Context: an optimization exercise on an open-source flow, tuned for small area and a short achievable clock period. The choices shown serve that exercise and are no tape-out recipe.
Where RTL was checked, it was by simulation tests only, not by an equivalence proof against the original.
The series may have gaps, and a smaller design here may also do less where the tests do not look.
No functional check of the RTL was part of runs 2 to 6.

`flow/run.sh`:
```
#!/bin/bash
# synth_recipe.tcl (not shown) runs the flow's synth.tcl, then flattens the netlist and writes it again
# the make line also repeats each setting of config.mk as NAME=value (left out here)
make -C /OpenROAD-flow-scripts/flow DESIGN_CONFIG=/design/flow/config.mk WORK_HOME=/design/flow/orfs CLKGATE_MAP_FILE= SYNTH_SCRIPT=/design/flow/synth_recipe.tcl finish
```
`flow/config.mk`:
```
export PLATFORM = sky130hd
export DESIGN_NAME = prng
export DESIGN_NICKNAME = prng
export VERILOG_FILES = /design/flow/design.v
export SDC_FILE = /design/flow/constraint.sdc
export NUM_CORES = 4
export LEC_CHECK = 0
export CAP_MARGIN = 20
export CORE_MARGIN = 2
export CORE_UTILIZATION = 40
export SLEW_MARGIN = 20
```
`flow/constraint.sdc`:
```
create_clock -name core_clock -period 7.0 [get_ports {clk}]
set_input_delay 1.4000 -clock core_clock [delete_from_list [all_inputs] [get_ports {clk}]]
set_output_delay 1.4000 -clock core_clock [all_outputs]
set_load 0.01 [all_outputs]
```
`flow/design.v`:
```
module prng (
    input logic [31:0] seed,
    output logic [31:0] rand_num,
    input logic clk,
    input logic rst
);
    logic [31:0] state;
    parameter int unsigned A = 1103515245;
    parameter int unsigned C = 12345;
    parameter int unsigned M = 2 ** 31;
    always_ff @(posedge clk) begin
        if (rst) begin
            state <= seed;
        end else begin
            state <= (A * state + C) % M;
        end
        rand_num <= state;
    end
endmodule
```
**Run 1: top view of the die**

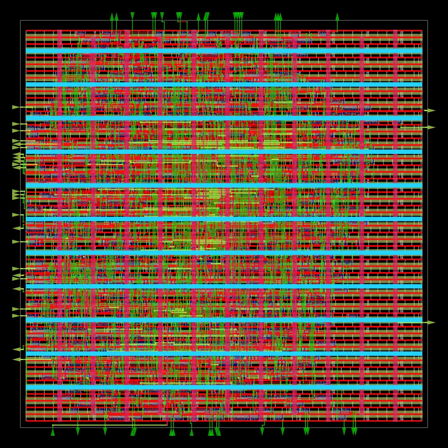
Post-Route Utilization: 47.0%
die width: 165 um
Die ar.: 27100 um^2

**Run 1: placement by cell class**

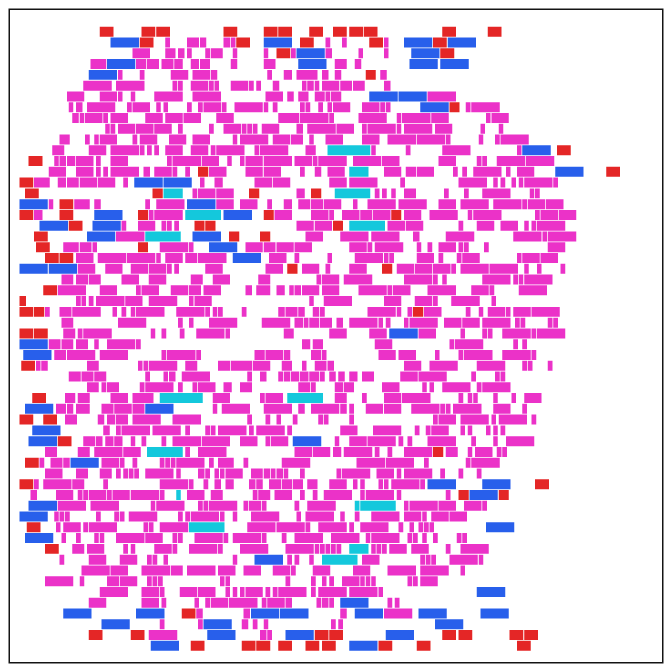
- magenta: all other logic (cells 995)
- cyan: clock drivers and dummy loads (cells 16)
- red: other buffers and delay cells (cells 87)
- blue: flip-flops (cells 64)
Seq/total area: 10.8%
FP Rows: 58
core area: 25300 um^2

**Run 1: cells by drive strength**

The bar under the picture is 50 um long.
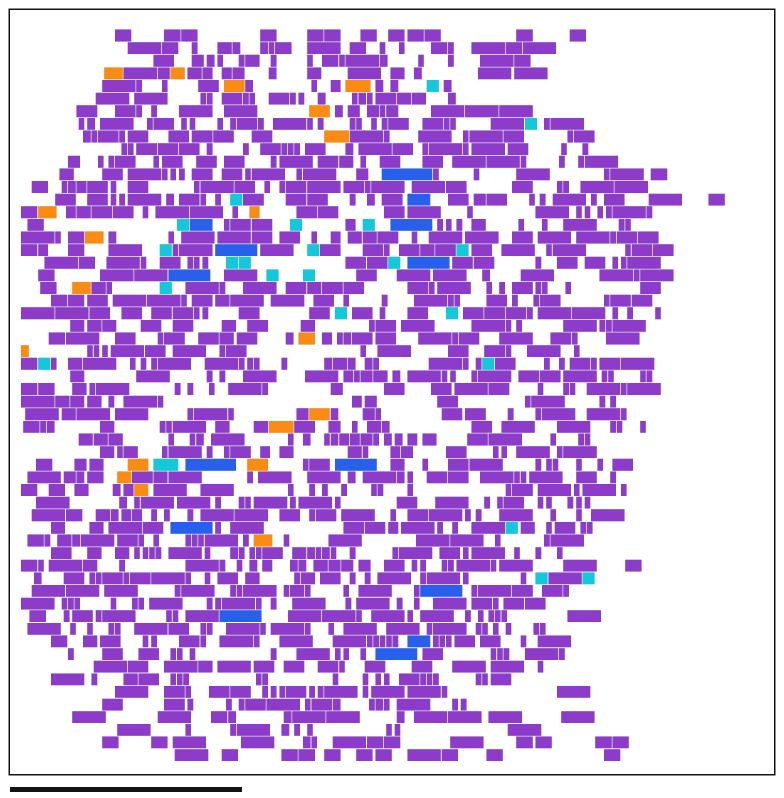
- purple: drive 1 or less (cells 1106; share 95%)
- orange: drive 2 (cells 19; share 1.6%)
- cyan: drive 3 to 4 (cells 23; share 2.0%)
- blue: drive 6 and up (cells 14; share 1.2%)
non-clock buffer total of the final layout: 87
Area Growth Syn to Fin: 14.9%
Finished Cell Area: 11900 um^2

**Run 1: signal wires on met3**

The bar under the picture is 50 um long.
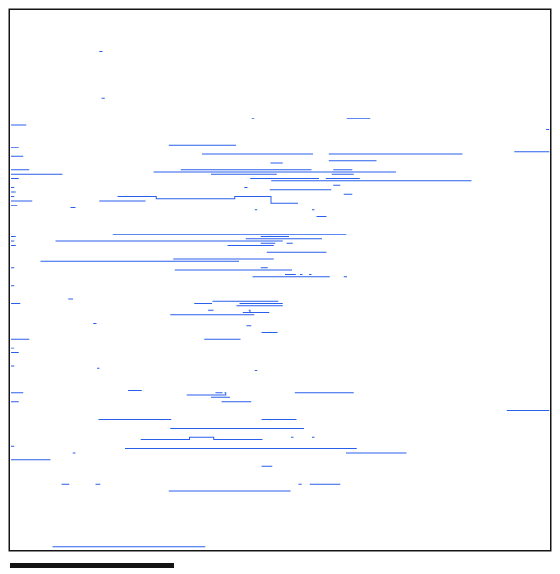
- nets with wire on the layer: 87
- main direction: horizontal
Global Route met3 Usage: 3.82%
WL final: 26.4 mm

==> impl_metrics.yaml, run 1 <==
cells_and_area:
  final_cell_mix: "inv_1 (386), ha_1 (195), fa_1 (178), clkdlybuf4s50_1 (64), dfxtp_1 (64)"
  final_common_cell: "inv_1"
  n_antenna_cell: 0
  final_net_count: 1564
  drive_gt1_share_pct: 4.82
synth:
  yosys_register_bits: 64
  yosysTopAreaCellShare_pct: 34.5
  ys.flop_type: "dfxtp_1"
  syn-instance-count: 1065
  synthDistinctLibCells: 50
  synthArstFlopShare_pct: 0
  syn_area_per_cell_um2: 9.69
  yosysSeqAreaShare_pct: 12.4
  yosysTopAreaCell: "fa_1"
  yosys-top-cells-area: "fa_1 (35%), ha_1 (24%), inv_1 (14%)"
  syn-cell-area_um2: 10300
  synth-edff-count: 0
  syn_nets: 1472
  yosysWarnings: 1
timing:
  period_needed_ns: 6.77
  slew_viol_final: 0
  finalSetupViolCount: 0
  fin_ws_ns: 0.235
  fmax_mhz: 148
  finalClockSkew_ns: 0.0112
  post-route-period-util_pct: 96.6
  max_slew_margin_pct: 49.2
grt:
  antenna_found_initial: 0
  grt_max_degree: 33
  grt_pass1_wl_mm: 42.2
  grt_pass1_vias: 7645
  grt_usage_pct: 21.4
  overflow: 0
clock_network:
  clk_pin_slew_worst_paths_ns: 0.06
  htreeDepth: 3
  cts.sinks: 64
  root_buffer: "clkbuf_16"
  hold_buffers: 0
  clock_latency_ns: 0.35
  cts_setup_buffers: 0
  cts_tree: "built"
  max-clock-path-buffers: 2
  cts_buffers: 9
min_path:
  whs_path_depth: 0
  hold_path.class: "reg2reg"
drt:
  drc: 0
  via_per_inst: 4.64
  drt_iter0_drc: 416
  num_vias: 6930
  firstDrtPassIters: 4
  wl_per_cell_um: 17.7
  postRouteAntennaNets: 0
worst_setup_path:
  cp.depth: 24
  critPathTopFamily: "adder cells"
  crit_required_ns: 7.23
  cp_common_cell: "fa_1"
  critPathBufInv: 5
  cp_cell_sequence: "ha_1, xor2_1, ha_1, a21oi_1, fa_1, fa_1, inv_1, fa_1, inv_1, fa_1, inv_1, fa_1, inv_1, fa_1, inv_1, ha_1, nand4_1, nor2_1, nand3_1, a211o_1, a211oi_2, o31ai_2, xnor2_1, mux2_4"
  crit_path_start_kind: "register"
  cpPeakStageDelay_ns: 0.54
  ff2ff_path_depth: 24
  critPathCaptureType: "register"
  worst_path_max_delay_cell: "fa_1"
  critPathArrivalTime_ns: 7.00
  cp_max_fo: 7
run_status:
  outcome: "timing/DRC/antenna clean"
place:
  portBuffers: 65
  dp_hpwl_mm: 23.8
  gp_congestion: 0.961
  pre_cts_slack_ns: 0.191
floorplanning:
  initial_core_util_pct: 40.9
  ios: 66
## run 1: worst paths after layout
path / from / to / slack (ns)
min reg2reg: state[31] / rand_num[31] / 0.33
min: state[31] / rand_num[31] / 0.33
max reg2reg: state[6] / state[29] / 0.23
max: state[6] / state[29] / 0.23
## run 1: layer usage
metal,wire (um),part of all wire [%],track usage (%)
met5,0,0,0
met4,864,3.3,7.55
met3,1380,5.2,3.82
met2,12100,46,33.8
met1,12000,46,29.6
## run 1: final cells by class
cell class	count	area, um^2
fill	2449	13400
tap	330	413
clock inverter	2	60.1
multi-input combinational	609	7570
inverter	386	1450
timing repair buffer	87	811
sequential	64	1280
clock buffer	14	274
## run 1: state kept, by name (all words and copies together), names as in the netlist
signal,flops
rand_num,32
state,32
## run 1: cells in the mapped netlist (all sizes together) (3+ instances only)
library cell,n
nor2,14
dfxtp,64
o21ai,36
xor2,18
a21o,7
nand4,3
nand2b,5
o21a,3
ha,195
inv,386
nand2,38
mux2,5
xnor2,39
a211oi,5
o211ai,3
and2,5
clkbuf,6
fa,178
a21oi,18
nand3,3
## run 1: through the flow
| stage | area (um^2) | TNS (ns) | utilization (%) | hold slack, ns | instances |
|---|---|---|---|---|---|
| after CTS | 11900 | 0 | 46.9 | 0.333 | 1492 |
| after detailed placement | 11500 | 0 | 45.6 | 0.319 | 1476 |
| after global placement | 11500 | 0 | 45.6 | 0.312 | 1476 |
| final | 11900 | 0 | 47.0 | 0.332 | 1492 |
| after global routing | 11900 | -0.00213 | 47.0 | 0.342 | 1492 |
| after floorplan | 10300 | 0 | - | 0.310 | 1065 |
## run 1: kinds of logic (layout without fill, tap and decap cells)
| family | Yosys count | after routing | synth area share, % |
|---|---|---|---|
| xor gates and xnor gates | 57 | 57 | 4.84 |
| and+or+nand+nor | 84 | 84 | 3.92 |
| muxes | 5 | 5 | 0.582 |
| DFF | 64 | 64 | 12.4 |
| buffers and inverters | 392 | 489 | 14.3 |
| AOI/OAI and AO/OA | 90 | 90 | 5.82 |
| adders and majority gates | 373 | 373 | 58.2 |
==> run 2: a larger rewrite; changed files in full <==
==> flow/design.v <==
module prng (
    input logic [31:0] seed,
    output logic [31:0] rand_num,
    input logic clk,
    input logic rst
);
    logic [31:0] state;
    wire [30:0] x = state[30:0];
    wire [30:0] xn = ~state[30:0];
    wire [30:0] nxt;
    wire s1;
    wire c2;
    wire s3;
    wire c4;
    wire s5;
    wire c6;
    wire s7;
    wire c8;
    wire s9;
    wire c10;
    wire s11;
    wire c12;
    wire s13;
    wire c14;
    wire s15;
    wire c16;
    wire s17;
    wire c18;
    wire s19;
    wire c20;
    wire s21;
    wire c22;
    wire s23;
    wire c24;
    wire s25;
    wire c26;
    wire s27;
    wire c28;
    wire s29;
    wire c30;
    wire s31;
    wire c32;
    wire s33;
    wire c34;
    wire s35;
    wire c36;
    wire s37;
    wire c38;
    wire s39;
    wire c40;
    wire s41;
    wire c42;
    wire s43;
    wire c44;
    wire s45;
    wire c46;
    wire s47;
    wire c48;
    wire s49;
    wire c50;
    wire s51;
    wire c52;
    wire s53;
    wire c54;
    wire s55;
    wire c56;
    wire s57;
    wire c58;
    wire s59;
    wire c60;
    wire s61;
    wire c62;
    wire s63;
    wire c64;
    wire s65;
    wire c66;
    wire s67;
    wire c68;
    wire s69;
    wire c70;
    wire s71;
    wire c72;
    wire s73;
    wire c74;
    wire s75;
    wire c76;
    wire s77;
    wire c78;
    wire s79;
    wire c80;
    wire s81;
    wire c82;
    wire s83;
    wire c84;
    wire s85;
    wire c86;
    wire s87;
    wire c88;
    wire s89;
    wire c90;
    wire s91;
    wire c92;
    wire s93;
    wire c94;
    wire s95;
    wire c96;
    wire s97;
    wire c98;
    wire s99;
    wire c100;
    wire s101;
    wire c102;
    wire s103;
    wire c104;
    wire s105;
    wire c106;
    wire s107;
    wire c108;
    wire s109;
    wire c110;
    wire s111;
    wire c112;
    wire s113;
    wire c114;
    wire s115;
    wire c116;
    wire s117;
    wire c118;
    wire s119;
    wire c120;
    wire s121;
    wire c122;
    wire s123;
    wire c124;
    wire s125;
    wire c126;
    wire s127;
    wire c128;
    wire s129;
    wire c130;
    wire s131;
    wire c132;
    wire s133;
    wire c134;
    wire s135;
    wire c136;
    wire s137;
    wire c138;
    wire s139;
    wire c140;
    wire s141;
    wire c142;
    wire s143;
    wire c144;
    wire s145;
    wire c146;
    wire s147;
    wire c148;
    wire s149;
    wire c150;
    wire s151;
    wire c152;
    wire s153;
    wire c154;
    wire s155;
    wire c156;
    wire s157;
    wire c158;
    wire s159;
    wire c160;
    wire s161;
    wire c162;
    wire s163;
    wire c164;
    wire s165;
    wire c166;
    wire s167;
    wire c168;
    wire s169;
    wire c170;
    wire s171;
    wire c172;
    wire s173;
    wire c174;
    wire s175;
    wire c176;
    wire s177;
    wire c178;
    wire s179;
    wire c180;
    wire s181;
    wire c182;
    wire s183;
    wire c184;
    wire s185;
    wire c186;
    wire s187;
    wire c188;
    wire s189;
    wire c190;
    wire s191;
    wire c192;
    wire s193;
    wire c194;
    wire s195;
    wire c196;
    wire s197;
    wire c198;
    wire s199;
    wire c200;
    wire s201;
    wire c202;
    wire s203;
    wire c204;
    wire s205;
    wire c206;
    wire s207;
    wire c208;
    wire s209;
    wire c210;
    wire s211;
    wire c212;
    wire s213;
    wire c214;
    wire s215;
    wire c216;
    wire s217;
    wire c218;
    wire s219;
    wire c220;
    wire s221;
    wire c222;
    wire s223;
    wire c224;
    wire s225;
    wire c226;
    wire s227;
    wire c228;
    wire s229;
    wire c230;
    wire s231;
    wire c232;
    wire s233;
    wire c234;
    wire s235;
    wire c236;
    wire s237;
    wire c238;
    wire s239;
    wire c240;
    wire s241;
    wire c242;
    wire s243;
    wire c244;
    wire s245;
    wire c246;
    wire s247;
    wire c248;
    wire s249;
    wire c250;
    wire s251;
    wire c252;
    wire s253;
    wire c254;
    wire s255;
    wire c256;
    wire s257;
    wire c258;
    wire s259;
    wire c260;
    wire s261;
    wire c262;
    wire s263;
    wire c264;
    wire s265;
    wire c266;
    wire s267;
    wire c268;
    wire s269;
    wire c270;
    wire s271;
    wire c272;
    wire s273;
    wire c274;
    wire s275;
    wire c276;
    wire s277;
    wire c278;
    wire s279;
    wire c280;
    wire s281;
    wire c282;
    wire s283;
    wire c284;
    wire s285;
    wire c286;
    wire s287;
    wire c288;
    wire s289;
    wire c290;
    wire s291;
    wire s292;
    wire s293;
    wire s294;
    wire s295;
    wire s296;
    wire s297;
    wire s298;
    wire s299;
    wire s300;
    assign s1 = 1'b0 ^ ~x[2] ^ x[0];
    assign c2 = (1'b0 & ~x[2]) | (1'b0 & x[0]) | (~x[2] & x[0]);
    assign s3 = 1'b0 ^ x[1] ^ c2;
    assign c4 = (1'b0 & x[1]) | (1'b0 & c2) | (x[1] & c2);
    fa u_s5 (.a(x[2]), .b(x[0]), .c(c4), .s(s5), .co(c6));
    fa u_s7 (.a(x[3]), .b(x[1]), .c(c6), .s(s7), .co(c8));
    assign s9 = 1'b0 ^ x[4] ^ x[2];
    assign c10 = (1'b0 & x[4]) | (1'b0 & x[2]) | (x[4] & x[2]);
    fa u_s11 (.a(~x[6]), .b(s9), .c(c8), .s(s11), .co(c12));
    fa u_s13 (.a(x[5]), .b(x[3]), .c(c10), .s(s13), .co(c14));
    fa u_s15 (.a(x[7]), .b(x[0]), .c(~s13), .s(s15), .co(c16));
    fa u_s17 (.a(x[6]), .b(x[4]), .c(c14), .s(s17), .co(c18));
    fa u_s19 (.a(x[8]), .b(x[1]), .c(c16), .s(s19), .co(c20));
    assign s21 = 1'b0 ^ x[7] ^ x[5];
    assign c22 = (1'b0 & x[7]) | (1'b0 & x[5]) | (x[7] & x[5]);
    fa u_s23 (.a(x[0]), .b(s21), .c(c18), .s(s23), .co(c24));
    fa u_s25 (.a(x[9]), .b(x[2]), .c(c20), .s(s25), .co(c26));
    fa u_s27 (.a(x[8]), .b(x[6]), .c(x[1]), .s(s27), .co(c28));
    fa u_s29 (.a(c22), .b(s27), .c(c24), .s(s29), .co(c30));
    fa u_s31 (.a(x[10]), .b(x[3]), .c(c26), .s(s31), .co(c32));
    fa u_s33 (.a(x[9]), .b(x[7]), .c(x[2]), .s(s33), .co(c34));
    fa u_s35 (.a(x[11]), .b(x[4]), .c(~c28), .s(s35), .co(c36));
    fa u_s37 (.a(s33), .b(~s35), .c(c30), .s(s37), .co(c38));
    assign s39 = 1'b0 ^ x[10] ^ x[8];
    assign c40 = (1'b0 & x[10]) | (1'b0 & x[8]) | (x[10] & x[8]);
    fa u_s41 (.a(x[12]), .b(x[5]), .c(x[0]), .s(s41), .co(c42));
    fa u_s43 (.a(x[3]), .b(c34), .c(s39), .s(s43), .co(c44));
    fa u_s45 (.a(s41), .b(c36), .c(~s43), .s(s45), .co(c46));
    assign s47 = 1'b0 ^ x[11] ^ x[9];
    assign c48 = (1'b0 & x[11]) | (1'b0 & x[9]) | (x[11] & x[9]);
    fa u_s49 (.a(x[13]), .b(x[6]), .c(x[1]), .s(s49), .co(c50));
    fa u_s51 (.a(x[4]), .b(c40), .c(s47), .s(s51), .co(c52));
    fa u_s53 (.a(c42), .b(s49), .c(c46), .s(s53), .co(c54));
    fa u_s55 (.a(c44), .b(s51), .c(~s53), .s(s55), .co(c56));
    fa u_s57 (.a(x[12]), .b(x[10]), .c(x[5]), .s(s57), .co(c58));
    fa u_s59 (.a(x[14]), .b(x[7]), .c(x[2]), .s(s59), .co(c60));
    fa u_s61 (.a(x[0]), .b(c50), .c(s59), .s(s61), .co(c62));
    fa u_s63 (.a(c48), .b(s57), .c(c52), .s(s63), .co(c64));
    fa u_s65 (.a(s61), .b(~s63), .c(c54), .s(s65), .co(c66));
    fa u_s67 (.a(x[13]), .b(x[11]), .c(x[6]), .s(s67), .co(c68));
    fa u_s69 (.a(x[15]), .b(x[8]), .c(x[3]), .s(s69), .co(c70));
    fa u_s71 (.a(x[1]), .b(c60), .c(s69), .s(s71), .co(c72));
    fa u_s73 (.a(c58), .b(s67), .c(c64), .s(s73), .co(c74));
    fa u_s75 (.a(c62), .b(s71), .c(c66), .s(s75), .co(c76));
    fa u_s77 (.a(x[14]), .b(x[12]), .c(x[7]), .s(s77), .co(c78));
    fa u_s79 (.a(x[16]), .b(x[9]), .c(x[4]), .s(s79), .co(c80));
    fa u_s81 (.a(x[2]), .b(c70), .c(s79), .s(s81), .co(c82));
    fa u_s83 (.a(c68), .b(s77), .c(c74), .s(s83), .co(c84));
    fa u_s85 (.a(c72), .b(s81), .c(c76), .s(s85), .co(c86));
    assign s87 = 1'b0 ^ x[15] ^ x[13];
    assign c88 = (1'b0 & x[15]) | (1'b0 & x[13]) | (x[15] & x[13]);
    fa u_s89 (.a(x[17]), .b(x[10]), .c(x[5]), .s(s89), .co(c90));
    fa u_s91 (.a(x[8]), .b(x[0]), .c(c78), .s(s91), .co(c92));
    fa u_s93 (.a(x[3]), .b(c80), .c(s89), .s(s93), .co(c94));
    fa u_s95 (.a(s87), .b(s91), .c(c84), .s(s95), .co(c96));
    fa u_s97 (.a(c82), .b(s93), .c(c86), .s(s97), .co(c98));
    fa u_s99 (.a(x[16]), .b(x[14]), .c(x[9]), .s(s99), .co(c100));
    fa u_s101 (.a(x[18]), .b(x[11]), .c(x[6]), .s(s101), .co(c102));
    fa u_s103 (.a(x[1]), .b(c88), .c(s99), .s(s103), .co(c104));
    fa u_s105 (.a(x[4]), .b(c90), .c(s101), .s(s105), .co(c106));
    fa u_s107 (.a(c92), .b(~c94), .c(s103), .s(s107), .co(c108));
    fa u_s109 (.a(~s105), .b(s107), .c(c96), .s(s109), .co(c110));
    fa u_s111 (.a(x[17]), .b(x[15]), .c(x[10]), .s(s111), .co(c112));
    fa u_s113 (.a(x[19]), .b(x[12]), .c(x[7]), .s(s113), .co(c114));
    fa u_s115 (.a(x[5]), .b(x[0]), .c(c102), .s(s115), .co(c116));
    fa u_s117 (.a(x[2]), .b(c100), .c(s111), .s(s117), .co(c118));
    fa u_s119 (.a(s113), .b(c106), .c(s115), .s(s119), .co(c120));
    fa u_s121 (.a(c104), .b(s117), .c(c108), .s(s121), .co(c122));
    fa u_s123 (.a(~s119), .b(s121), .c(c110), .s(s123), .co(c124));
    fa u_s125 (.a(x[18]), .b(x[16]), .c(x[11]), .s(s125), .co(c126));
    fa u_s127 (.a(x[20]), .b(x[13]), .c(x[8]), .s(s127), .co(c128));
    fa u_s129 (.a(x[6]), .b(x[1]), .c(c114), .s(s129), .co(c130));
    fa u_s131 (.a(x[3]), .b(c112), .c(s125), .s(s131), .co(c132));
    fa u_s133 (.a(s127), .b(c116), .c(s129), .s(s133), .co(c134));
    fa u_s135 (.a(c118), .b(s131), .c(c122), .s(s135), .co(c136));
    fa u_s137 (.a(c120), .b(s133), .c(~s135), .s(s137), .co(c138));
    fa u_s139 (.a(x[19]), .b(x[17]), .c(x[12]), .s(s139), .co(c140));
    fa u_s141 (.a(x[21]), .b(x[14]), .c(x[9]), .s(s141), .co(c142));
    fa u_s143 (.a(x[7]), .b(x[2]), .c(c128), .s(s143), .co(c144));
    fa u_s145 (.a(x[4]), .b(c126), .c(s139), .s(s145), .co(c146));
    fa u_s147 (.a(s141), .b(c130), .c(s143), .s(s147), .co(c148));
    fa u_s149 (.a(c132), .b(s145), .c(c136), .s(s149), .co(c150));
    fa u_s151 (.a(c134), .b(s147), .c(c138), .s(s151), .co(c152));
    assign s153 = 1'b0 ^ x[20] ^ x[18];
    assign c154 = (1'b0 & x[20]) | (1'b0 & x[18]) | (x[20] & x[18]);
    fa u_s155 (.a(x[22]), .b(x[15]), .c(x[10]), .s(s155), .co(c156));
    fa u_s157 (.a(x[13]), .b(x[5]), .c(x[0]), .s(s157), .co(c158));
    fa u_s159 (.a(x[8]), .b(x[3]), .c(c142), .s(s159), .co(c160));
    fa u_s161 (.a(c140), .b(s153), .c(s157), .s(s161), .co(c162));
    fa u_s163 (.a(s155), .b(c144), .c(s159), .s(s163), .co(c164));
    fa u_s165 (.a(c146), .b(s161), .c(c150), .s(s165), .co(c166));
    fa u_s167 (.a(c148), .b(s163), .c(c152), .s(s167), .co(c168));
    fa u_s169 (.a(x[21]), .b(x[19]), .c(x[14]), .s(s169), .co(c170));
    fa u_s171 (.a(x[23]), .b(x[16]), .c(x[11]), .s(s171), .co(c172));
    fa u_s173 (.a(x[6]), .b(x[1]), .c(c154), .s(s173), .co(c174));
    fa u_s175 (.a(x[9]), .b(x[4]), .c(c156), .s(s175), .co(c176));
    fa u_s177 (.a(c158), .b(s169), .c(c162), .s(s177), .co(c178));
    fa u_s179 (.a(s171), .b(c160), .c(s175), .s(s179), .co(c180));
    fa u_s181 (.a(s173), .b(~c164), .c(s177), .s(s181), .co(c182));
    fa u_s183 (.a(~s179), .b(s181), .c(c166), .s(s183), .co(c184));
    fa u_s185 (.a(x[22]), .b(x[20]), .c(x[15]), .s(s185), .co(c186));
    fa u_s187 (.a(x[24]), .b(x[17]), .c(x[12]), .s(s187), .co(c188));
    fa u_s189 (.a(x[7]), .b(x[2]), .c(c170), .s(s189), .co(c190));
    fa u_s191 (.a(x[10]), .b(x[5]), .c(c172), .s(s191), .co(c192));
    fa u_s193 (.a(s185), .b(c174), .c(s189), .s(s193), .co(c194));
    fa u_s195 (.a(s187), .b(c176), .c(s191), .s(s195), .co(c196));
    fa u_s197 (.a(c178), .b(s193), .c(c182), .s(s197), .co(c198));
    fa u_s199 (.a(c180), .b(s195), .c(~s197), .s(s199), .co(c200));
    fa u_s201 (.a(x[23]), .b(x[21]), .c(x[16]), .s(s201), .co(c202));
    fa u_s203 (.a(x[25]), .b(x[18]), .c(x[13]), .s(s203), .co(c204));
    fa u_s205 (.a(x[11]), .b(x[6]), .c(x[0]), .s(s205), .co(c206));
    fa u_s207 (.a(x[8]), .b(x[3]), .c(c186), .s(s207), .co(c208));
    fa u_s209 (.a(c188), .b(s203), .c(s205), .s(s209), .co(c210));
    fa u_s211 (.a(s201), .b(c190), .c(s207), .s(s211), .co(c212));
    fa u_s213 (.a(c192), .b(s209), .c(c196), .s(s213), .co(c214));
    fa u_s215 (.a(c194), .b(s211), .c(c198), .s(s215), .co(c216));
    fa u_s217 (.a(s213), .b(c200), .c(~s215), .s(s217), .co(c218));
    fa u_s219 (.a(x[24]), .b(x[22]), .c(x[17]), .s(s219), .co(c220));
    fa u_s221 (.a(x[26]), .b(x[19]), .c(x[14]), .s(s221), .co(c222));
    fa u_s223 (.a(x[12]), .b(x[7]), .c(x[1]), .s(s223), .co(c224));
    fa u_s225 (.a(x[9]), .b(x[4]), .c(c202), .s(s225), .co(c226));
    fa u_s227 (.a(c204), .b(c206), .c(s221), .s(s227), .co(c228));
    fa u_s229 (.a(s219), .b(c208), .c(s225), .s(s229), .co(c230));
    fa u_s231 (.a(s223), .b(c210), .c(s227), .s(s231), .co(c232));
    fa u_s233 (.a(c212), .b(s229), .c(c216), .s(s233), .co(c234));
    fa u_s235 (.a(s231), .b(c214), .c(c218), .s(s235), .co(c236));
    fa u_s237 (.a(x[25]), .b(x[23]), .c(x[18]), .s(s237), .co(c238));
    fa u_s239 (.a(x[27]), .b(x[20]), .c(x[15]), .s(s239), .co(c240));
    fa u_s241 (.a(x[13]), .b(x[8]), .c(x[2]), .s(s241), .co(c242));
    fa u_s243 (.a(x[10]), .b(x[5]), .c(c220), .s(s243), .co(c244));
    fa u_s245 (.a(c222), .b(c224), .c(s239), .s(s245), .co(c246));
    fa u_s247 (.a(s237), .b(c226), .c(s243), .s(s247), .co(c248));
    fa u_s249 (.a(s241), .b(c228), .c(s245), .s(s249), .co(c250));
    fa u_s251 (.a(c230), .b(~c232), .c(s247), .s(s251), .co(c252));
    fa u_s253 (.a(~s249), .b(s251), .c(c234), .s(s253), .co(c254));
    fa u_s255 (.a(x[26]), .b(x[24]), .c(x[19]), .s(s255), .co(c256));
    fa u_s257 (.a(x[28]), .b(x[21]), .c(x[16]), .s(s257), .co(c258));
    fa u_s259 (.a(x[14]), .b(x[9]), .c(x[3]), .s(s259), .co(c260));
    fa u_s261 (.a(x[11]), .b(x[6]), .c(c238), .s(s261), .co(c262));
    fa u_s263 (.a(c240), .b(c242), .c(s257), .s(s263), .co(c264));
    fa u_s265 (.a(s255), .b(c244), .c(s261), .s(s265), .co(c266));
    fa u_s267 (.a(s259), .b(c246), .c(s263), .s(s267), .co(c268));
    fa u_s269 (.a(c248), .b(s265), .c(c252), .s(s269), .co(c270));
    fa u_s271 (.a(c250), .b(s267), .c(~s269), .s(s271), .co(c272));
    fa u_s273 (.a(x[27]), .b(x[25]), .c(x[20]), .s(s273), .co(c274));
    fa u_s275 (.a(x[29]), .b(x[22]), .c(x[17]), .s(s275), .co(c276));
    fa u_s277 (.a(x[15]), .b(x[10]), .c(x[4]), .s(s277), .co(c278));
    fa u_s279 (.a(x[12]), .b(x[7]), .c(c256), .s(s279), .co(c280));
    fa u_s281 (.a(c258), .b(c260), .c(s275), .s(s281), .co(c282));
    fa u_s283 (.a(s273), .b(c262), .c(s279), .s(s283), .co(c284));
    fa u_s285 (.a(s277), .b(c264), .c(s281), .s(s285), .co(c286));
    fa u_s287 (.a(c266), .b(s283), .c(c270), .s(s287), .co(c288));
    fa u_s289 (.a(c268), .b(s285), .c(c272), .s(s289), .co(c290));
    assign s291 = x[28] ^ x[26] ^ x[21];
    assign s292 = x[30] ^ x[23] ^ x[18];
    assign s293 = x[16] ^ x[11] ^ x[5];
    assign s294 = x[13] ^ x[8] ^ c274;
    assign s295 = x[0] ^ c276 ^ c278;
    assign s296 = s292 ^ s293 ^ c282;
    assign s297 = s291 ^ c280 ^ s294;
    assign s298 = s295 ^ c286 ^ s296;
    assign s299 = c284 ^ s297 ^ c288;
    assign s300 = s298 ^ c290 ^ ~s299;
    wire [30:0] ra, rb;
    assign ra[0] = ~1'b0;
    assign rb[0] = x[0];
    assign ra[1] = x[1];
    assign rb[1] = 1'b0;
    assign ra[2] = ~s1;
    assign rb[2] = 1'b0;
    assign ra[3] = x[3];
    assign rb[3] = ~s3;
    assign ra[4] = x[4];
    assign rb[4] = ~s5;
    assign ra[5] = x[5];
    assign rb[5] = ~s7;
    assign ra[6] = ~s11;
    assign rb[6] = 1'b0;
    assign ra[7] = s15;
    assign rb[7] = ~c12;
    assign ra[8] = ~s17;
    assign rb[8] = s19;
    assign ra[9] = ~s23;
    assign rb[9] = s25;
    assign ra[10] = ~s29;
    assign rb[10] = s31;
    assign ra[11] = c32;
    assign rb[11] = ~s37;
    assign ra[12] = s45;
    assign rb[12] = ~c38;
    assign ra[13] = ~s55;
    assign rb[13] = 1'b0;
    assign ra[14] = ~c56;
    assign rb[14] = s65;
    assign ra[15] = ~s73;
    assign rb[15] = s75;
    assign ra[16] = ~s83;
    assign rb[16] = s85;
    assign ra[17] = ~s95;
    assign rb[17] = s97;
    assign ra[18] = ~s109;
    assign rb[18] = c98;
    assign ra[19] = ~s123;
    assign rb[19] = 1'b0;
    assign ra[20] = s137;
    assign rb[20] = ~c124;
    assign ra[21] = ~s149;
    assign rb[21] = s151;
    assign ra[22] = ~s165;
    assign rb[22] = s167;
    assign ra[23] = c168;
    assign rb[23] = ~s183;
    assign ra[24] = s199;
    assign rb[24] = ~c184;
    assign ra[25] = s217;
    assign rb[25] = 1'b0;
    assign ra[26] = ~s233;
    assign rb[26] = s235;
    assign ra[27] = c236;
    assign rb[27] = ~s253;
    assign ra[28] = s271;
    assign rb[28] = ~c254;
    assign ra[29] = ~s287;
    assign rb[29] = s289;
    assign ra[30] = s300;
    assign rb[30] = 1'b0;
    assign nxt = ra + rb;
    always_ff @(posedge clk) begin
        if (rst) begin
            state <= seed;
        end else begin
            state <= {1'b0, nxt};
        end
        rand_num <= state;
    end
endmodule
module fa (
    input  logic a,
    input  logic b,
    input  logic c,
    output logic s,
    output logic co
);
    assign s = a ^ b ^ c;
    assign co = (a & b) | (a & c) | (b & c);
endmodule
==> flow/config.mk <==
export PLATFORM = sky130hd
export DESIGN_NAME = prng
export DESIGN_NICKNAME = prng
export VERILOG_FILES = /design/flow/design.v
export SDC_FILE = /design/flow/constraint.sdc
export NUM_CORES = 4
export LEC_CHECK = 0
export CAP_MARGIN = 20
export CORE_MARGIN = 2
export CORE_UTILIZATION = 40
export SLEW_MARGIN = 20
export SYNTH_HIERARCHICAL = 1
**Run 2: placement by cell class**

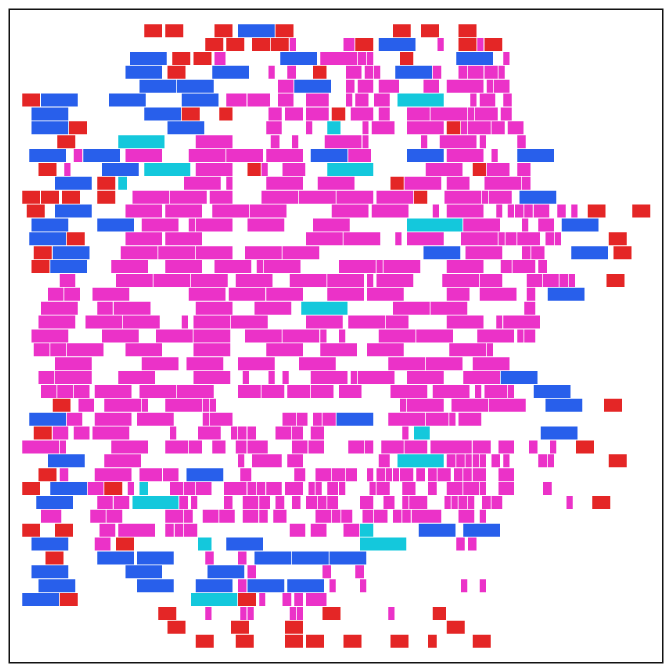
- red: other buffers and delay cells (cells 75)
- cyan: clock drivers and dummy loads (cells 16)
- magenta: all other logic (cells 444)
- blue: flip-flops (cells 64)
Finished Cell Area: 7350 um^2
core area: 15100 um^2
Post-Route Utilization: 48.7%

==> impl_metrics.yaml, run 2 <==
drt:
  firstDrtPassIters: 5
  num_vias: 4162
  via_per_inst: 5.29
  wl_per_cell_um: 19.5
  drc: 0
cells_and_area:
  largest_registers: "rand_num (32), state (32)"
  n_antenna_cell: 0
  area_growth_syn_to_layout_pct: 19.9
  final_cell_mix: "fa_1 (137), clkdlybuf4s50_1 (64), dfxtp_1 (64), inv_1 (46), xnor2_1 (36)"
grt:
  overflow: 0
  grt_pass1_vias: 4593
  grt_pass1_wl_mm: 24.4
  antenna_found_initial: 0
floorplanning:
  rows: 45
  initial_core_util_pct: 40.6
worst_setup_path:
  crit_path_start_kind: "register"
  critPathArrivalTime_ns: 6.35
  cp_cell_sequence: "ha_1, fa_1, inv_1, fa_1, fa_1, fa_1, fa_1, fa_1, fa_1, ha_1, or2_2, a21o_1, a311o_1, a21oi_1, o21ai_1, nor4_1, nor3_1"
  critPathTopFamily: "adder cells"
  r2r-start: "state[8]"
  ff2ff_path_depth: 17
  worst_path_max_delay_cell: "dfxtp_1"
  cp_common_cell: "fa_1"
  r2r_slack_ns: 0.86
  crit_required_ns: 7.22
synth:
  yosysWarnings: 7
  synthArstFlopShare_pct: 0
  yosys_register_bits: 64
  yosys-top-cells-area: "fa_1 (45%), dfxtp_1 (21%), ha_1 (6.5%)"
  ys.flop_type: "dfxtp_1"
  yosys-top-cells-count: "fa_1 (137), dfxtp_1 (64), inv_1 (46)"
  syn-cell-area_um2: 6130
  synth-edff-count: 0
  yosysTopAreaCellShare_pct: 44.7
  syn_nets: 719
min_path:
  min_to: "rand_num[31]"
  hold_path_startpoint: "state[31]"
  hold_path.class: "reg2reg"
timing:
  finalSetupViolCount: 0
  fmax_mhz: 163
  period_needed_ns: 6.14
  finalClockSkew_ns: 0.00840
  slew_viol_final: 0
clock_network:
  hold_buffers: 0
  clk_pin_slew_worst_paths_ns: 0.06
  cts_buffers: 9
  cts.sinks: 64
  cts_tree: "built"
place:
  pre_cts_slack_ns: 0.865
run_status:
  outcome: "timing/DRC/antenna clean"
**Run 2: wires at chosen ports, followed through buffers**

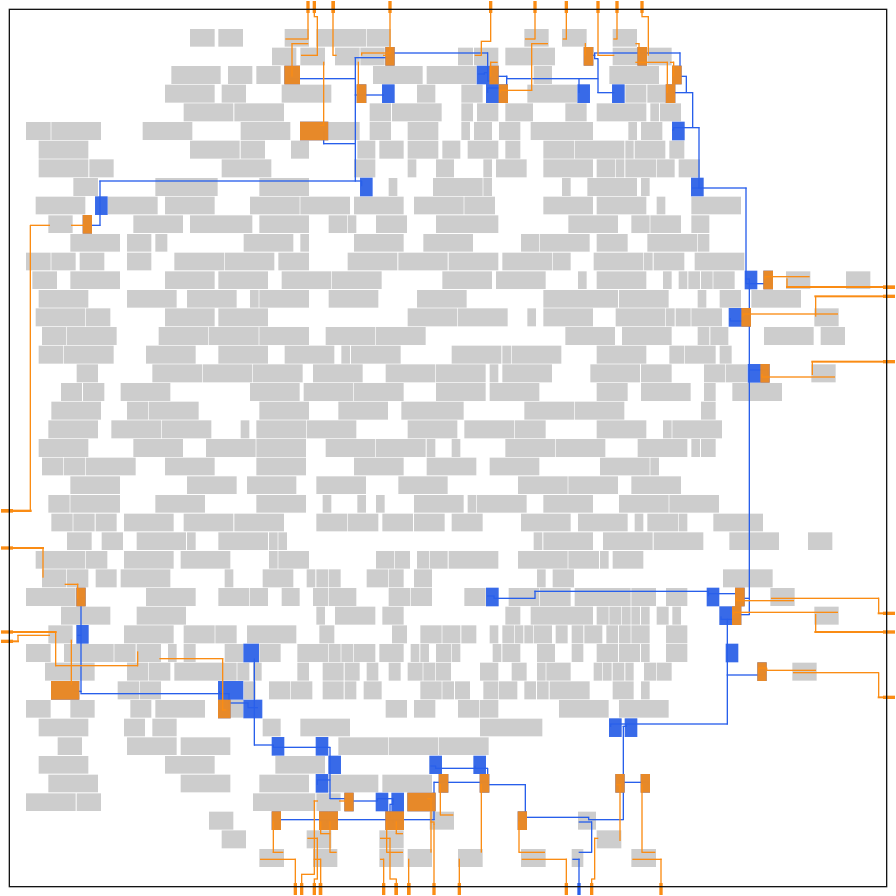
- blue: rst (direction input; end cells 62; buffers 2; wire 552 um)
- orange: seed (direction input; end cells 32; buffers 32; wire 563 um)
I/O Buffers: 65
boundary pin count: 66

## run 2: cell types whose count changed in the layout (fill, tap and decap cells not counted), sizes merged, moves of 4 or more
cell / delta
clkbuf: -5
inv: -339
buf: -12
ha: -163
a211oi: -4
fa: -41
nand2: -4
a21oi: -4
o21ai: +5
xor2: -6
## run 2: final cells by class
type	instances	area, um^2	share of cell area [%]
Clock buffer	9	225	3.06
Clock inverter	7	71.3	0.970
Inverter	46	173	2.35
Multi-Input combinational cell	398	4650	63.2
Sequential cell	64	1280	17.4
Tap cell	188	235	3.20
Timing Repair Buffer	75	721	9.80
## run 2: Yosys stat by module, one instance, submodules excluded
module,flops+latches,cells inside,area [um^2]
prng,64,379,3390
fa,0,1,20.0
## run 2: layer usage
metal / GRT usage [%] / routed length (um)
met1: 25.5 / 6310
met2: 35.3 / 7970
met3: 4.09 / 701
met4: 6.92 / 374
met5: 0 / 0
## run 2: worst max-delay path by stage
stage                   start        end  slack, ns
global placement    state[14]  state[30]       0.90
CTS                 state[13]  state[30]       0.84
floorplan            state[0]  state[30]       1.29
finish               state[8]  state[29]       0.86
detailed placement  state[13]  state[30]       0.87
global route         state[8]  state[29]       0.55
## run 2: per-stage QoR
step / std cells / hold WS [ns] / cell area, um^2
2_1_floorplan: 516 / 0.310 / 6130
3_3_place_gp: 771 / 0.310 / 7060
3_5_place_dp: 771 / 0.322 / 7060
4_1_cts: 787 / 0.327 / 7350
5_1_grt: 787 / 0.339 / 7350
6_report: 787 / 0.324 / 7350
## run 2: worst reg2reg max path: cells and delay by family (launching register included)
| family | cells | cell delay, ns |
|---|---|---|
| simple gates | 3 | 0.71 |
| compound gates | 4 | 0.81 |
| flops | 1 | 0.87 |
| fa+ha+maj | 9 | 3.56 |
| buf+inv | 1 | 0.06 |
## run 2: cells by family (layout without fill, tap and decap cells)
family	after synthesis	in the layout	share of synthesized area [%]
AND/OR/NAND/NOR	85	85	7.06
buffers and inverters	54	137	3.31
flip-flops	64	64	20.9
multiplexers	3	3	0.551
XOR/XNOR	48	48	6.86
AO/OA/AOI/OAI	93	93	10.1
adder cells (fa/ha/maj)	169	169	51.3
==> run 3: a larger rewrite; changed files in full <==
==> flow/design.v <==
module prng (
    input logic [31:0] seed,
    output logic [31:0] rand_num,
    input logic clk,
    input logic rst
);
    logic [31:0] state;
    wire [30:0] x = state[30:0];
    wire [30:0] xn = ~state[30:0];
    wire [30:0] nxt;
    wire s1;
    wire c2;
    wire s3;
    wire c4;
    wire s5;
    wire c6;
    wire s7;
    wire c8;
    wire s9;
    wire c10;
    wire s11;
    wire c12;
    wire s13;
    wire c14;
    wire s15;
    wire c16;
    wire s17;
    wire c18;
    wire s19;
    wire c20;
    wire s21;
    wire c22;
    wire s23;
    wire c24;
    wire s25;
    wire c26;
    wire s27;
    wire c28;
    wire s29;
    wire c30;
    wire s31;
    wire c32;
    wire s33;
    wire c34;
    wire s35;
    wire c36;
    wire s37;
    wire c38;
    wire s39;
    wire c40;
    wire s41;
    wire c42;
    wire s43;
    wire c44;
    wire s45;
    wire c46;
    wire s47;
    wire c48;
    wire s49;
    wire c50;
    wire s51;
    wire c52;
    wire s53;
    wire c54;
    wire s55;
    wire c56;
    wire s57;
    wire c58;
    wire s59;
    wire c60;
    wire s61;
    wire c62;
    wire s63;
    wire c64;
    wire s65;
    wire c66;
    wire s67;
    wire c68;
    wire s69;
    wire c70;
    wire s71;
    wire c72;
    wire s73;
    wire c74;
    wire s75;
    wire c76;
    wire s77;
    wire c78;
    wire s79;
    wire c80;
    wire s81;
    wire c82;
    wire s83;
    wire c84;
    wire s85;
    wire c86;
    wire s87;
    wire c88;
    wire s89;
    wire c90;
    wire s91;
    wire c92;
    wire s93;
    wire c94;
    wire s95;
    wire c96;
    wire s97;
    wire c98;
    wire s99;
    wire c100;
    wire s101;
    wire c102;
    wire s103;
    wire c104;
    wire s105;
    wire c106;
    wire s107;
    wire c108;
    wire s109;
    wire c110;
    wire s111;
    wire c112;
    wire s113;
    wire c114;
    wire s115;
    wire c116;
    wire s117;
    wire c118;
    wire s119;
    wire c120;
    wire s121;
    wire c122;
    wire s123;
    wire c124;
    wire s125;
    wire c126;
    wire s127;
    wire c128;
    wire s129;
    wire c130;
    wire s131;
    wire c132;
    wire s133;
    wire c134;
    wire s135;
    wire c136;
    wire s137;
    wire c138;
    wire s139;
    wire c140;
    wire s141;
    wire c142;
    wire s143;
    wire c144;
    wire s145;
    wire c146;
    wire s147;
    wire c148;
    wire s149;
    wire c150;
    wire s151;
    wire c152;
    wire s153;
    wire c154;
    wire s155;
    wire c156;
    wire s157;
    wire c158;
    wire s159;
    wire c160;
    wire s161;
    wire c162;
    wire s163;
    wire c164;
    wire s165;
    wire c166;
    wire s167;
    wire c168;
    wire s169;
    wire c170;
    wire s171;
    wire c172;
    wire s173;
    wire c174;
    wire s175;
    wire c176;
    wire s177;
    wire c178;
    wire s179;
    wire c180;
    wire s181;
    wire c182;
    wire s183;
    wire c184;
    wire s185;
    wire c186;
    wire s187;
    wire c188;
    wire s189;
    wire c190;
    wire s191;
    wire c192;
    wire s193;
    wire c194;
    wire s195;
    wire c196;
    wire s197;
    wire c198;
    wire s199;
    wire c200;
    wire s201;
    wire c202;
    wire s203;
    wire c204;
    wire s205;
    wire c206;
    wire s207;
    wire c208;
    wire s209;
    wire c210;
    wire s211;
    wire c212;
    wire s213;
    wire c214;
    wire s215;
    wire c216;
    wire s217;
    wire c218;
    wire s219;
    wire c220;
    wire s221;
    wire c222;
    wire s223;
    wire c224;
    wire s225;
    wire c226;
    wire s227;
    wire c228;
    wire s229;
    wire c230;
    wire s231;
    wire c232;
    wire s233;
    wire c234;
    wire s235;
    wire c236;
    wire s237;
    wire c238;
    wire s239;
    wire c240;
    wire s241;
    wire c242;
    wire s243;
    wire c244;
    wire s245;
    wire c246;
    wire s247;
    wire c248;
    wire s249;
    wire c250;
    wire s251;
    wire c252;
    wire s253;
    wire c254;
    wire s255;
    wire c256;
    wire s257;
    wire c258;
    wire s259;
    wire c260;
    wire s261;
    wire c262;
    wire s263;
    wire c264;
    wire s265;
    wire c266;
    wire s267;
    wire c268;
    wire s269;
    wire c270;
    wire s271;
    wire c272;
    wire s273;
    wire c274;
    wire s275;
    wire c276;
    wire s277;
    wire c278;
    wire s279;
    wire c280;
    wire s281;
    wire c282;
    wire s283;
    wire c284;
    wire s285;
    wire c286;
    wire s287;
    wire c288;
    wire s289;
    wire c290;
    wire s291;
    wire s292;
    wire s293;
    wire s294;
    wire s295;
    wire s296;
    wire s297;
    wire s298;
    wire s299;
    wire s300;
    assign s1 = 1'b0 ^ ~x[2] ^ x[0];
    assign c2 = (1'b0 & ~x[2]) | (x[0] & (1'b0 ^ ~x[2]));
    assign s3 = 1'b0 ^ x[1] ^ c2;
    assign c4 = (1'b0 & x[1]) | (c2 & (1'b0 ^ x[1]));
    assign s5 = x[2] ^ x[0] ^ c4;
    assign c6 = (x[2] & x[0]) | (c4 & (x[2] ^ x[0]));
    assign s7 = x[3] ^ x[1] ^ c6;
    assign c8 = (x[3] & x[1]) | (c6 & (x[3] ^ x[1]));
    assign s9 = 1'b0 ^ x[4] ^ x[2];
    assign c10 = (1'b0 & x[4]) | (x[2] & (1'b0 ^ x[4]));
    assign s11 = ~x[6] ^ s9 ^ c8;
    assign c12 = (~x[6] & s9) | (c8 & (~x[6] ^ s9));
    assign s13 = x[5] ^ x[3] ^ c10;
    assign c14 = (x[5] & x[3]) | (c10 & (x[5] ^ x[3]));
    assign s15 = x[7] ^ x[0] ^ ~s13;
    assign c16 = (x[7] & x[0]) | (~s13 & (x[7] ^ x[0]));
    assign s17 = x[6] ^ x[4] ^ c14;
    assign c18 = (x[6] & x[4]) | (c14 & (x[6] ^ x[4]));
    assign s19 = x[8] ^ x[1] ^ c16;
    assign c20 = (x[8] & x[1]) | (c16 & (x[8] ^ x[1]));
    assign s21 = 1'b0 ^ x[7] ^ x[5];
    assign c22 = (1'b0 & x[7]) | (x[5] & (1'b0 ^ x[7]));
    assign s23 = x[0] ^ s21 ^ c18;
    assign c24 = (x[0] & s21) | (c18 & (x[0] ^ s21));
    assign s25 = x[9] ^ x[2] ^ c20;
    assign c26 = (x[9] & x[2]) | (c20 & (x[9] ^ x[2]));
    assign s27 = x[8] ^ x[6] ^ x[1];
    assign c28 = (x[8] & x[6]) | (x[1] & (x[8] ^ x[6]));
    assign s29 = c22 ^ s27 ^ c24;
    assign c30 = (c22 & s27) | (c24 & (c22 ^ s27));
    assign s31 = x[10] ^ x[3] ^ c26;
    assign c32 = (x[10] & x[3]) | (c26 & (x[10] ^ x[3]));
    assign s33 = x[9] ^ x[7] ^ x[2];
    assign c34 = (x[9] & x[7]) | (x[2] & (x[9] ^ x[7]));
    assign s35 = x[11] ^ x[4] ^ ~c28;
    assign c36 = (x[11] & x[4]) | (~c28 & (x[11] ^ x[4]));
    assign s37 = s33 ^ ~s35 ^ c30;
    assign c38 = (s33 & ~s35) | (c30 & (s33 ^ ~s35));
    assign s39 = 1'b0 ^ x[10] ^ x[8];
    assign c40 = (1'b0 & x[10]) | (x[8] & (1'b0 ^ x[10]));
    assign s41 = x[12] ^ x[5] ^ x[0];
    assign c42 = (x[12] & x[5]) | (x[0] & (x[12] ^ x[5]));
    assign s43 = x[3] ^ c34 ^ s39;
    assign c44 = (x[3] & c34) | (s39 & (x[3] ^ c34));
    assign s45 = s41 ^ c36 ^ ~s43;
    assign c46 = (s41 & c36) | (~s43 & (s41 ^ c36));
    assign s47 = 1'b0 ^ x[11] ^ x[9];
    assign c48 = (1'b0 & x[11]) | (x[9] & (1'b0 ^ x[11]));
    assign s49 = x[13] ^ x[6] ^ x[1];
    assign c50 = (x[13] & x[6]) | (x[1] & (x[13] ^ x[6]));
    assign s51 = x[4] ^ c40 ^ s47;
    assign c52 = (x[4] & c40) | (s47 & (x[4] ^ c40));
    assign s53 = c42 ^ s49 ^ c46;
    assign c54 = (c42 & s49) | (c46 & (c42 ^ s49));
    assign s55 = c44 ^ s51 ^ ~s53;
    assign c56 = (c44 & s51) | (~s53 & (c44 ^ s51));
    assign s57 = x[12] ^ x[10] ^ x[5];
    assign c58 = (x[12] & x[10]) | (x[5] & (x[12] ^ x[10]));
    assign s59 = x[14] ^ x[7] ^ x[2];
    assign c60 = (x[14] & x[7]) | (x[2] & (x[14] ^ x[7]));
    assign s61 = x[0] ^ c50 ^ s59;
    assign c62 = (x[0] & c50) | (s59 & (x[0] ^ c50));
    assign s63 = c48 ^ s57 ^ c52;
    assign c64 = (c48 & s57) | (c52 & (c48 ^ s57));
    assign s65 = s61 ^ ~s63 ^ c54;
    assign c66 = (s61 & ~s63) | (c54 & (s61 ^ ~s63));
    assign s67 = x[13] ^ x[11] ^ x[6];
    assign c68 = (x[13] & x[11]) | (x[6] & (x[13] ^ x[11]));
    assign s69 = x[15] ^ x[8] ^ x[3];
    assign c70 = (x[15] & x[8]) | (x[3] & (x[15] ^ x[8]));
    assign s71 = x[1] ^ c60 ^ s69;
    assign c72 = (x[1] & c60) | (s69 & (x[1] ^ c60));
    assign s73 = c58 ^ s67 ^ c64;
    assign c74 = (c58 & s67) | (c64 & (c58 ^ s67));
    assign s75 = c62 ^ s71 ^ c66;
    assign c76 = (c62 & s71) | (c66 & (c62 ^ s71));
    assign s77 = x[14] ^ x[12] ^ x[7];
    assign c78 = (x[14] & x[12]) | (x[7] & (x[14] ^ x[12]));
    assign s79 = x[16] ^ x[9] ^ x[4];
    assign c80 = (x[16] & x[9]) | (x[4] & (x[16] ^ x[9]));
    assign s81 = x[2] ^ c70 ^ s79;
    assign c82 = (x[2] & c70) | (s79 & (x[2] ^ c70));
    assign s83 = c68 ^ s77 ^ c74;
    assign c84 = (c68 & s77) | (c74 & (c68 ^ s77));
    assign s85 = c72 ^ s81 ^ c76;
    assign c86 = (c72 & s81) | (c76 & (c72 ^ s81));
    assign s87 = 1'b0 ^ x[15] ^ x[13];
    assign c88 = (1'b0 & x[15]) | (x[13] & (1'b0 ^ x[15]));
    assign s89 = x[17] ^ x[10] ^ x[5];
    assign c90 = (x[17] & x[10]) | (x[5] & (x[17] ^ x[10]));
    assign s91 = x[8] ^ x[0] ^ c78;
    assign c92 = (x[8] & x[0]) | (c78 & (x[8] ^ x[0]));
    assign s93 = x[3] ^ c80 ^ s89;
    assign c94 = (x[3] & c80) | (s89 & (x[3] ^ c80));
    assign s95 = s87 ^ s91 ^ c84;
    assign c96 = (s87 & s91) | (c84 & (s87 ^ s91));
    assign s97 = c82 ^ s93 ^ c86;
    assign c98 = (c82 & s93) | (c86 & (c82 ^ s93));
    assign s99 = x[16] ^ x[14] ^ x[9];
    assign c100 = (x[16] & x[14]) | (x[9] & (x[16] ^ x[14]));
    assign s101 = x[18] ^ x[11] ^ x[6];
    assign c102 = (x[18] & x[11]) | (x[6] & (x[18] ^ x[11]));
    assign s103 = x[1] ^ c88 ^ s99;
    assign c104 = (x[1] & c88) | (s99 & (x[1] ^ c88));
    assign s105 = x[4] ^ c90 ^ s101;
    assign c106 = (x[4] & c90) | (s101 & (x[4] ^ c90));
    assign s107 = c92 ^ ~c94 ^ s103;
    assign c108 = (c92 & ~c94) | (s103 & (c92 ^ ~c94));
    assign s109 = ~s105 ^ s107 ^ c96;
    assign c110 = (~s105 & s107) | (c96 & (~s105 ^ s107));
    assign s111 = x[17] ^ x[15] ^ x[10];
    assign c112 = (x[17] & x[15]) | (x[10] & (x[17] ^ x[15]));
    assign s113 = x[19] ^ x[12] ^ x[7];
    assign c114 = (x[19] & x[12]) | (x[7] & (x[19] ^ x[12]));
    assign s115 = x[5] ^ x[0] ^ c102;
    assign c116 = (x[5] & x[0]) | (c102 & (x[5] ^ x[0]));
    assign s117 = x[2] ^ c100 ^ s111;
    assign c118 = (x[2] & c100) | (s111 & (x[2] ^ c100));
    assign s119 = s113 ^ c106 ^ s115;
    assign c120 = (s113 & c106) | (s115 & (s113 ^ c106));
    assign s121 = c104 ^ s117 ^ c108;
    assign c122 = (c104 & s117) | (c108 & (c104 ^ s117));
    assign s123 = ~s119 ^ s121 ^ c110;
    assign c124 = (~s119 & s121) | (c110 & (~s119 ^ s121));
    assign s125 = x[18] ^ x[16] ^ x[11];
    assign c126 = (x[18] & x[16]) | (x[11] & (x[18] ^ x[16]));
    assign s127 = x[20] ^ x[13] ^ x[8];
    assign c128 = (x[20] & x[13]) | (x[8] & (x[20] ^ x[13]));
    assign s129 = x[6] ^ x[1] ^ c114;
    assign c130 = (x[6] & x[1]) | (c114 & (x[6] ^ x[1]));
    assign s131 = x[3] ^ c112 ^ s125;
    assign c132 = (x[3] & c112) | (s125 & (x[3] ^ c112));
    assign s133 = s127 ^ c116 ^ s129;
    assign c134 = (s127 & c116) | (s129 & (s127 ^ c116));
    assign s135 = c118 ^ s131 ^ c122;
    assign c136 = (c118 & s131) | (c122 & (c118 ^ s131));
    assign s137 = c120 ^ s133 ^ ~s135;
    assign c138 = (c120 & s133) | (~s135 & (c120 ^ s133));
    assign s139 = x[19] ^ x[17] ^ x[12];
    assign c140 = (x[19] & x[17]) | (x[12] & (x[19] ^ x[17]));
    assign s141 = x[21] ^ x[14] ^ x[9];
    assign c142 = (x[21] & x[14]) | (x[9] & (x[21] ^ x[14]));
    assign s143 = x[7] ^ x[2] ^ c128;
    assign c144 = (x[7] & x[2]) | (c128 & (x[7] ^ x[2]));
    assign s145 = x[4] ^ c126 ^ s139;
    assign c146 = (x[4] & c126) | (s139 & (x[4] ^ c126));
    assign s147 = s141 ^ c130 ^ s143;
    assign c148 = (s141 & c130) | (s143 & (s141 ^ c130));
    assign s149 = c132 ^ s145 ^ c136;
    assign c150 = (c132 & s145) | (c136 & (c132 ^ s145));
    assign s151 = c134 ^ s147 ^ c138;
    assign c152 = (c134 & s147) | (c138 & (c134 ^ s147));
    assign s153 = 1'b0 ^ x[20] ^ x[18];
    assign c154 = (1'b0 & x[20]) | (x[18] & (1'b0 ^ x[20]));
    assign s155 = x[22] ^ x[15] ^ x[10];
    assign c156 = (x[22] & x[15]) | (x[10] & (x[22] ^ x[15]));
    assign s157 = x[13] ^ x[5] ^ x[0];
    assign c158 = (x[13] & x[5]) | (x[0] & (x[13] ^ x[5]));
    assign s159 = x[8] ^ x[3] ^ c142;
    assign c160 = (x[8] & x[3]) | (c142 & (x[8] ^ x[3]));
    assign s161 = c140 ^ s153 ^ s157;
    assign c162 = (c140 & s153) | (s157 & (c140 ^ s153));
    assign s163 = s155 ^ c144 ^ s159;
    assign c164 = (s155 & c144) | (s159 & (s155 ^ c144));
    assign s165 = c146 ^ s161 ^ c150;
    assign c166 = (c146 & s161) | (c150 & (c146 ^ s161));
    assign s167 = c148 ^ s163 ^ c152;
    assign c168 = (c148 & s163) | (c152 & (c148 ^ s163));
    assign s169 = x[21] ^ x[19] ^ x[14];
    assign c170 = (x[21] & x[19]) | (x[14] & (x[21] ^ x[19]));
    assign s171 = x[23] ^ x[16] ^ x[11];
    assign c172 = (x[23] & x[16]) | (x[11] & (x[23] ^ x[16]));
    assign s173 = x[6] ^ x[1] ^ c154;
    assign c174 = (x[6] & x[1]) | (c154 & (x[6] ^ x[1]));
    assign s175 = x[9] ^ x[4] ^ c156;
    assign c176 = (x[9] & x[4]) | (c156 & (x[9] ^ x[4]));
    assign s177 = c158 ^ s169 ^ c162;
    assign c178 = (c158 & s169) | (c162 & (c158 ^ s169));
    assign s179 = s171 ^ c160 ^ s175;
    assign c180 = (s171 & c160) | (s175 & (s171 ^ c160));
    assign s181 = s173 ^ ~c164 ^ s177;
    assign c182 = (s173 & ~c164) | (s177 & (s173 ^ ~c164));
    assign s183 = ~s179 ^ s181 ^ c166;
    assign c184 = (~s179 & s181) | (c166 & (~s179 ^ s181));
    assign s185 = x[22] ^ x[20] ^ x[15];
    assign c186 = (x[22] & x[20]) | (x[15] & (x[22] ^ x[20]));
    assign s187 = x[24] ^ x[17] ^ x[12];
    assign c188 = (x[24] & x[17]) | (x[12] & (x[24] ^ x[17]));
    assign s189 = x[7] ^ x[2] ^ c170;
    assign c190 = (x[7] & x[2]) | (c170 & (x[7] ^ x[2]));
    assign s191 = x[10] ^ x[5] ^ c172;
    assign c192 = (x[10] & x[5]) | (c172 & (x[10] ^ x[5]));
    assign s193 = s185 ^ c174 ^ s189;
    assign c194 = (s185 & c174) | (s189 & (s185 ^ c174));
    assign s195 = s187 ^ c176 ^ s191;
    assign c196 = (s187 & c176) | (s191 & (s187 ^ c176));
    assign s197 = c178 ^ s193 ^ c182;
    assign c198 = (c178 & s193) | (c182 & (c178 ^ s193));
    assign s199 = c180 ^ s195 ^ ~s197;
    assign c200 = (c180 & s195) | (~s197 & (c180 ^ s195));
    assign s201 = x[23] ^ x[21] ^ x[16];
    assign c202 = (x[23] & x[21]) | (x[16] & (x[23] ^ x[21]));
    assign s203 = x[25] ^ x[18] ^ x[13];
    assign c204 = (x[25] & x[18]) | (x[13] & (x[25] ^ x[18]));
    assign s205 = x[11] ^ x[6] ^ x[0];
    assign c206 = (x[11] & x[6]) | (x[0] & (x[11] ^ x[6]));
    assign s207 = x[8] ^ x[3] ^ c186;
    assign c208 = (x[8] & x[3]) | (c186 & (x[8] ^ x[3]));
    assign s209 = c188 ^ s203 ^ s205;
    assign c210 = (c188 & s203) | (s205 & (c188 ^ s203));
    assign s211 = s201 ^ c190 ^ s207;
    assign c212 = (s201 & c190) | (s207 & (s201 ^ c190));
    assign s213 = c192 ^ s209 ^ c196;
    assign c214 = (c192 & s209) | (c196 & (c192 ^ s209));
    assign s215 = c194 ^ s211 ^ c198;
    assign c216 = (c194 & s211) | (c198 & (c194 ^ s211));
    assign s217 = s213 ^ c200 ^ ~s215;
    assign c218 = (s213 & c200) | (~s215 & (s213 ^ c200));
    assign s219 = x[24] ^ x[22] ^ x[17];
    assign c220 = (x[24] & x[22]) | (x[17] & (x[24] ^ x[22]));
    assign s221 = x[26] ^ x[19] ^ x[14];
    assign c222 = (x[26] & x[19]) | (x[14] & (x[26] ^ x[19]));
    assign s223 = x[12] ^ x[7] ^ x[1];
    assign c224 = (x[12] & x[7]) | (x[1] & (x[12] ^ x[7]));
    assign s225 = x[9] ^ x[4] ^ c202;
    assign c226 = (x[9] & x[4]) | (c202 & (x[9] ^ x[4]));
    assign s227 = c204 ^ c206 ^ s221;
    assign c228 = (c204 & c206) | (s221 & (c204 ^ c206));
    assign s229 = s219 ^ c208 ^ s225;
    assign c230 = (s219 & c208) | (s225 & (s219 ^ c208));
    assign s231 = s223 ^ c210 ^ s227;
    assign c232 = (s223 & c210) | (s227 & (s223 ^ c210));
    assign s233 = c212 ^ s229 ^ c216;
    assign c234 = (c212 & s229) | (c216 & (c212 ^ s229));
    assign s235 = s231 ^ c214 ^ c218;
    assign c236 = (s231 & c214) | (c218 & (s231 ^ c214));
    assign s237 = x[25] ^ x[23] ^ x[18];
    assign c238 = (x[25] & x[23]) | (x[18] & (x[25] ^ x[23]));
    assign s239 = x[27] ^ x[20] ^ x[15];
    assign c240 = (x[27] & x[20]) | (x[15] & (x[27] ^ x[20]));
    assign s241 = x[13] ^ x[8] ^ x[2];
    assign c242 = (x[13] & x[8]) | (x[2] & (x[13] ^ x[8]));
    assign s243 = x[10] ^ x[5] ^ c220;
    assign c244 = (x[10] & x[5]) | (c220 & (x[10] ^ x[5]));
    assign s245 = c222 ^ c224 ^ s239;
    assign c246 = (c222 & c224) | (s239 & (c222 ^ c224));
    assign s247 = s237 ^ c226 ^ s243;
    assign c248 = (s237 & c226) | (s243 & (s237 ^ c226));
    assign s249 = s241 ^ c228 ^ s245;
    assign c250 = (s241 & c228) | (s245 & (s241 ^ c228));
    assign s251 = c230 ^ ~c232 ^ s247;
    assign c252 = (c230 & ~c232) | (s247 & (c230 ^ ~c232));
    assign s253 = ~s249 ^ s251 ^ c234;
    assign c254 = (~s249 & s251) | (c234 & (~s249 ^ s251));
    assign s255 = x[26] ^ x[24] ^ x[19];
    assign c256 = (x[26] & x[24]) | (x[19] & (x[26] ^ x[24]));
    assign s257 = x[28] ^ x[21] ^ x[16];
    assign c258 = (x[28] & x[21]) | (x[16] & (x[28] ^ x[21]));
    assign s259 = x[14] ^ x[9] ^ x[3];
    assign c260 = (x[14] & x[9]) | (x[3] & (x[14] ^ x[9]));
    assign s261 = x[11] ^ x[6] ^ c238;
    assign c262 = (x[11] & x[6]) | (c238 & (x[11] ^ x[6]));
    assign s263 = c240 ^ c242 ^ s257;
    assign c264 = (c240 & c242) | (s257 & (c240 ^ c242));
    assign s265 = s255 ^ c244 ^ s261;
    assign c266 = (s255 & c244) | (s261 & (s255 ^ c244));
    assign s267 = s259 ^ c246 ^ s263;
    assign c268 = (s259 & c246) | (s263 & (s259 ^ c246));
    assign s269 = c248 ^ s265 ^ c252;
    assign c270 = (c248 & s265) | (c252 & (c248 ^ s265));
    assign s271 = c250 ^ s267 ^ ~s269;
    assign c272 = (c250 & s267) | (~s269 & (c250 ^ s267));
    assign s273 = x[27] ^ x[25] ^ x[20];
    assign c274 = (x[27] & x[25]) | (x[20] & (x[27] ^ x[25]));
    assign s275 = x[29] ^ x[22] ^ x[17];
    assign c276 = (x[29] & x[22]) | (x[17] & (x[29] ^ x[22]));
    assign s277 = x[15] ^ x[10] ^ x[4];
    assign c278 = (x[15] & x[10]) | (x[4] & (x[15] ^ x[10]));
    assign s279 = x[12] ^ x[7] ^ c256;
    assign c280 = (x[12] & x[7]) | (c256 & (x[12] ^ x[7]));
    assign s281 = c258 ^ c260 ^ s275;
    assign c282 = (c258 & c260) | (s275 & (c258 ^ c260));
    assign s283 = s273 ^ c262 ^ s279;
    assign c284 = (s273 & c262) | (s279 & (s273 ^ c262));
    assign s285 = s277 ^ c264 ^ s281;
    assign c286 = (s277 & c264) | (s281 & (s277 ^ c264));
    assign s287 = c266 ^ s283 ^ c270;
    assign c288 = (c266 & s283) | (c270 & (c266 ^ s283));
    assign s289 = c268 ^ s285 ^ c272;
    assign c290 = (c268 & s285) | (c272 & (c268 ^ s285));
    assign s291 = x[28] ^ x[26] ^ x[21];
    assign s292 = x[30] ^ x[23] ^ x[18];
    assign s293 = x[16] ^ x[11] ^ x[5];
    assign s294 = x[13] ^ x[8] ^ c274;
    assign s295 = x[0] ^ c276 ^ c278;
    assign s296 = s292 ^ s293 ^ c282;
    assign s297 = s291 ^ c280 ^ s294;
    assign s298 = s295 ^ c286 ^ s296;
    assign s299 = c284 ^ s297 ^ c288;
    assign s300 = s298 ^ c290 ^ ~s299;
    wire [30:0] ra, rb;
    assign ra[0] = ~1'b0;
    assign rb[0] = x[0];
    assign ra[1] = x[1];
    assign rb[1] = 1'b0;
    assign ra[2] = ~s1;
    assign rb[2] = 1'b0;
    assign ra[3] = x[3];
    assign rb[3] = ~s3;
    assign ra[4] = x[4];
    assign rb[4] = ~s5;
    assign ra[5] = x[5];
    assign rb[5] = ~s7;
    assign ra[6] = ~s11;
    assign rb[6] = 1'b0;
    assign ra[7] = s15;
    assign rb[7] = ~c12;
    assign ra[8] = ~s17;
    assign rb[8] = s19;
    assign ra[9] = ~s23;
    assign rb[9] = s25;
    assign ra[10] = ~s29;
    assign rb[10] = s31;
    assign ra[11] = c32;
    assign rb[11] = ~s37;
    assign ra[12] = s45;
    assign rb[12] = ~c38;
    assign ra[13] = ~s55;
    assign rb[13] = 1'b0;
    assign ra[14] = ~c56;
    assign rb[14] = s65;
    assign ra[15] = ~s73;
    assign rb[15] = s75;
    assign ra[16] = ~s83;
    assign rb[16] = s85;
    assign ra[17] = ~s95;
    assign rb[17] = s97;
    assign ra[18] = ~s109;
    assign rb[18] = c98;
    assign ra[19] = ~s123;
    assign rb[19] = 1'b0;
    assign ra[20] = s137;
    assign rb[20] = ~c124;
    assign ra[21] = ~s149;
    assign rb[21] = s151;
    assign ra[22] = ~s165;
    assign rb[22] = s167;
    assign ra[23] = c168;
    assign rb[23] = ~s183;
    assign ra[24] = s199;
    assign rb[24] = ~c184;
    assign ra[25] = s217;
    assign rb[25] = 1'b0;
    assign ra[26] = ~s233;
    assign rb[26] = s235;
    assign ra[27] = c236;
    assign rb[27] = ~s253;
    assign ra[28] = s271;
    assign rb[28] = ~c254;
    assign ra[29] = ~s287;
    assign rb[29] = s289;
    assign ra[30] = s300;
    assign rb[30] = 1'b0;
    assign nxt = ra + rb;
    always_ff @(posedge clk) begin
        if (rst) begin
            state <= seed;
        end else begin
            state <= {1'b0, nxt};
        end
        rand_num <= state;
    end
endmodule
==> flow/config.mk <==
export PLATFORM = sky130hd
export DESIGN_NAME = prng
export DESIGN_NICKNAME = prng
export VERILOG_FILES = /design/flow/design.v
export SDC_FILE = /design/flow/constraint.sdc
export NUM_CORES = 4
export LEC_CHECK = 0
export CAP_MARGIN = 20
export CORE_MARGIN = 2
export CORE_UTILIZATION = 40
export SLEW_MARGIN = 20
==> impl_metrics.yaml, run 3 <==
run_status:
  outcome: "timing/DRC/antenna clean"
synth:
  yosysWarnings: 1
  syn-instance-count: 654
  syn-cell-area_um2: 6720
  yosysTopAreaCellShare_pct: 40.5
  yosysSeqAreaShare_pct: 19.1
  yosys-top-cells-area: "fa_1 (40%), dfxtp_1 (19%), inv_1 (8.7%)"
  yosysTopAreaCell: "fa_1"
  ys.flop_type: "dfxtp_1"
  yosys_register_bits: 64
  yosysMostFrequentCell: "inv_1"
timing:
  fin_setup_tns_ns: 0
  finalClockSkew_ns: 0.00783
  fmax_mhz: 162
  fin_ws_ns: 0.826
  slew_viol_final: 0
  post-route-period-util_pct: 88.2
  max_slew_margin_pct: 34.2
clock_network:
  clk_pin_slew_worst_paths_ns: 0.06
  cts_buffers: 9
  clock_latency_ns: 0.35
  cts_tree: "built"
  max-clock-path-buffers: 2
  htreeDepth: 3
  root_buffer: "clkbuf_16"
  hold_buffers: 0
floorplanning:
  ios: 66
  fp.dieW_um: 134
  rows: 47
  die_area_um2: 17900
  coreArea_um2: 16500
drt:
  wl_per_cell_um: 19.3
  firstDrtPassIters: 5
  drt_iter0_drc: 279
  postRouteAntennaNets: 0
grt:
  overflow: 0
  grt_pass1_vias: 5220
  antenna_found_initial: 0
  grt_usage_pct: 22.6
  grt_pass1_wl_mm: 29.6
place:
  pre_cts_slack_ns: 0.797
  gp_congestion: 0.985
  dp_hpwl_mm: 15.1
  portBuffers: 65
worst_setup_path:
  cp_max_fo: 9
  critPathArrivalTime_ns: 6.42
  critPathCaptureType: "register"
  cpPeakStageDelay_ns: 0.68
  crit_path_start_kind: "register"
  r2r_slack_ns: 0.83
  r2r-end: "state[30]"
  crit_required_ns: 7.24
  cp_common_cell: "fa_1"
  r2r-start: "state[4]"
  worst_path_max_delay_cell: "dfxtp_1"
  ff2ff_path_depth: 17
cells_and_area:
  fillers: 1530
  drive_gt1_share_pct: 5.87
  final_net_count: 932
  largest_registers: "rand_num (32), state (32)"
min_path:
  whs_path_depth: 0
  hold_path_startpoint: "state[31]"
  hold_path.class: "reg2reg"
  min_to: "rand_num[31]"
-- run 3: cells by family (layout without fill, tap and decap cells) --
kind of cell,count (synthesis),count (layout),share of synthesized area (%)
AOI/OAI and AO/OA,104,104,10.5
xor gates and xnor gates,39,39,5.08
adders and majority gates,171,171,47.0
buffers and inverters,167,245,9.38
DFF,64,64,19.1
muxes,6,6,0.968
and+or+nand+nor,103,103,8.00
-- run 3: metal layers --
layer | track usage, % | vias up | routed length (um)
met2 | 35.6 | 154 | 8590
met3 | 5.29 | 34 | 1210
li1 | - | 2192 | -
met5 | 0 | - | 0
met4 | 7.68 | 0 | 494
met1 | 30.8 | 2408 | 8090
-- run 3: worst max path at each step --
stage / start / endpoint / slack (ns) / cells after the start
finish: state[4] / state[30] / 0.83 / 17
global route: state[4] / state[30] / 0.53 / 17
CTS: state[4] / state[30] / 0.80 / 17
detailed placement: state[4] / state[30] / 0.80 / 17
global placement: state[4] / state[30] / 0.92 / 17
floorplan: state[9] / state[30] / 1.27 / 17
-- run 3: area by class of cell --
class,count,area [um^2],area share [%]
clock inverters,7,55.1,0.693
repair buffers,73,706,8.89
flip-flops and latches,64,1280,16.1
inverters,156,586,7.38
well taps,220,275,3.47
multi-input cells,423,4810,60.6
clock buffers,9,225,2.84
-- run 3: through the flow --
stage	cell area (um^2)	hold slack, ns
after global routing	7940	0.359
after CTS	7940	0.326
after floorplan	6720	0.310
after global placement	7660	0.310
after detailed placement	7660	0.312
final	7940	0.328
**Run 3: wires at chosen ports, followed through buffers**

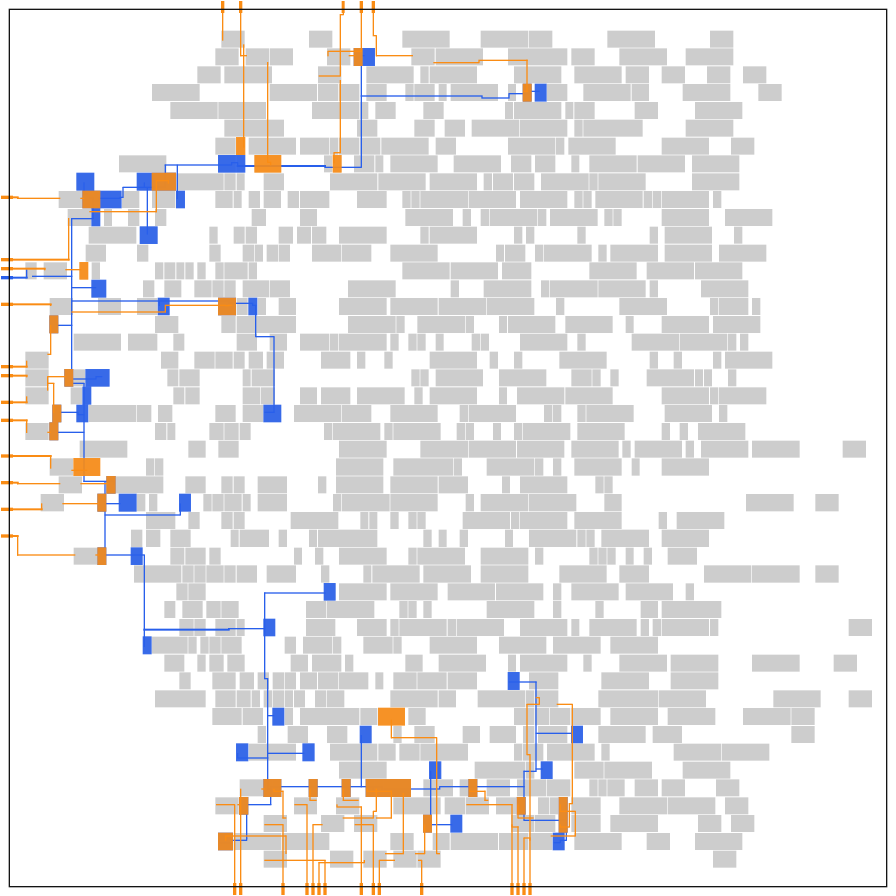
- orange: seed (direction input; end cells 32; buffers 32; wire 596 um)
- blue: rst (direction input; end cells 59; buffers 1; wire 483 um)

**Run 3: cells by drive strength**

The bar under the picture is 50 um long.
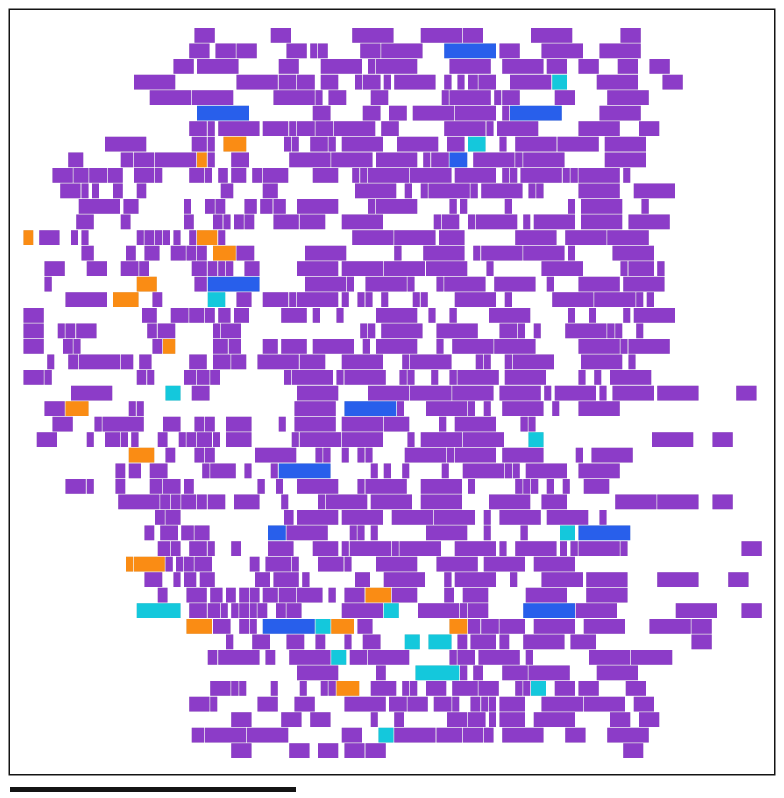
- orange: drive 2 (cells 17; share 2.3%)
- cyan: drive 3 to 4 (cells 15; share 2.0%)
- purple: drive 1 or less (cells 689; share 94%)
- blue: drive 6 and up (cells 11; share 1.5%)
Area Growth Syn to Fin: 18.1%
Finished Cell Area: 7940 um^2

## Run 4: files that changed since run 3, shown whole
==> flow/design.v <==
module prng (
    input logic [31:0] seed,
    output logic [31:0] rand_num,
    input logic clk,
    input logic rst
);
    logic [31:0] state;
    wire [30:0] x = state[30:0];
    wire [30:0] xn = ~state[30:0];
    wire [30:0] nxt;
    wire s1;
    wire c2;
    wire s3;
    wire c4;
    wire s5;
    wire c6;
    wire s7;
    wire c8;
    wire s9;
    wire c10;
    wire s11;
    wire c12;
    wire s13;
    wire c14;
    wire s15;
    wire c16;
    wire s17;
    wire c18;
    wire s19;
    wire c20;
    wire s21;
    wire c22;
    wire s23;
    wire c24;
    wire s25;
    wire c26;
    wire s27;
    wire c28;
    wire s29;
    wire c30;
    wire s31;
    wire c32;
    wire s33;
    wire c34;
    wire s35;
    wire c36;
    wire s37;
    wire c38;
    wire s39;
    wire c40;
    wire s41;
    wire c42;
    wire s43;
    wire c44;
    wire s45;
    wire c46;
    wire s47;
    wire c48;
    wire s49;
    wire c50;
    wire s51;
    wire c52;
    wire s53;
    wire c54;
    wire s55;
    wire c56;
    wire s57;
    wire c58;
    wire s59;
    wire c60;
    wire s61;
    wire c62;
    wire s63;
    wire c64;
    wire s65;
    wire c66;
    wire s67;
    wire c68;
    wire s69;
    wire c70;
    wire s71;
    wire c72;
    wire s73;
    wire c74;
    wire s75;
    wire c76;
    wire s77;
    wire c78;
    wire s79;
    wire c80;
    wire s81;
    wire c82;
    wire s83;
    wire c84;
    wire s85;
    wire c86;
    wire s87;
    wire c88;
    wire s89;
    wire c90;
    wire s91;
    wire c92;
    wire s93;
    wire c94;
    wire s95;
    wire c96;
    wire s97;
    wire c98;
    wire s99;
    wire c100;
    wire s101;
    wire c102;
    wire s103;
    wire c104;
    wire s105;
    wire c106;
    wire s107;
    wire c108;
    wire s109;
    wire c110;
    wire s111;
    wire c112;
    wire s113;
    wire c114;
    wire s115;
    wire c116;
    wire s117;
    wire c118;
    wire s119;
    wire c120;
    wire s121;
    wire c122;
    wire s123;
    wire c124;
    wire s125;
    wire c126;
    wire s127;
    wire c128;
    wire s129;
    wire c130;
    wire s131;
    wire c132;
    wire s133;
    wire c134;
    wire s135;
    wire c136;
    wire s137;
    wire c138;
    wire s139;
    wire c140;
    wire s141;
    wire c142;
    wire s143;
    wire c144;
    wire s145;
    wire c146;
    wire s147;
    wire c148;
    wire s149;
    wire c150;
    wire s151;
    wire c152;
    wire s153;
    wire c154;
    wire s155;
    wire c156;
    wire s157;
    wire c158;
    wire s159;
    wire c160;
    wire s161;
    wire c162;
    wire s163;
    wire c164;
    wire s165;
    wire c166;
    wire s167;
    wire c168;
    wire s169;
    wire c170;
    wire s171;
    wire c172;
    wire s173;
    wire c174;
    wire s175;
    wire c176;
    wire s177;
    wire c178;
    wire s179;
    wire c180;
    wire s181;
    wire c182;
    wire s183;
    wire c184;
    wire s185;
    wire c186;
    wire s187;
    wire c188;
    wire s189;
    wire c190;
    wire s191;
    wire c192;
    wire s193;
    wire c194;
    wire s195;
    wire c196;
    wire s197;
    wire c198;
    wire s199;
    wire c200;
    wire s201;
    wire c202;
    wire s203;
    wire c204;
    wire s205;
    wire c206;
    wire s207;
    wire c208;
    wire s209;
    wire c210;
    wire s211;
    wire c212;
    wire s213;
    wire c214;
    wire s215;
    wire c216;
    wire s217;
    wire c218;
    wire s219;
    wire c220;
    wire s221;
    wire c222;
    wire s223;
    wire c224;
    wire s225;
    wire c226;
    wire s227;
    wire c228;
    wire s229;
    wire c230;
    wire s231;
    wire c232;
    wire s233;
    wire c234;
    wire s235;
    wire c236;
    wire s237;
    wire c238;
    wire s239;
    wire c240;
    wire s241;
    wire c242;
    wire s243;
    wire c244;
    wire s245;
    wire c246;
    wire s247;
    wire c248;
    wire s249;
    wire c250;
    wire s251;
    wire c252;
    wire s253;
    wire c254;
    wire s255;
    wire c256;
    wire s257;
    wire c258;
    wire s259;
    wire c260;
    wire s261;
    wire c262;
    wire s263;
    wire c264;
    wire s265;
    wire c266;
    wire s267;
    wire c268;
    wire s269;
    wire c270;
    wire s271;
    wire c272;
    wire s273;
    wire c274;
    wire s275;
    wire c276;
    wire s277;
    wire c278;
    wire s279;
    wire c280;
    wire s281;
    wire c282;
    wire s283;
    wire c284;
    wire s285;
    wire c286;
    wire s287;
    wire c288;
    wire s289;
    wire c290;
    wire s291;
    wire s292;
    wire s293;
    wire s294;
    wire s295;
    wire s296;
    wire s297;
    wire s298;
    wire s299;
    wire s300;
    assign s1 = 1'b0 ^ ~x[2] ^ x[0];
    assign c2 = (1'b0 & ~x[2]) | (1'b0 & x[0]) | (~x[2] & x[0]);
    assign s3 = 1'b0 ^ ~x[3] ^ x[1];
    assign c4 = (1'b0 & ~x[3]) | (1'b0 & x[1]) | (~x[3] & x[1]);
    fa u_s5 (.a(~x[4]), .b(x[2]), .c(x[0]), .s(s5), .co(c6));
    fa u_s7 (.a(~x[5]), .b(x[3]), .c(x[1]), .s(s7), .co(c8));
    assign s9 = 1'b0 ^ ~x[6] ^ x[4];
    assign c10 = (1'b0 & ~x[6]) | (1'b0 & x[4]) | (~x[6] & x[4]);
    fa u_s11 (.a(x[2]), .b(c8), .c(s9), .s(s11), .co(c12));
    fa u_s13 (.a(~x[7]), .b(x[5]), .c(x[3]), .s(s13), .co(c14));
    fa u_s15 (.a(~x[0]), .b(c10), .c(s13), .s(s15), .co(c16));
    fa u_s17 (.a(~x[8]), .b(x[6]), .c(x[4]), .s(s17), .co(c18));
    fa u_s19 (.a(~x[1]), .b(c14), .c(s17), .s(s19), .co(c20));
    assign s21 = 1'b0 ^ ~x[9] ^ x[7];
    assign c22 = (1'b0 & ~x[9]) | (1'b0 & x[7]) | (~x[9] & x[7]);
    fa u_s23 (.a(x[5]), .b(~x[2]), .c(x[0]), .s(s23), .co(c24));
    fa u_s25 (.a(c18), .b(s21), .c(s23), .s(s25), .co(c26));
    fa u_s27 (.a(~x[10]), .b(x[8]), .c(x[6]), .s(s27), .co(c28));
    fa u_s29 (.a(~x[3]), .b(x[1]), .c(c22), .s(s29), .co(c30));
    fa u_s31 (.a(c24), .b(s27), .c(c26), .s(s31), .co(c32));
    fa u_s33 (.a(~x[11]), .b(x[9]), .c(x[7]), .s(s33), .co(c34));
    fa u_s35 (.a(~x[4]), .b(x[2]), .c(c28), .s(s35), .co(c36));
    fa u_s37 (.a(s33), .b(c30), .c(s35), .s(s37), .co(c38));
    assign s39 = 1'b0 ^ ~x[12] ^ x[10];
    assign c40 = (1'b0 & ~x[12]) | (1'b0 & x[10]) | (~x[12] & x[10]);
    fa u_s41 (.a(x[8]), .b(~x[5]), .c(x[3]), .s(s41), .co(c42));
    fa u_s43 (.a(~x[0]), .b(c34), .c(s39), .s(s43), .co(c44));
    fa u_s45 (.a(s41), .b(c36), .c(s43), .s(s45), .co(c46));
    assign s47 = 1'b0 ^ ~x[13] ^ x[11];
    assign c48 = (1'b0 & ~x[13]) | (1'b0 & x[11]) | (~x[13] & x[11]);
    fa u_s49 (.a(x[9]), .b(~x[6]), .c(x[4]), .s(s49), .co(c50));
    fa u_s51 (.a(~x[1]), .b(c40), .c(c42), .s(s51), .co(c52));
    fa u_s53 (.a(s47), .b(s49), .c(c44), .s(s53), .co(c54));
    fa u_s55 (.a(s51), .b(c46), .c(s53), .s(s55), .co(c56));
    fa u_s57 (.a(~x[14]), .b(x[12]), .c(x[10]), .s(s57), .co(c58));
    fa u_s59 (.a(x[7]), .b(~x[5]), .c(x[2]), .s(s59), .co(c60));
    fa u_s61 (.a(~x[0]), .b(c48), .c(c50), .s(s61), .co(c62));
    fa u_s63 (.a(s57), .b(~s59), .c(c52), .s(s63), .co(c64));
    fa u_s65 (.a(s61), .b(c54), .c(s63), .s(s65), .co(c66));
    fa u_s67 (.a(~x[15]), .b(x[13]), .c(x[11]), .s(s67), .co(c68));
    fa u_s69 (.a(x[8]), .b(~x[6]), .c(x[3]), .s(s69), .co(c70));
    fa u_s71 (.a(x[1]), .b(~c58), .c(c60), .s(s71), .co(c72));
    fa u_s73 (.a(s67), .b(~s69), .c(c62), .s(s73), .co(c74));
    fa u_s75 (.a(~s71), .b(c64), .c(s73), .s(s75), .co(c76));
    fa u_s77 (.a(~x[16]), .b(x[14]), .c(x[12]), .s(s77), .co(c78));
    fa u_s79 (.a(x[9]), .b(~x[7]), .c(x[4]), .s(s79), .co(c80));
    fa u_s81 (.a(x[2]), .b(~c68), .c(c70), .s(s81), .co(c82));
    fa u_s83 (.a(~s77), .b(s79), .c(c72), .s(s83), .co(c84));
    fa u_s85 (.a(s81), .b(~c74), .c(s83), .s(s85), .co(c86));
    assign s87 = 1'b0 ^ ~x[17] ^ x[15];
    assign c88 = (1'b0 & ~x[17]) | (1'b0 & x[15]) | (~x[17] & x[15]);
    fa u_s89 (.a(x[13]), .b(~x[10]), .c(x[8]), .s(s89), .co(c90));
    fa u_s91 (.a(x[5]), .b(x[3]), .c(~x[0]), .s(s91), .co(c92));
    fa u_s93 (.a(c78), .b(~c80), .c(s87), .s(s93), .co(c94));
    fa u_s95 (.a(~s89), .b(s91), .c(c82), .s(s95), .co(c96));
    fa u_s97 (.a(~s93), .b(c84), .c(s95), .s(s97), .co(c98));
    fa u_s99 (.a(~x[18]), .b(x[16]), .c(x[14]), .s(s99), .co(c100));
    fa u_s101 (.a(x[11]), .b(~x[9]), .c(x[6]), .s(s101), .co(c102));
    fa u_s103 (.a(~x[4]), .b(x[1]), .c(c88), .s(s103), .co(c104));
    fa u_s105 (.a(c90), .b(~c92), .c(s99), .s(s105), .co(c106));
    fa u_s107 (.a(~s101), .b(c94), .c(s103), .s(s107), .co(c108));
    fa u_s109 (.a(s105), .b(~c96), .c(s107), .s(s109), .co(c110));
    fa u_s111 (.a(~x[19]), .b(x[17]), .c(x[15]), .s(s111), .co(c112));
    fa u_s113 (.a(x[12]), .b(~x[10]), .c(x[7]), .s(s113), .co(c114));
    fa u_s115 (.a(x[5]), .b(~x[2]), .c(x[0]), .s(s115), .co(c116));
    fa u_s117 (.a(c100), .b(~c102), .c(s111), .s(s117), .co(c118));
    fa u_s119 (.a(s113), .b(s115), .c(~c104), .s(s119), .co(c120));
    fa u_s121 (.a(c106), .b(s117), .c(c108), .s(s121), .co(c122));
    fa u_s123 (.a(~s119), .b(c110), .c(s121), .s(s123), .co(c124));
    fa u_s125 (.a(~x[20]), .b(x[18]), .c(x[16]), .s(s125), .co(c126));
    fa u_s127 (.a(x[13]), .b(~x[11]), .c(x[8]), .s(s127), .co(c128));
    fa u_s129 (.a(x[6]), .b(~x[3]), .c(x[1]), .s(s129), .co(c130));
    fa u_s131 (.a(~c112), .b(c114), .c(c116), .s(s131), .co(c132));
    fa u_s133 (.a(~s125), .b(s127), .c(s129), .s(s133), .co(c134));
    fa u_s135 (.a(~c118), .b(s131), .c(s133), .s(s135), .co(c136));
    fa u_s137 (.a(c120), .b(s135), .c(~c122), .s(s137), .co(c138));
    fa u_s139 (.a(~x[21]), .b(x[19]), .c(x[17]), .s(s139), .co(c140));
    fa u_s141 (.a(x[14]), .b(~x[12]), .c(x[9]), .s(s141), .co(c142));
    fa u_s143 (.a(x[7]), .b(~x[4]), .c(x[2]), .s(s143), .co(c144));
    fa u_s145 (.a(~c126), .b(c128), .c(c130), .s(s145), .co(c146));
    fa u_s147 (.a(~s139), .b(s141), .c(s143), .s(s147), .co(c148));
    fa u_s149 (.a(c132), .b(c134), .c(s145), .s(s149), .co(c150));
    fa u_s151 (.a(s147), .b(c136), .c(s149), .s(s151), .co(c152));
    assign s153 = 1'b0 ^ ~x[22] ^ x[20];
    assign c154 = (1'b0 & ~x[22]) | (1'b0 & x[20]) | (~x[22] & x[20]);
    fa u_s155 (.a(x[18]), .b(~x[15]), .c(x[13]), .s(s155), .co(c156));
    fa u_s157 (.a(x[10]), .b(x[8]), .c(~x[5]), .s(s157), .co(c158));
    fa u_s159 (.a(~x[3]), .b(x[0]), .c(c140), .s(s159), .co(c160));
    fa u_s161 (.a(c142), .b(c144), .c(~s153), .s(s161), .co(c162));
    fa u_s163 (.a(~s155), .b(s157), .c(c146), .s(s163), .co(c164));
    fa u_s165 (.a(c148), .b(~s159), .c(s161), .s(s165), .co(c166));
    fa u_s167 (.a(c150), .b(s163), .c(s165), .s(s167), .co(c168));
    fa u_s169 (.a(~x[23]), .b(x[21]), .c(x[19]), .s(s169), .co(c170));
    fa u_s171 (.a(x[16]), .b(~x[14]), .c(x[11]), .s(s171), .co(c172));
    fa u_s173 (.a(x[9]), .b(~x[6]), .c(x[4]), .s(s173), .co(c174));
    fa u_s175 (.a(x[1]), .b(c154), .c(c156), .s(s175), .co(c176));
    fa u_s177 (.a(c158), .b(~s169), .c(s171), .s(s177), .co(c178));
    fa u_s179 (.a(s173), .b(~c160), .c(c162), .s(s179), .co(c180));
    fa u_s181 (.a(~s175), .b(s177), .c(c164), .s(s181), .co(c182));
    fa u_s183 (.a(c166), .b(s179), .c(s181), .s(s183), .co(c184));
    fa u_s185 (.a(~x[24]), .b(x[22]), .c(x[20]), .s(s185), .co(c186));
    fa u_s187 (.a(x[17]), .b(~x[15]), .c(x[12]), .s(s187), .co(c188));
    fa u_s189 (.a(x[10]), .b(~x[7]), .c(x[5]), .s(s189), .co(c190));
    fa u_s191 (.a(x[2]), .b(c170), .c(~c172), .s(s191), .co(c192));
    fa u_s193 (.a(c174), .b(~s185), .c(s187), .s(s193), .co(c194));
    fa u_s195 (.a(s189), .b(~c176), .c(c178), .s(s195), .co(c196));
    fa u_s197 (.a(~s191), .b(s193), .c(c180), .s(s197), .co(c198));
    fa u_s199 (.a(s195), .b(c182), .c(s197), .s(s199), .co(c200));
    fa u_s201 (.a(~x[25]), .b(x[23]), .c(x[21]), .s(s201), .co(c202));
    fa u_s203 (.a(x[18]), .b(~x[16]), .c(x[13]), .s(s203), .co(c204));
    fa u_s205 (.a(x[11]), .b(~x[8]), .c(x[6]), .s(s205), .co(c206));
    fa u_s207 (.a(x[3]), .b(~x[0]), .c(c186), .s(s207), .co(c208));
    fa u_s209 (.a(c188), .b(c190), .c(~s201), .s(s209), .co(c210));
    fa u_s211 (.a(s203), .b(s205), .c(~c192), .s(s211), .co(c212));
    fa u_s213 (.a(c194), .b(~s207), .c(s209), .s(s213), .co(c214));
    fa u_s215 (.a(c196), .b(s211), .c(s213), .s(s215), .co(c216));
    fa u_s217 (.a(c198), .b(s215), .c(c200), .s(s217), .co(c218));
    fa u_s219 (.a(~x[26]), .b(x[24]), .c(x[22]), .s(s219), .co(c220));
    fa u_s221 (.a(x[19]), .b(~x[17]), .c(x[14]), .s(s221), .co(c222));
    fa u_s223 (.a(x[12]), .b(~x[9]), .c(x[7]), .s(s223), .co(c224));
    fa u_s225 (.a(x[4]), .b(~x[1]), .c(c202), .s(s225), .co(c226));
    fa u_s227 (.a(c204), .b(c206), .c(~s219), .s(s227), .co(c228));
    fa u_s229 (.a(s221), .b(s223), .c(~c208), .s(s229), .co(c230));
    fa u_s231 (.a(c210), .b(~s225), .c(s227), .s(s231), .co(c232));
    fa u_s233 (.a(c212), .b(s229), .c(c214), .s(s233), .co(c234));
    fa u_s235 (.a(s231), .b(c216), .c(s233), .s(s235), .co(c236));
    fa u_s237 (.a(~x[27]), .b(x[25]), .c(x[23]), .s(s237), .co(c238));
    fa u_s239 (.a(x[20]), .b(~x[18]), .c(x[15]), .s(s239), .co(c240));
    fa u_s241 (.a(x[13]), .b(~x[10]), .c(x[8]), .s(s241), .co(c242));
    fa u_s243 (.a(x[5]), .b(~x[2]), .c(c220), .s(s243), .co(c244));
    fa u_s245 (.a(c222), .b(c224), .c(~s237), .s(s245), .co(c246));
    fa u_s247 (.a(s239), .b(s241), .c(~c226), .s(s247), .co(c248));
    fa u_s249 (.a(c228), .b(~s243), .c(s245), .s(s249), .co(c250));
    fa u_s251 (.a(c230), .b(s247), .c(c232), .s(s251), .co(c252));
    fa u_s253 (.a(s249), .b(c234), .c(s251), .s(s253), .co(c254));
    fa u_s255 (.a(~x[28]), .b(x[26]), .c(x[24]), .s(s255), .co(c256));
    fa u_s257 (.a(x[21]), .b(~x[19]), .c(x[16]), .s(s257), .co(c258));
    fa u_s259 (.a(x[14]), .b(~x[11]), .c(x[9]), .s(s259), .co(c260));
    fa u_s261 (.a(x[6]), .b(~x[3]), .c(c238), .s(s261), .co(c262));
    fa u_s263 (.a(c240), .b(c242), .c(~s255), .s(s263), .co(c264));
    fa u_s265 (.a(s257), .b(s259), .c(~c244), .s(s265), .co(c266));
    fa u_s267 (.a(c246), .b(~s261), .c(s263), .s(s267), .co(c268));
    fa u_s269 (.a(c248), .b(s265), .c(c250), .s(s269), .co(c270));
    fa u_s271 (.a(s267), .b(c252), .c(s269), .s(s271), .co(c272));
    fa u_s273 (.a(~x[29]), .b(x[27]), .c(x[25]), .s(s273), .co(c274));
    fa u_s275 (.a(x[22]), .b(~x[20]), .c(x[17]), .s(s275), .co(c276));
    fa u_s277 (.a(x[15]), .b(~x[12]), .c(x[10]), .s(s277), .co(c278));
    fa u_s279 (.a(x[7]), .b(~x[4]), .c(c256), .s(s279), .co(c280));
    fa u_s281 (.a(c258), .b(c260), .c(~s273), .s(s281), .co(c282));
    fa u_s283 (.a(s275), .b(s277), .c(~c262), .s(s283), .co(c284));
    fa u_s285 (.a(c264), .b(~s279), .c(s281), .s(s285), .co(c286));
    fa u_s287 (.a(c266), .b(s283), .c(c268), .s(s287), .co(c288));
    fa u_s289 (.a(s285), .b(c270), .c(s287), .s(s289), .co(c290));
    assign s291 = ~x[30] ^ x[28] ^ x[26];
    assign s292 = x[23] ^ ~x[21] ^ x[18];
    assign s293 = x[16] ^ ~x[13] ^ x[11];
    assign s294 = ~x[8] ^ x[5] ^ x[0];
    assign s295 = ~c274 ^ c276 ^ c278;
    assign s296 = ~s291 ^ s292 ^ s293;
    assign s297 = s294 ^ ~c280 ^ c282;
    assign s298 = s295 ^ s296 ^ c284;
    assign s299 = c286 ^ s297 ^ s298;
    assign s300 = c288 ^ s299 ^ c290;
    wire [30:0] ra, rb;
    assign ra[0] = ~1'b0;
    assign rb[0] = x[0];
    assign ra[1] = x[1];
    assign rb[1] = 1'b0;
    assign ra[2] = ~s1;
    assign rb[2] = 1'b0;
    assign ra[3] = ~c2;
    assign rb[3] = ~s3;
    assign ra[4] = ~c4;
    assign rb[4] = ~s5;
    assign ra[5] = ~c6;
    assign rb[5] = ~s7;
    assign ra[6] = ~s11;
    assign rb[6] = 1'b0;
    assign ra[7] = ~c12;
    assign rb[7] = ~s15;
    assign ra[8] = ~c16;
    assign rb[8] = ~s19;
    assign ra[9] = ~c20;
    assign rb[9] = ~s25;
    assign ra[10] = ~s29;
    assign rb[10] = ~s31;
    assign ra[11] = ~c32;
    assign rb[11] = ~s37;
    assign ra[12] = ~c38;
    assign rb[12] = ~s45;
    assign ra[13] = ~s55;
    assign rb[13] = 1'b0;
    assign ra[14] = ~c56;
    assign rb[14] = ~s65;
    assign ra[15] = ~c66;
    assign rb[15] = ~s75;
    assign ra[16] = ~c76;
    assign rb[16] = s85;
    assign ra[17] = c86;
    assign rb[17] = s97;
    assign ra[18] = c98;
    assign rb[18] = ~s109;
    assign ra[19] = ~s123;
    assign rb[19] = 1'b0;
    assign ra[20] = ~c124;
    assign rb[20] = s137;
    assign ra[21] = s151;
    assign rb[21] = c138;
    assign ra[22] = c152;
    assign rb[22] = s167;
    assign ra[23] = c168;
    assign rb[23] = s183;
    assign ra[24] = c184;
    assign rb[24] = s199;
    assign ra[25] = s217;
    assign rb[25] = 1'b0;
    assign ra[26] = s235;
    assign rb[26] = c218;
    assign ra[27] = c236;
    assign rb[27] = s253;
    assign ra[28] = c254;
    assign rb[28] = s271;
    assign ra[29] = c272;
    assign rb[29] = s289;
    assign ra[30] = s300;
    assign rb[30] = 1'b0;
    assign nxt = ra + rb;
    always_ff @(posedge clk) begin
        if (rst) begin
            state <= seed;
        end else begin
            state <= {1'b0, nxt};
        end
        rand_num <= state;
    end
endmodule
module fa (
    input  logic a,
    input  logic b,
    input  logic c,
    output logic s,
    output logic co
);
    assign s = a ^ b ^ c;
    assign co = (a & b) | (a & c) | (b & c);
endmodule
==> flow/config.mk <==
export PLATFORM = sky130hd
export DESIGN_NAME = prng
export DESIGN_NICKNAME = prng
export VERILOG_FILES = /design/flow/design.v
export SDC_FILE = /design/flow/constraint.sdc
export NUM_CORES = 4
export LEC_CHECK = 0
export CAP_MARGIN = 20
export CORE_MARGIN = 2
export CORE_UTILIZATION = 40
export SLEW_MARGIN = 20
export SYNTH_HIERARCHICAL = 1
**Run 4: signal wires on met3**

The bar under the picture is 50 um long.
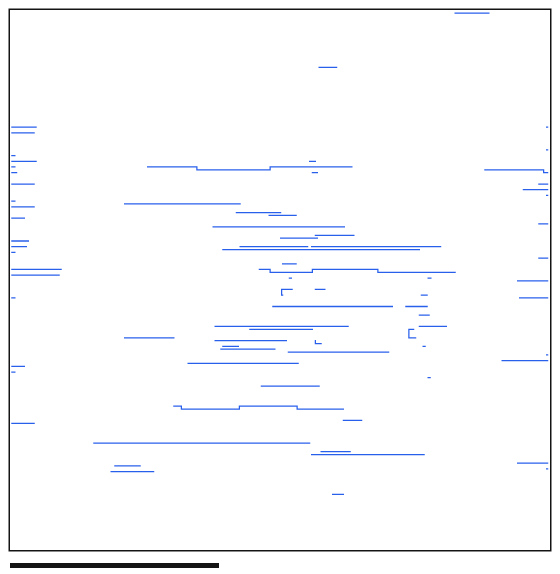
- share of all routed wire: 5.2%
- main direction: horizontal
- wire length on this layer: 804 um
- nets with wire on the layer: 68
WL final: 15.4 mm
Global Route met3 Usage: 4.74%
Via Count: 4141

==> impl_metrics.yaml, run 4 <==
worst_setup_path:
  critPathTopFamily: "adder cells"
  cpPeakStageDelay_ns: 0.70
  cp_max_fo: 9
  ff2ff_path_depth: 15
  crit_required_ns: 7.21
  cp_cell_sequence: "inv_1, fa_1, fa_1, fa_1, fa_1, inv_1, ha_1, a21oi_1, a21boi_0, o311a_2, a211oi_2, a21oi_2, a311oi_2, xnor2_1, o21ai_1"
  worst_path_max_delay_cell: "dfxtp_1"
  critPathCaptureType: "register"
  cp_common_cell: "fa_1"
  crit_path_start_kind: "register"
  critPathBufInv: 2
  critPathArrivalTime_ns: 5.56
place:
  gp_congestion: 0.949
  dp_hpwl_mm: 12.7
  portBuffers: 65
  pre_cts_slack_ns: 1.70
grt:
  grt_pass1_vias: 4543
  grt_usage_pct: 20.4
  overflow: 0
  antenna_found_initial: 0
  grt_pass1_wl_mm: 24.8
  grt_max_degree: 66
timing:
  fin_ws_ns: 1.65
  finalSetupViolCount: 0
  finalClockSkew_ns: 0.00511
  max_slew_margin_pct: 49.6
  fin_setup_tns_ns: 0
  period_needed_ns: 5.35
  post-route-period-util_pct: 76.5
  fmax_mhz: 187
  slew_viol_final: 0
  whs_ns: 0.326
clock_network:
  root_buffer: "clkbuf_16"
  max-clock-path-buffers: 2
  hold_buffers: 0
  cts_tree: "built"
  cts_buffers: 9
  clock_latency_ns: 0.34
  htreeDepth: 3
  cts_setup_buffers: 0
  cts.sinks: 64
  clk_pin_slew_worst_paths_ns: 0.05
synth:
  synthXorXnorAreaFrac_pct: 6.03
  yosys-top-cells-count: "fa_1 (137), inv_1 (108), dfxtp_1 (64)"
  syn_nets: 771
  yosys_register_bits: 64
  yosysTopAreaCell: "fa_1"
  yosysSeqAreaShare_pct: 20.5
  synthMuxAreaShare_pct: 0.701
  synth_compound_area_share_pct: 8.32
  yosys.area_share.simple_pct: 7.17
  synth-edff-count: 0
  synthDistinctLibCells: 48
  synth_top_family_by_area: "adder cells"
  syn_area_per_cell_um2: 11.0
  yosysMostFrequentCell: "fa_1"
  yosys-top-cells-area: "fa_1 (44%), dfxtp_1 (21%), inv_1 (6.5%)"
  yosysWarnings: 7
  synthArstFlopShare_pct: 0
  syn-instance-count: 568
  ys.flop_type: "dfxtp_1"
  synthAdderAreaFrac_pct: 50.3
  syn-cell-area_um2: 6240
  yosysTopAreaCellShare_pct: 43.9
run_status:
  outcome: "timing/DRC/antenna clean"
cells_and_area:
  final_net_count: 841
  largest_registers: "rand_num (32), state (32)"
  n_antenna_cell: 0
  fillers: 1398
  area_growth_syn_to_layout_pct: 18.2
  multi_input_area_um2: 4530
  final_common_cell: "fa_1"
  seq_area_um2: 1280
  drive_gt1_share_pct: 4.83
  final_cell_mix: "fa_1 (137), inv_1 (108), clkdlybuf4s50_1 (64), dfxtp_1 (64), nand2_1 (37)"
min_path:
  hold_path.class: "reg2reg"
  whs_path_depth: 0
floorplanning:
  initial_core_util_pct: 41.1
  fp.dieW_um: 129
  ios: 66
  die_h_um: 129
  die_area_um2: 16600
drt:
  via_per_inst: 4.99
  postRouteAntennaNets: 0
  firstDrtPassIters: 4
  drt_iter0_drc: 313
  drc: 0
  wl_per_cell_um: 18.6
**Run 4: placement by cell class**

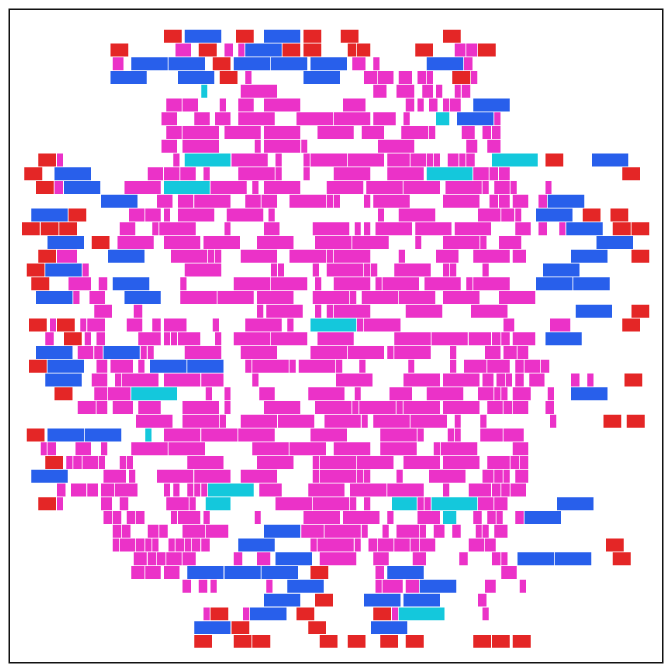
- blue: flip-flops (cells 64)
- magenta: all other logic (cells 497)
- red: other buffers and delay cells (cells 66)
- cyan: clock drivers and dummy loads (cells 15)
Finished Cell Area: 7380 um^2
core area: 15200 um^2
FP Rows: 45
Seq/total area: 17.4%

-- run 4: cell families (layout without fill, tap and decap cells) --
kind of cell	Yosys count	count (layout)
AND/OR/NAND/NOR	91	91
XOR/XNOR	43	43
buffers and inverters	115	189
adder cells (fa/ha/maj)	169	169
AO/OA/AOI/OAI	82	82
flip-flops	64	64
multiplexers	4	4
-- run 4: final timing paths --
| check | end | start | slack, ns |
|---|---|---|---|
| worst min-delay path | rand_num[31] | state[31] | 0.33 |
| worst max-delay path | state[30] | state[5] | 1.65 |
| worst min register to register | rand_num[31] | state[31] | 0.33 |
| worst max register to register | state[30] | state[5] | 1.65 |
-- run 4: per-layer routing --
layer  up-vias  share of wire, %  GRT usage (%)  routed length [um]
met1      2091                46           27.6                7090
li1       1920                 -              -                   -
met3        16               5.2           4.74                 804
met2       114                47           32.6                7260
met5         -                 0              0                   0
met4         0               1.6           6.46                 242
-- run 4: final cells by class --
cell class / instances / area share (%)
well taps: 188 / 3.19
repair buffers: 66 / 8.85
multi-input cells: 389 / 61.4
clock inverters: 2 / 0.203
flip-flops and latches: 64 / 17.4
clock buffers: 13 / 3.53
inverters: 108 / 5.49
-- run 4: Yosys stat by module (local to each module, per instance) --
| module | cells | area (um^2) | flip-flops and latches |
|---|---|---|---|
| prng | 431 | 3500 | 64 |
| fa | 1 | 20.0 | 0 |
-- run 4: through the flow --
stage,area [um^2],util (%),cells
4_1_cts,7380,48.6,830
3_3_place_gp,7110,46.7,815
6_report,7380,48.6,830
5_1_grt,7380,48.6,830
2_1_floorplan,6240,-,568
3_5_place_dp,7110,46.7,815
**Run 4: cells by drive strength**

The bar under the picture is 50 um long.
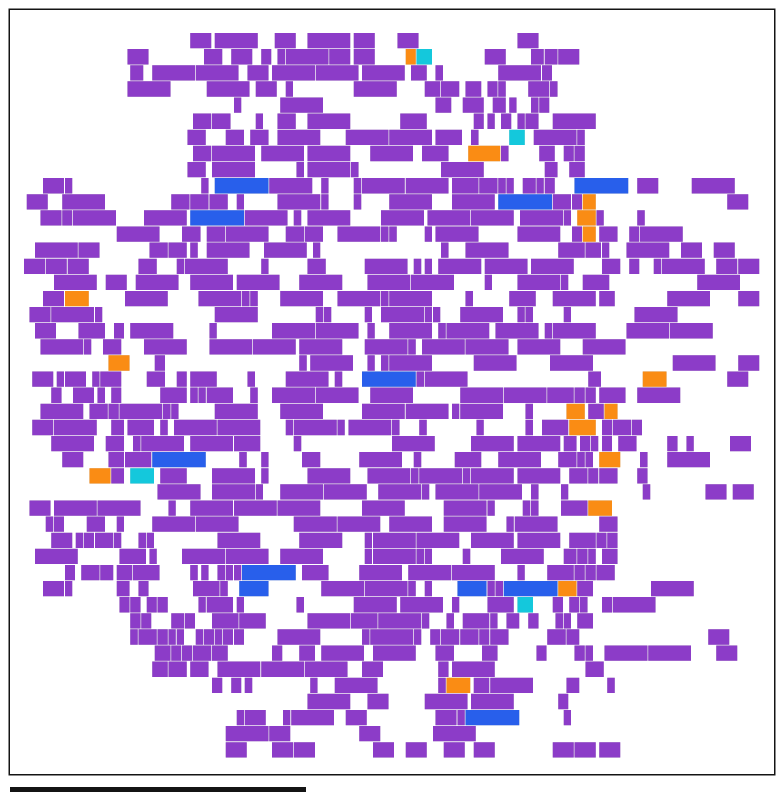

==> run 4 -> run 5 <==
--- a/flow/config.mk
+++ b/flow/config.mk
@@ -8,5 +8,6 @@
 export CAP_MARGIN = 20
 export CORE_MARGIN = 2
 export CORE_UTILIZATION = 40
+export SETUP_SLACK_MARGIN = 2.5
 export SLEW_MARGIN = 20
 export SYNTH_HIERARCHICAL = 1
**Run 5: cells by drive strength**

The bar under the picture is 50 um long.
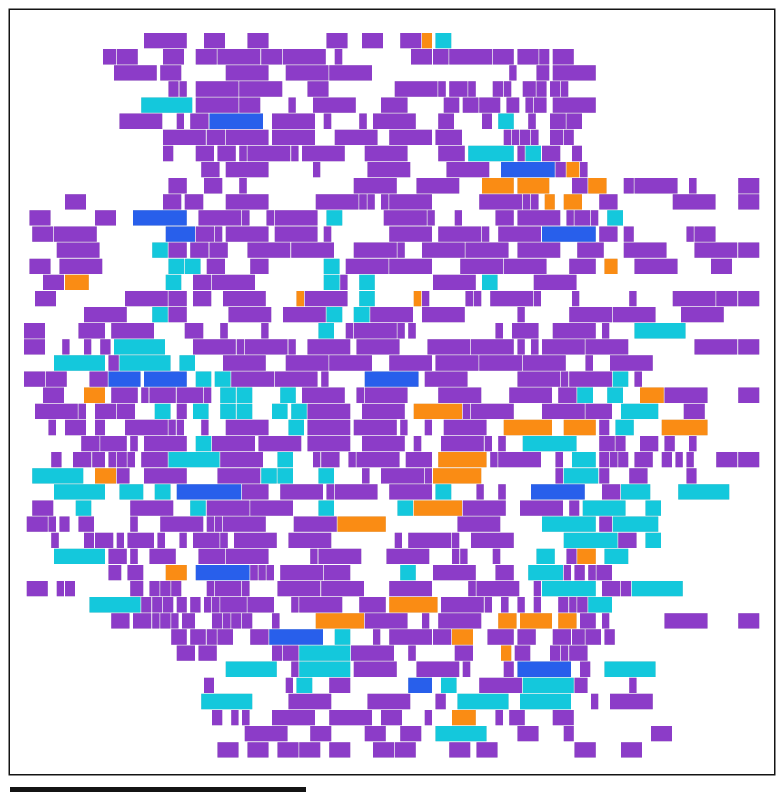
- cyan: drive 3 to 4 (cells 89; share 13%)
- blue: drive 6 and up (cells 14; share 2.0%)
- orange: drive 2 (cells 32; share 4.7%)
- purple: drive 1 or less (cells 551; share 80%)
Finished Cell Area: 8050 um^2
Area Growth Syn to Fin: 28.9%

**Run 5: signal wires on met3**

The bar under the picture is 50 um long.
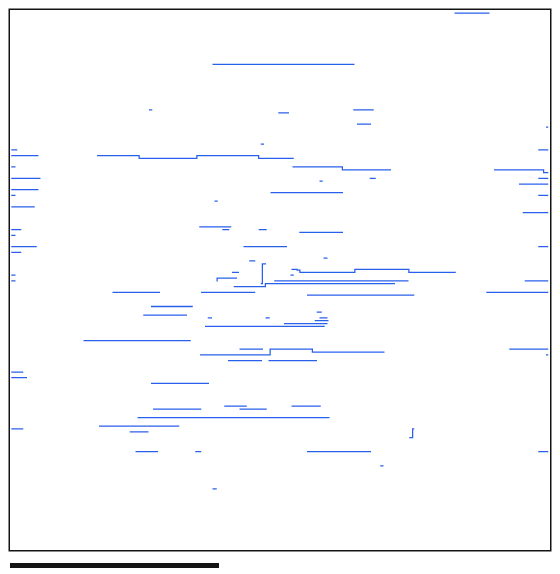
- wire length on this layer: 758 um
- share of all routed wire: 4.6%
- longest straight run: 45.5 um
Via Count: 4360
WL final: 16.7 mm

==> impl_metrics.yaml, run 5 <==
worst_setup_path:
  crit_required_ns: 7.21
  r2r_slack_ns: 2.44
  r2r-end: "state[30]"
  ff2ff_path_depth: 16
  cp_cell_sequence: "clkinvlp_4, buf_4, fa_1, fa_1, fa_1, inv_1, fa_2, ha_4, or2_4, o22a_4, o311a_4, a211oi_4, a21oi_2, a311oi_2, xnor2_1, o21ai_1"
  path_class: "reg2reg"
  critPathArrivalTime_ns: 4.77
  crit_path_start_kind: "register"
  critPathCaptureType: "register"
  cpPeakStageDelay_ns: 0.47
  r2r-start: "state[10]"
  cp_common_cell: "fa_1"
  worst_path_max_delay_cell: "fa_1"
min_path:
  whs_path_depth: 0
  hold_path_startpoint: "state[31]"
  hold_path.class: "reg2reg"
  min_to: "rand_num[31]"
floorplanning:
  die_area_um2: 16600
  initial_core_util_pct: 41.1
  coreArea_um2: 15200
  ios: 66
  rows: 45
  fp.dieW_um: 129
  die_h_um: 129
synth:
  synthDistinctLibCells: 48
  ys.flop_type: "dfxtp_1"
  yosysMostFrequentCell: "fa_1"
  synthArstFlopShare_pct: 0
  syn_nets: 771
  yosysWarnings: 7
  syn-cell-area_um2: 6240
  syn-instance-count: 568
  yosys_register_bits: 64
  yosysSeqAreaShare_pct: 20.5
  yosysTopAreaCellShare_pct: 43.9
  yosys-top-cells-count: "fa_1 (137), inv_1 (108), dfxtp_1 (64)"
  yosys-top-cells-area: "fa_1 (44%), dfxtp_1 (21%), inv_1 (6.5%)"
  synth-edff-count: 0
  syn_area_per_cell_um2: 11.0
cells_and_area:
  drive_gt1_share_pct: 19.7
  fillers: 1348
  seq_area_um2: 1360
  n_antenna_cell: 0
  largest_registers: "rand_num (32), state (32)"
  fin_cells: 874
  final_common_cell: "fa_1"
  final_net_count: 884
  final_cell_mix: "fa_1 (129), inv_1 (97), clkdlybuf4s50_1 (64), dfxtp_1 (42), buf_4 (41)"
  multi_input_area_um2: 4720
drt:
  firstDrtPassIters: 4
  drc: 0
  wl_per_cell_um: 19.1
  via_per_inst: 4.99
  postRouteAntennaNets: 0
  drt_iter0_drc: 259
timing:
  hold_violations: 0
  fin_setup_tns_ns: 0
  fmax_mhz: 219
  slew_viol_final: 0
  finalClockSkew_ns: 0.00674
  post-route-period-util_pct: 65.2
  max_slew_margin_pct: 58.5
  period_needed_ns: 4.56
clock_network:
  clk_pin_slew_worst_paths_ns: 0.05
  htreeDepth: 3
  max-clock-path-buffers: 2
  hold_buffers: 0
  root_buffer: "clkbuf_16"
  cts.sinks: 64
  cts_buffers: 9
  clock_latency_ns: 0.35
  cts_tree: "built"
place:
  portBuffers: 65
  gp_congestion: 0.996
  dp_hpwl_mm: 12.8
  place_inst: 815
grt:
  overflow: 0
  antenna_found_initial: 0
  grt_usage_pct: 21.7
  grt_pass1_wl_mm: 26.2
run_status:
  outcome: "timing/DRC/antenna clean"
[run 5: logic make-up after synthesis]
group           count (synthesis)  share of synthesized area [%]
fa+ha+maj                     169                           50.3
buf+inv                       115                           6.91
simple gates                   91                           7.17
compound gates                 82                           8.32
flops                          64                           20.5
xor+xnor                       43                           6.03
mux                             4                          0.701
[run 5: modules after synthesis (local to each module, per instance)]
| module | cells | flip-flops and latches | area (um^2) |
|---|---|---|---|
| fa | 1 | 0 | 20.0 |
| prng | 431 | 64 | 3500 |
[run 5: cell type report]
type | count | share of cell area (%)
clock buffers | 11 | 3.02
flip-flops and latches | 64 | 16.9
inverters | 108 | 5.46
repair buffers | 109 | 12.4
clock inverters | 5 | 0.699
well taps | 188 | 2.92
multi-input cells | 389 | 58.6
[run 5: worst max-delay path by stage]
stage	from	end	cells past startpoint
global placement	state[3]	state[30]	13
detailed placement	state[3]	state[30]	13
finish	state[10]	state[30]	16
floorplan	state[3]	state[30]	13
CTS	state[4]	state[30]	14
global route	state[6]	state[30]	15
[run 5: per-stage QoR]
stage / cell area, um^2 / hold WS, ns / setup WS, ns / utilization, %
floorplan: 6250 / 0.310 / 2.56 / -
global placement: 7110 / 0.310 / 1.67 / 46.8
detailed placement: 7110 / 0.319 / 1.69 / 46.8
CTS: 7670 / 0.331 / 2.45 / 50.5
global route: 8050 / 0.332 / 2.26 / 53.0
finish: 8050 / 0.326 / 2.44 / 53.0
[run 5: repair_timing]
item                                    in CTS  in global routing
gates resized for setup                     52                 43
pin swaps                                    7                 15
setup buffers                               18                 25
endpoints found under the setup margin      11                  7
gates cloned                                 0                  0
[run 5: worst max-delay path, delay by kind of cell, from the launching register on]
kind | cells | cell delay, ns
simple gates | 1 | 0.24
xor+xnor | 1 | 0.17
buf+inv | 3 | 0.44
fa+ha+maj | 5 | 1.96
compound gates | 6 | 1.22
flops | 1 | 0.38
[run 5: routing by layer]
metal | global-route usage [%] | share of wire, % | wire (um) | up-vias
met4 | 7.99 | 3.2 | 531 | 0
li1 | - | - | - | 2017
met1 | 29.9 | 45 | 7490 | 2191
met5 | 0 | 0 | 0 | -
met3 | 3.83 | 4.5 | 758 | 36
met2 | 34.5 | 47 | 7890 | 116
==> run 5 -> run 6 <==
--- a/flow/config.mk
+++ b/flow/config.mk
@@ -5,6 +5,7 @@
 export SDC_FILE = /design/flow/constraint.sdc
 export NUM_CORES = 4
 export LEC_CHECK = 0
+export ABC_CLOCK_PERIOD_IN_PS = 2000
 export CAP_MARGIN = 20
 export CORE_MARGIN = 2
 export CORE_UTILIZATION = 40
==> impl_metrics.yaml, run 6 <==
run_status:
  outcome: "timing/DRC/antenna clean"
grt:
  grt_usage_pct: 21.7
  grt_max_degree: 66
  grt_pass1_vias: 4732
  overflow: 0
  antenna_found_initial: 0
  grt_pass1_wl_mm: 26.2
cells_and_area:
  final_cell_mix: "fa_1 (129), inv_1 (97), clkdlybuf4s50_1 (64), dfxtp_1 (42), buf_4 (41)"
  largest_registers: "rand_num (32), state (32)"
  area_growth_syn_to_layout_pct: 28.9
  drive_gt1_share_pct: 19.7
  final_common_cell: "fa_1"
  final_net_count: 884
  n_antenna_cell: 0
timing:
  finalSetupViolCount: 0
  finalClockSkew_ns: 0.00674
  grt_setup_unrepaired: "yes"
  tightest_slew_ns: 0.623
  slew_viol_final: 0
  fin_setup_tns_ns: 0
  max_slew_margin_pct: 58.5
  whs_ns: 0.326
  hold_violations: 0
  post-route-period-util_pct: 65.2
  period_needed_ns: 4.56
  fmax_mhz: 219
drt:
  via_per_inst: 4.99
  num_vias: 4360
  wirelength_mm: 16.7
  drc: 0
  firstDrtPassIters: 4
  postRouteAntennaNets: 0
  wl_per_cell_um: 19.1
  drt_iter0_drc: 259
worst_setup_path:
  critPathCaptureType: "register"
  critPathTopFamily: "adder cells"
  critPathBufInv: 3
  cpPeakStageDelay_ns: 0.47
  path_class: "reg2reg"
  cp_cell_sequence: "clkinvlp_4, buf_4, fa_1, fa_1, fa_1, inv_1, fa_2, ha_4, or2_4, o22a_4, o311a_4, a211oi_4, a21oi_2, a311oi_2, xnor2_1, o21ai_1"
  critPathArrivalTime_ns: 4.77
  crit_required_ns: 7.21
  cp_common_cell: "fa_1"
  crit_path_start_kind: "register"
  cp_max_fo: 4
  worst_path_max_delay_cell: "fa_1"
place:
  gp_congestion: 0.996
  dp_hpwl_mm: 12.8
  portBuffers: 65
synth:
  synthArstFlopShare_pct: 0
  yosysWarnings: 7
  yosysSeqAreaShare_pct: 20.5
  synth-edff-count: 0
  synthDistinctLibCells: 48
  yosys-top-cells-count: "fa_1 (137), inv_1 (108), dfxtp_1 (64)"
  syn_nets: 771
  yosys_register_bits: 64
  yosysTopAreaCell: "fa_1"
  ys.flop_type: "dfxtp_1"
  yosysMostFrequentCell: "fa_1"
  yosysTopAreaCellShare_pct: 43.9
  syn-cell-area_um2: 6240
  syn_area_per_cell_um2: 11.0
  syn-instance-count: 568
  yosys-top-cells-area: "fa_1 (44%), dfxtp_1 (21%), inv_1 (6.5%)"
floorplanning:
  ios: 66
  initial_core_util_pct: 41.1
  rows: 45
  coreArea_um2: 15200
clock_network:
  max-clock-path-buffers: 2
  cts_tree: "built"
  htreeDepth: 3
  clock_latency_ns: 0.35
  cts_buffers: 9
  cts.sinks: 64
  clk_pin_slew_worst_paths_ns: 0.05
  root_buffer: "clkbuf_16"
min_path:
  hold_path.class: "reg2reg"
job:
  drv_cap: 0
[run 6: area by class of cell]
type                            instances  area [um^2]
Fill cell                            1348         7150
Clock buffer                           11          243
Inverter                              108          439
Timing Repair Buffer                  109         1000
Sequential cell                        64         1360
Multi-Input combinational cell        389         4720
Clock inverter                          5         56.3
Tap cell                              188          235
[run 6: what timing repair did]
action,in CTS,in global routing
buffers inserted,18,25
setup endpoints to repair,11,7
hold buffers,0,0
gates resized for setup,52,43
pin swaps,7,15
[run 6: per-module statistics from Yosys (local to each module, per instance)]
| module | area [um^2] | cells |
|---|---|---|
| prng | 3500 | 431 |
| fa | 20.0 | 1 |
[run 6: final timing paths]
path | startpoint | endpoint | slack (ns) | cells past startpoint
worst max-delay path | state[10] | state[30] | 2.44 | 16
worst min-delay path | state[31] | rand_num[31] | 0.33 | 0
worst max register to register | state[10] | state[30] | 2.44 | 16
worst min register to register | state[31] | rand_num[31] | 0.33 | 0
[run 6: logic make-up after synthesis]
| family | count (synthesis) | synth area share, % |
|---|---|---|
| adder cells (fa/ha/maj) | 169 | 50.3 |
| buffers and inverters | 115 | 6.91 |
| AND/OR/NAND/NOR | 91 | 7.17 |
| AO/OA/AOI/OAI | 82 | 8.32 |
| flip-flops | 64 | 20.5 |
| XOR/XNOR | 43 | 6.03 |
| multiplexers | 4 | 0.701 |
[run 6: worst reg2reg max path, cell delays in order, from the launching register on]
cell        delay (ns)
dfxtp_4           0.38
clkinvlp_4        0.17
buf_4             0.19
fa_1              0.41
fa_1              0.47
fa_1              0.43
inv_1             0.09
fa_2              0.46
ha_4              0.19
or2_4             0.24
o22a_4            0.20
o311a_4           0.13
a211oi_4          0.29
a21oi_2           0.12
a311oi_2          0.41
xnor2_1           0.17
o21ai_1           0.07
[run 6: stage by stage]
stage | worst slack (ns) | cells | cell area [um^2]
after global routing | 2.26 | 874 | 8050
after global placement | 1.67 | 815 | 7110
final | 2.44 | 874 | 8050
after floorplan | 2.56 | 568 | 6250
after CTS | 2.45 | 849 | 7670
after detailed placement | 1.69 | 815 | 7110
[run 6: routing by layer]
metal | GRT usage (%) | up-vias | share of wire, %
li1 | - | 2017 | -
met1 | 29.9 | 2191 | 45
met2 | 34.5 | 116 | 47
met3 | 3.83 | 36 | 4.5
met4 | 7.99 | 0 | 3.2
met5 | 0 | - | 0
**Run 6: top view of the die**

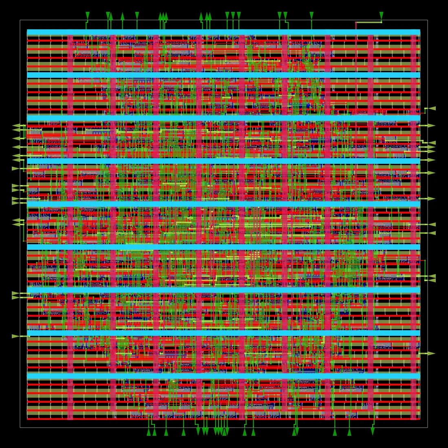
Post-Route Utilization: 53.0%
Final Non-Filler Cells: 874
Die ar.: 16600 um^2
die width: 129 um
die height: 129 um

**Run 6: placement by cell class**

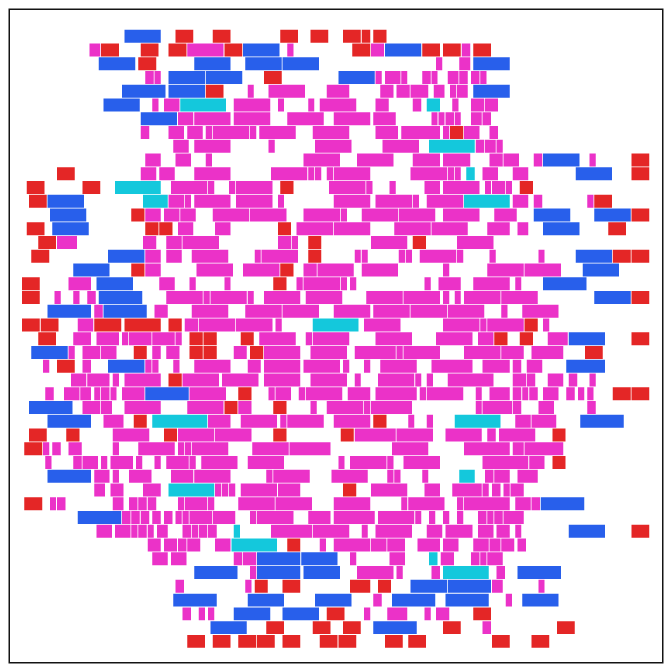
- magenta: all other logic (cells 497)
- cyan: clock drivers and dummy loads (cells 16)
- blue: flip-flops (cells 64)
- red: other buffers and delay cells (cells 109)
Seq/total area: 16.9%


==> gallery <==
Top view of the die.
shot_01.png
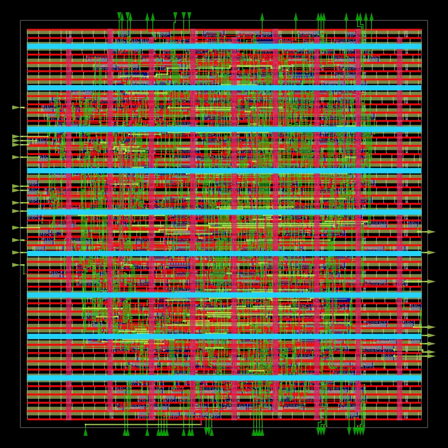
shot_02.png
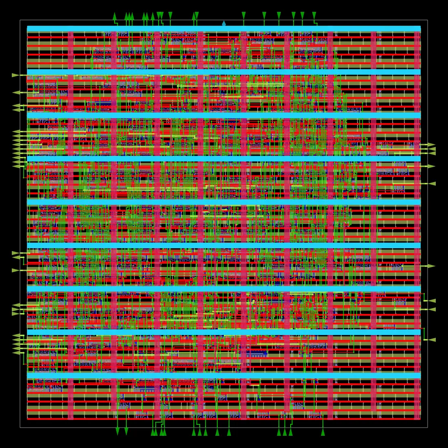
shot_03.png
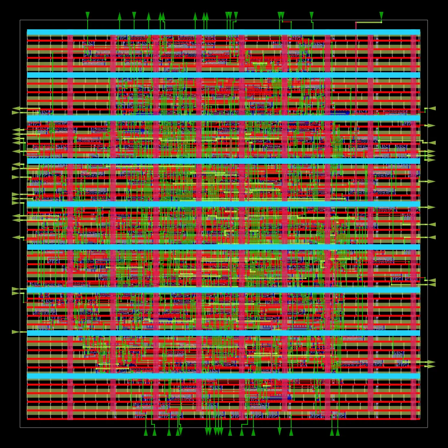
- most wire: shot_01.png
shot_03.png is run 4.
shot_01.png is run 3.
shot_02.png is run 2.


==> notes/layouts.md <==
Pictures saved along the way, in no particular order.

Wires at chosen ports, followed through buffers.
Plate I
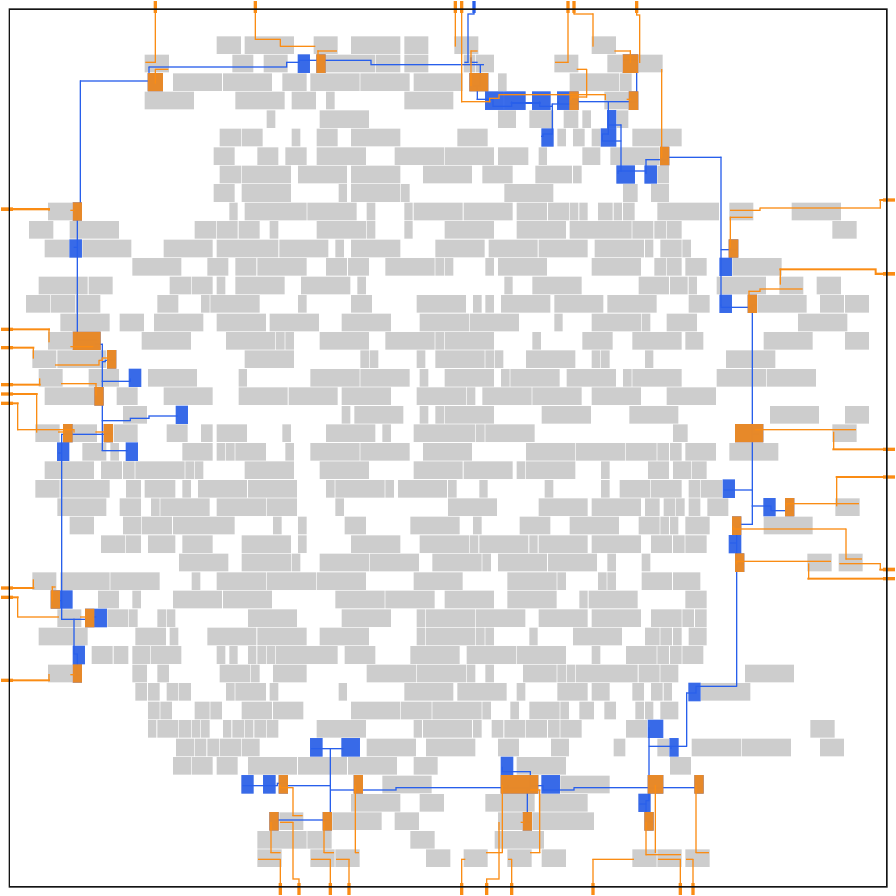
Plate II
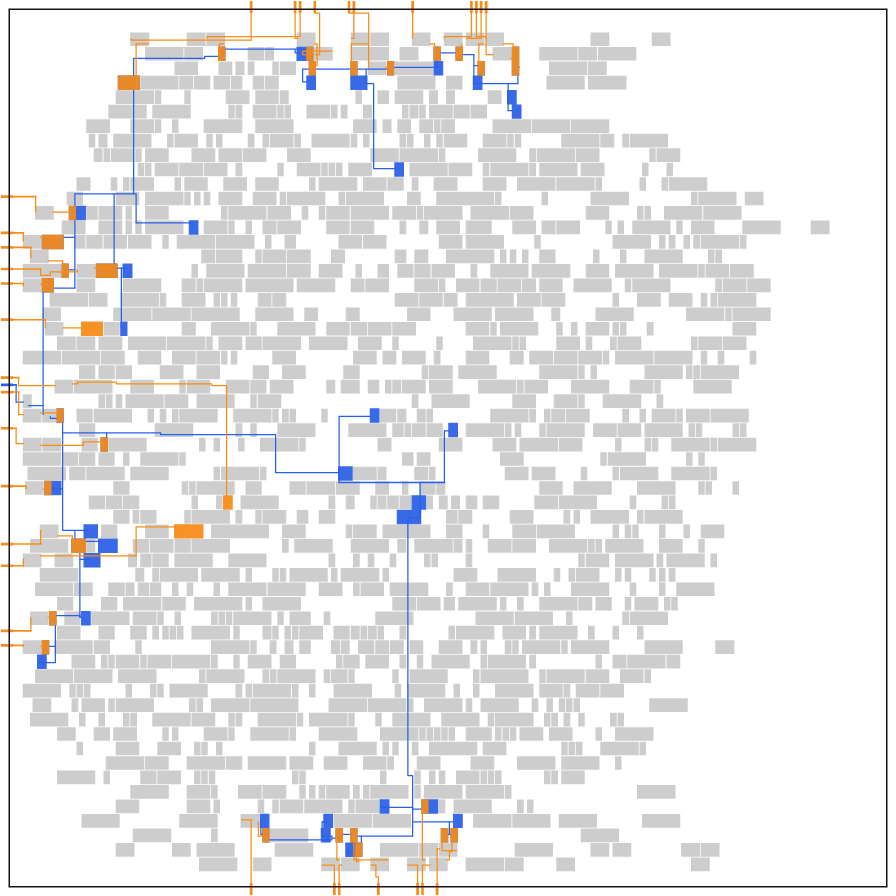
| from | picture |
|---|---|
| run 4 | Plate I |
| run 1 | Plate II |

Key to Plate II:
- blue: rst (direction input; end cells 60; buffers 2; wire 597 um)
- orange: seed (direction input; end cells 32; buffers 32; wire 479 um)

-- re-timing with driven ports --
Ports are ideal in the flow. The routed layouts listed here were re-timed in OpenROAD. Step 1: set_driving_cell puts a clkbuf_16 on clk and a buf_2 on each other input, an assumption about the parent block. Step 2 adds t to the input delays and takes it off the output delays; t is the mean of the earliest and latest rising clock arrival at the registers after step 1. Input paths then give back, and output paths get back, about the clock's delay inside the block. Slacks: no drivers / after step 1 / after step 2; pairs: no drivers / after step 1.
run | t (ns) | setup WS [ns] | worst hold slack (ns) | worst setup path at the end
run 1 | 0.386 | 0.235 / 0.235 / 0.235 | 0.332 / 0.332 / 0.332 | register to register
run 2 | 0.380 | 0.863 / 0.863 / 0.863 | 0.324 / 0.324 / 0.324 | register to register
run 3 | 0.387 | 0.826 / 0.826 / 0.826 | 0.328 / 0.328 / 0.328 | register to register
run 4 | 0.380 | 1.648 / 1.648 / 1.648 | 0.326 / 0.326 / 0.326 | register to register
run 5 | 0.388 | 2.439 / 2.439 / 2.439 | 0.326 / 0.326 / 0.326 | register to register
run 6 | 0.388 | 2.439 / 2.439 / 2.439 | 0.326 / 0.326 / 0.326 | register to register
After both steps every run listed still meets setup and hold.
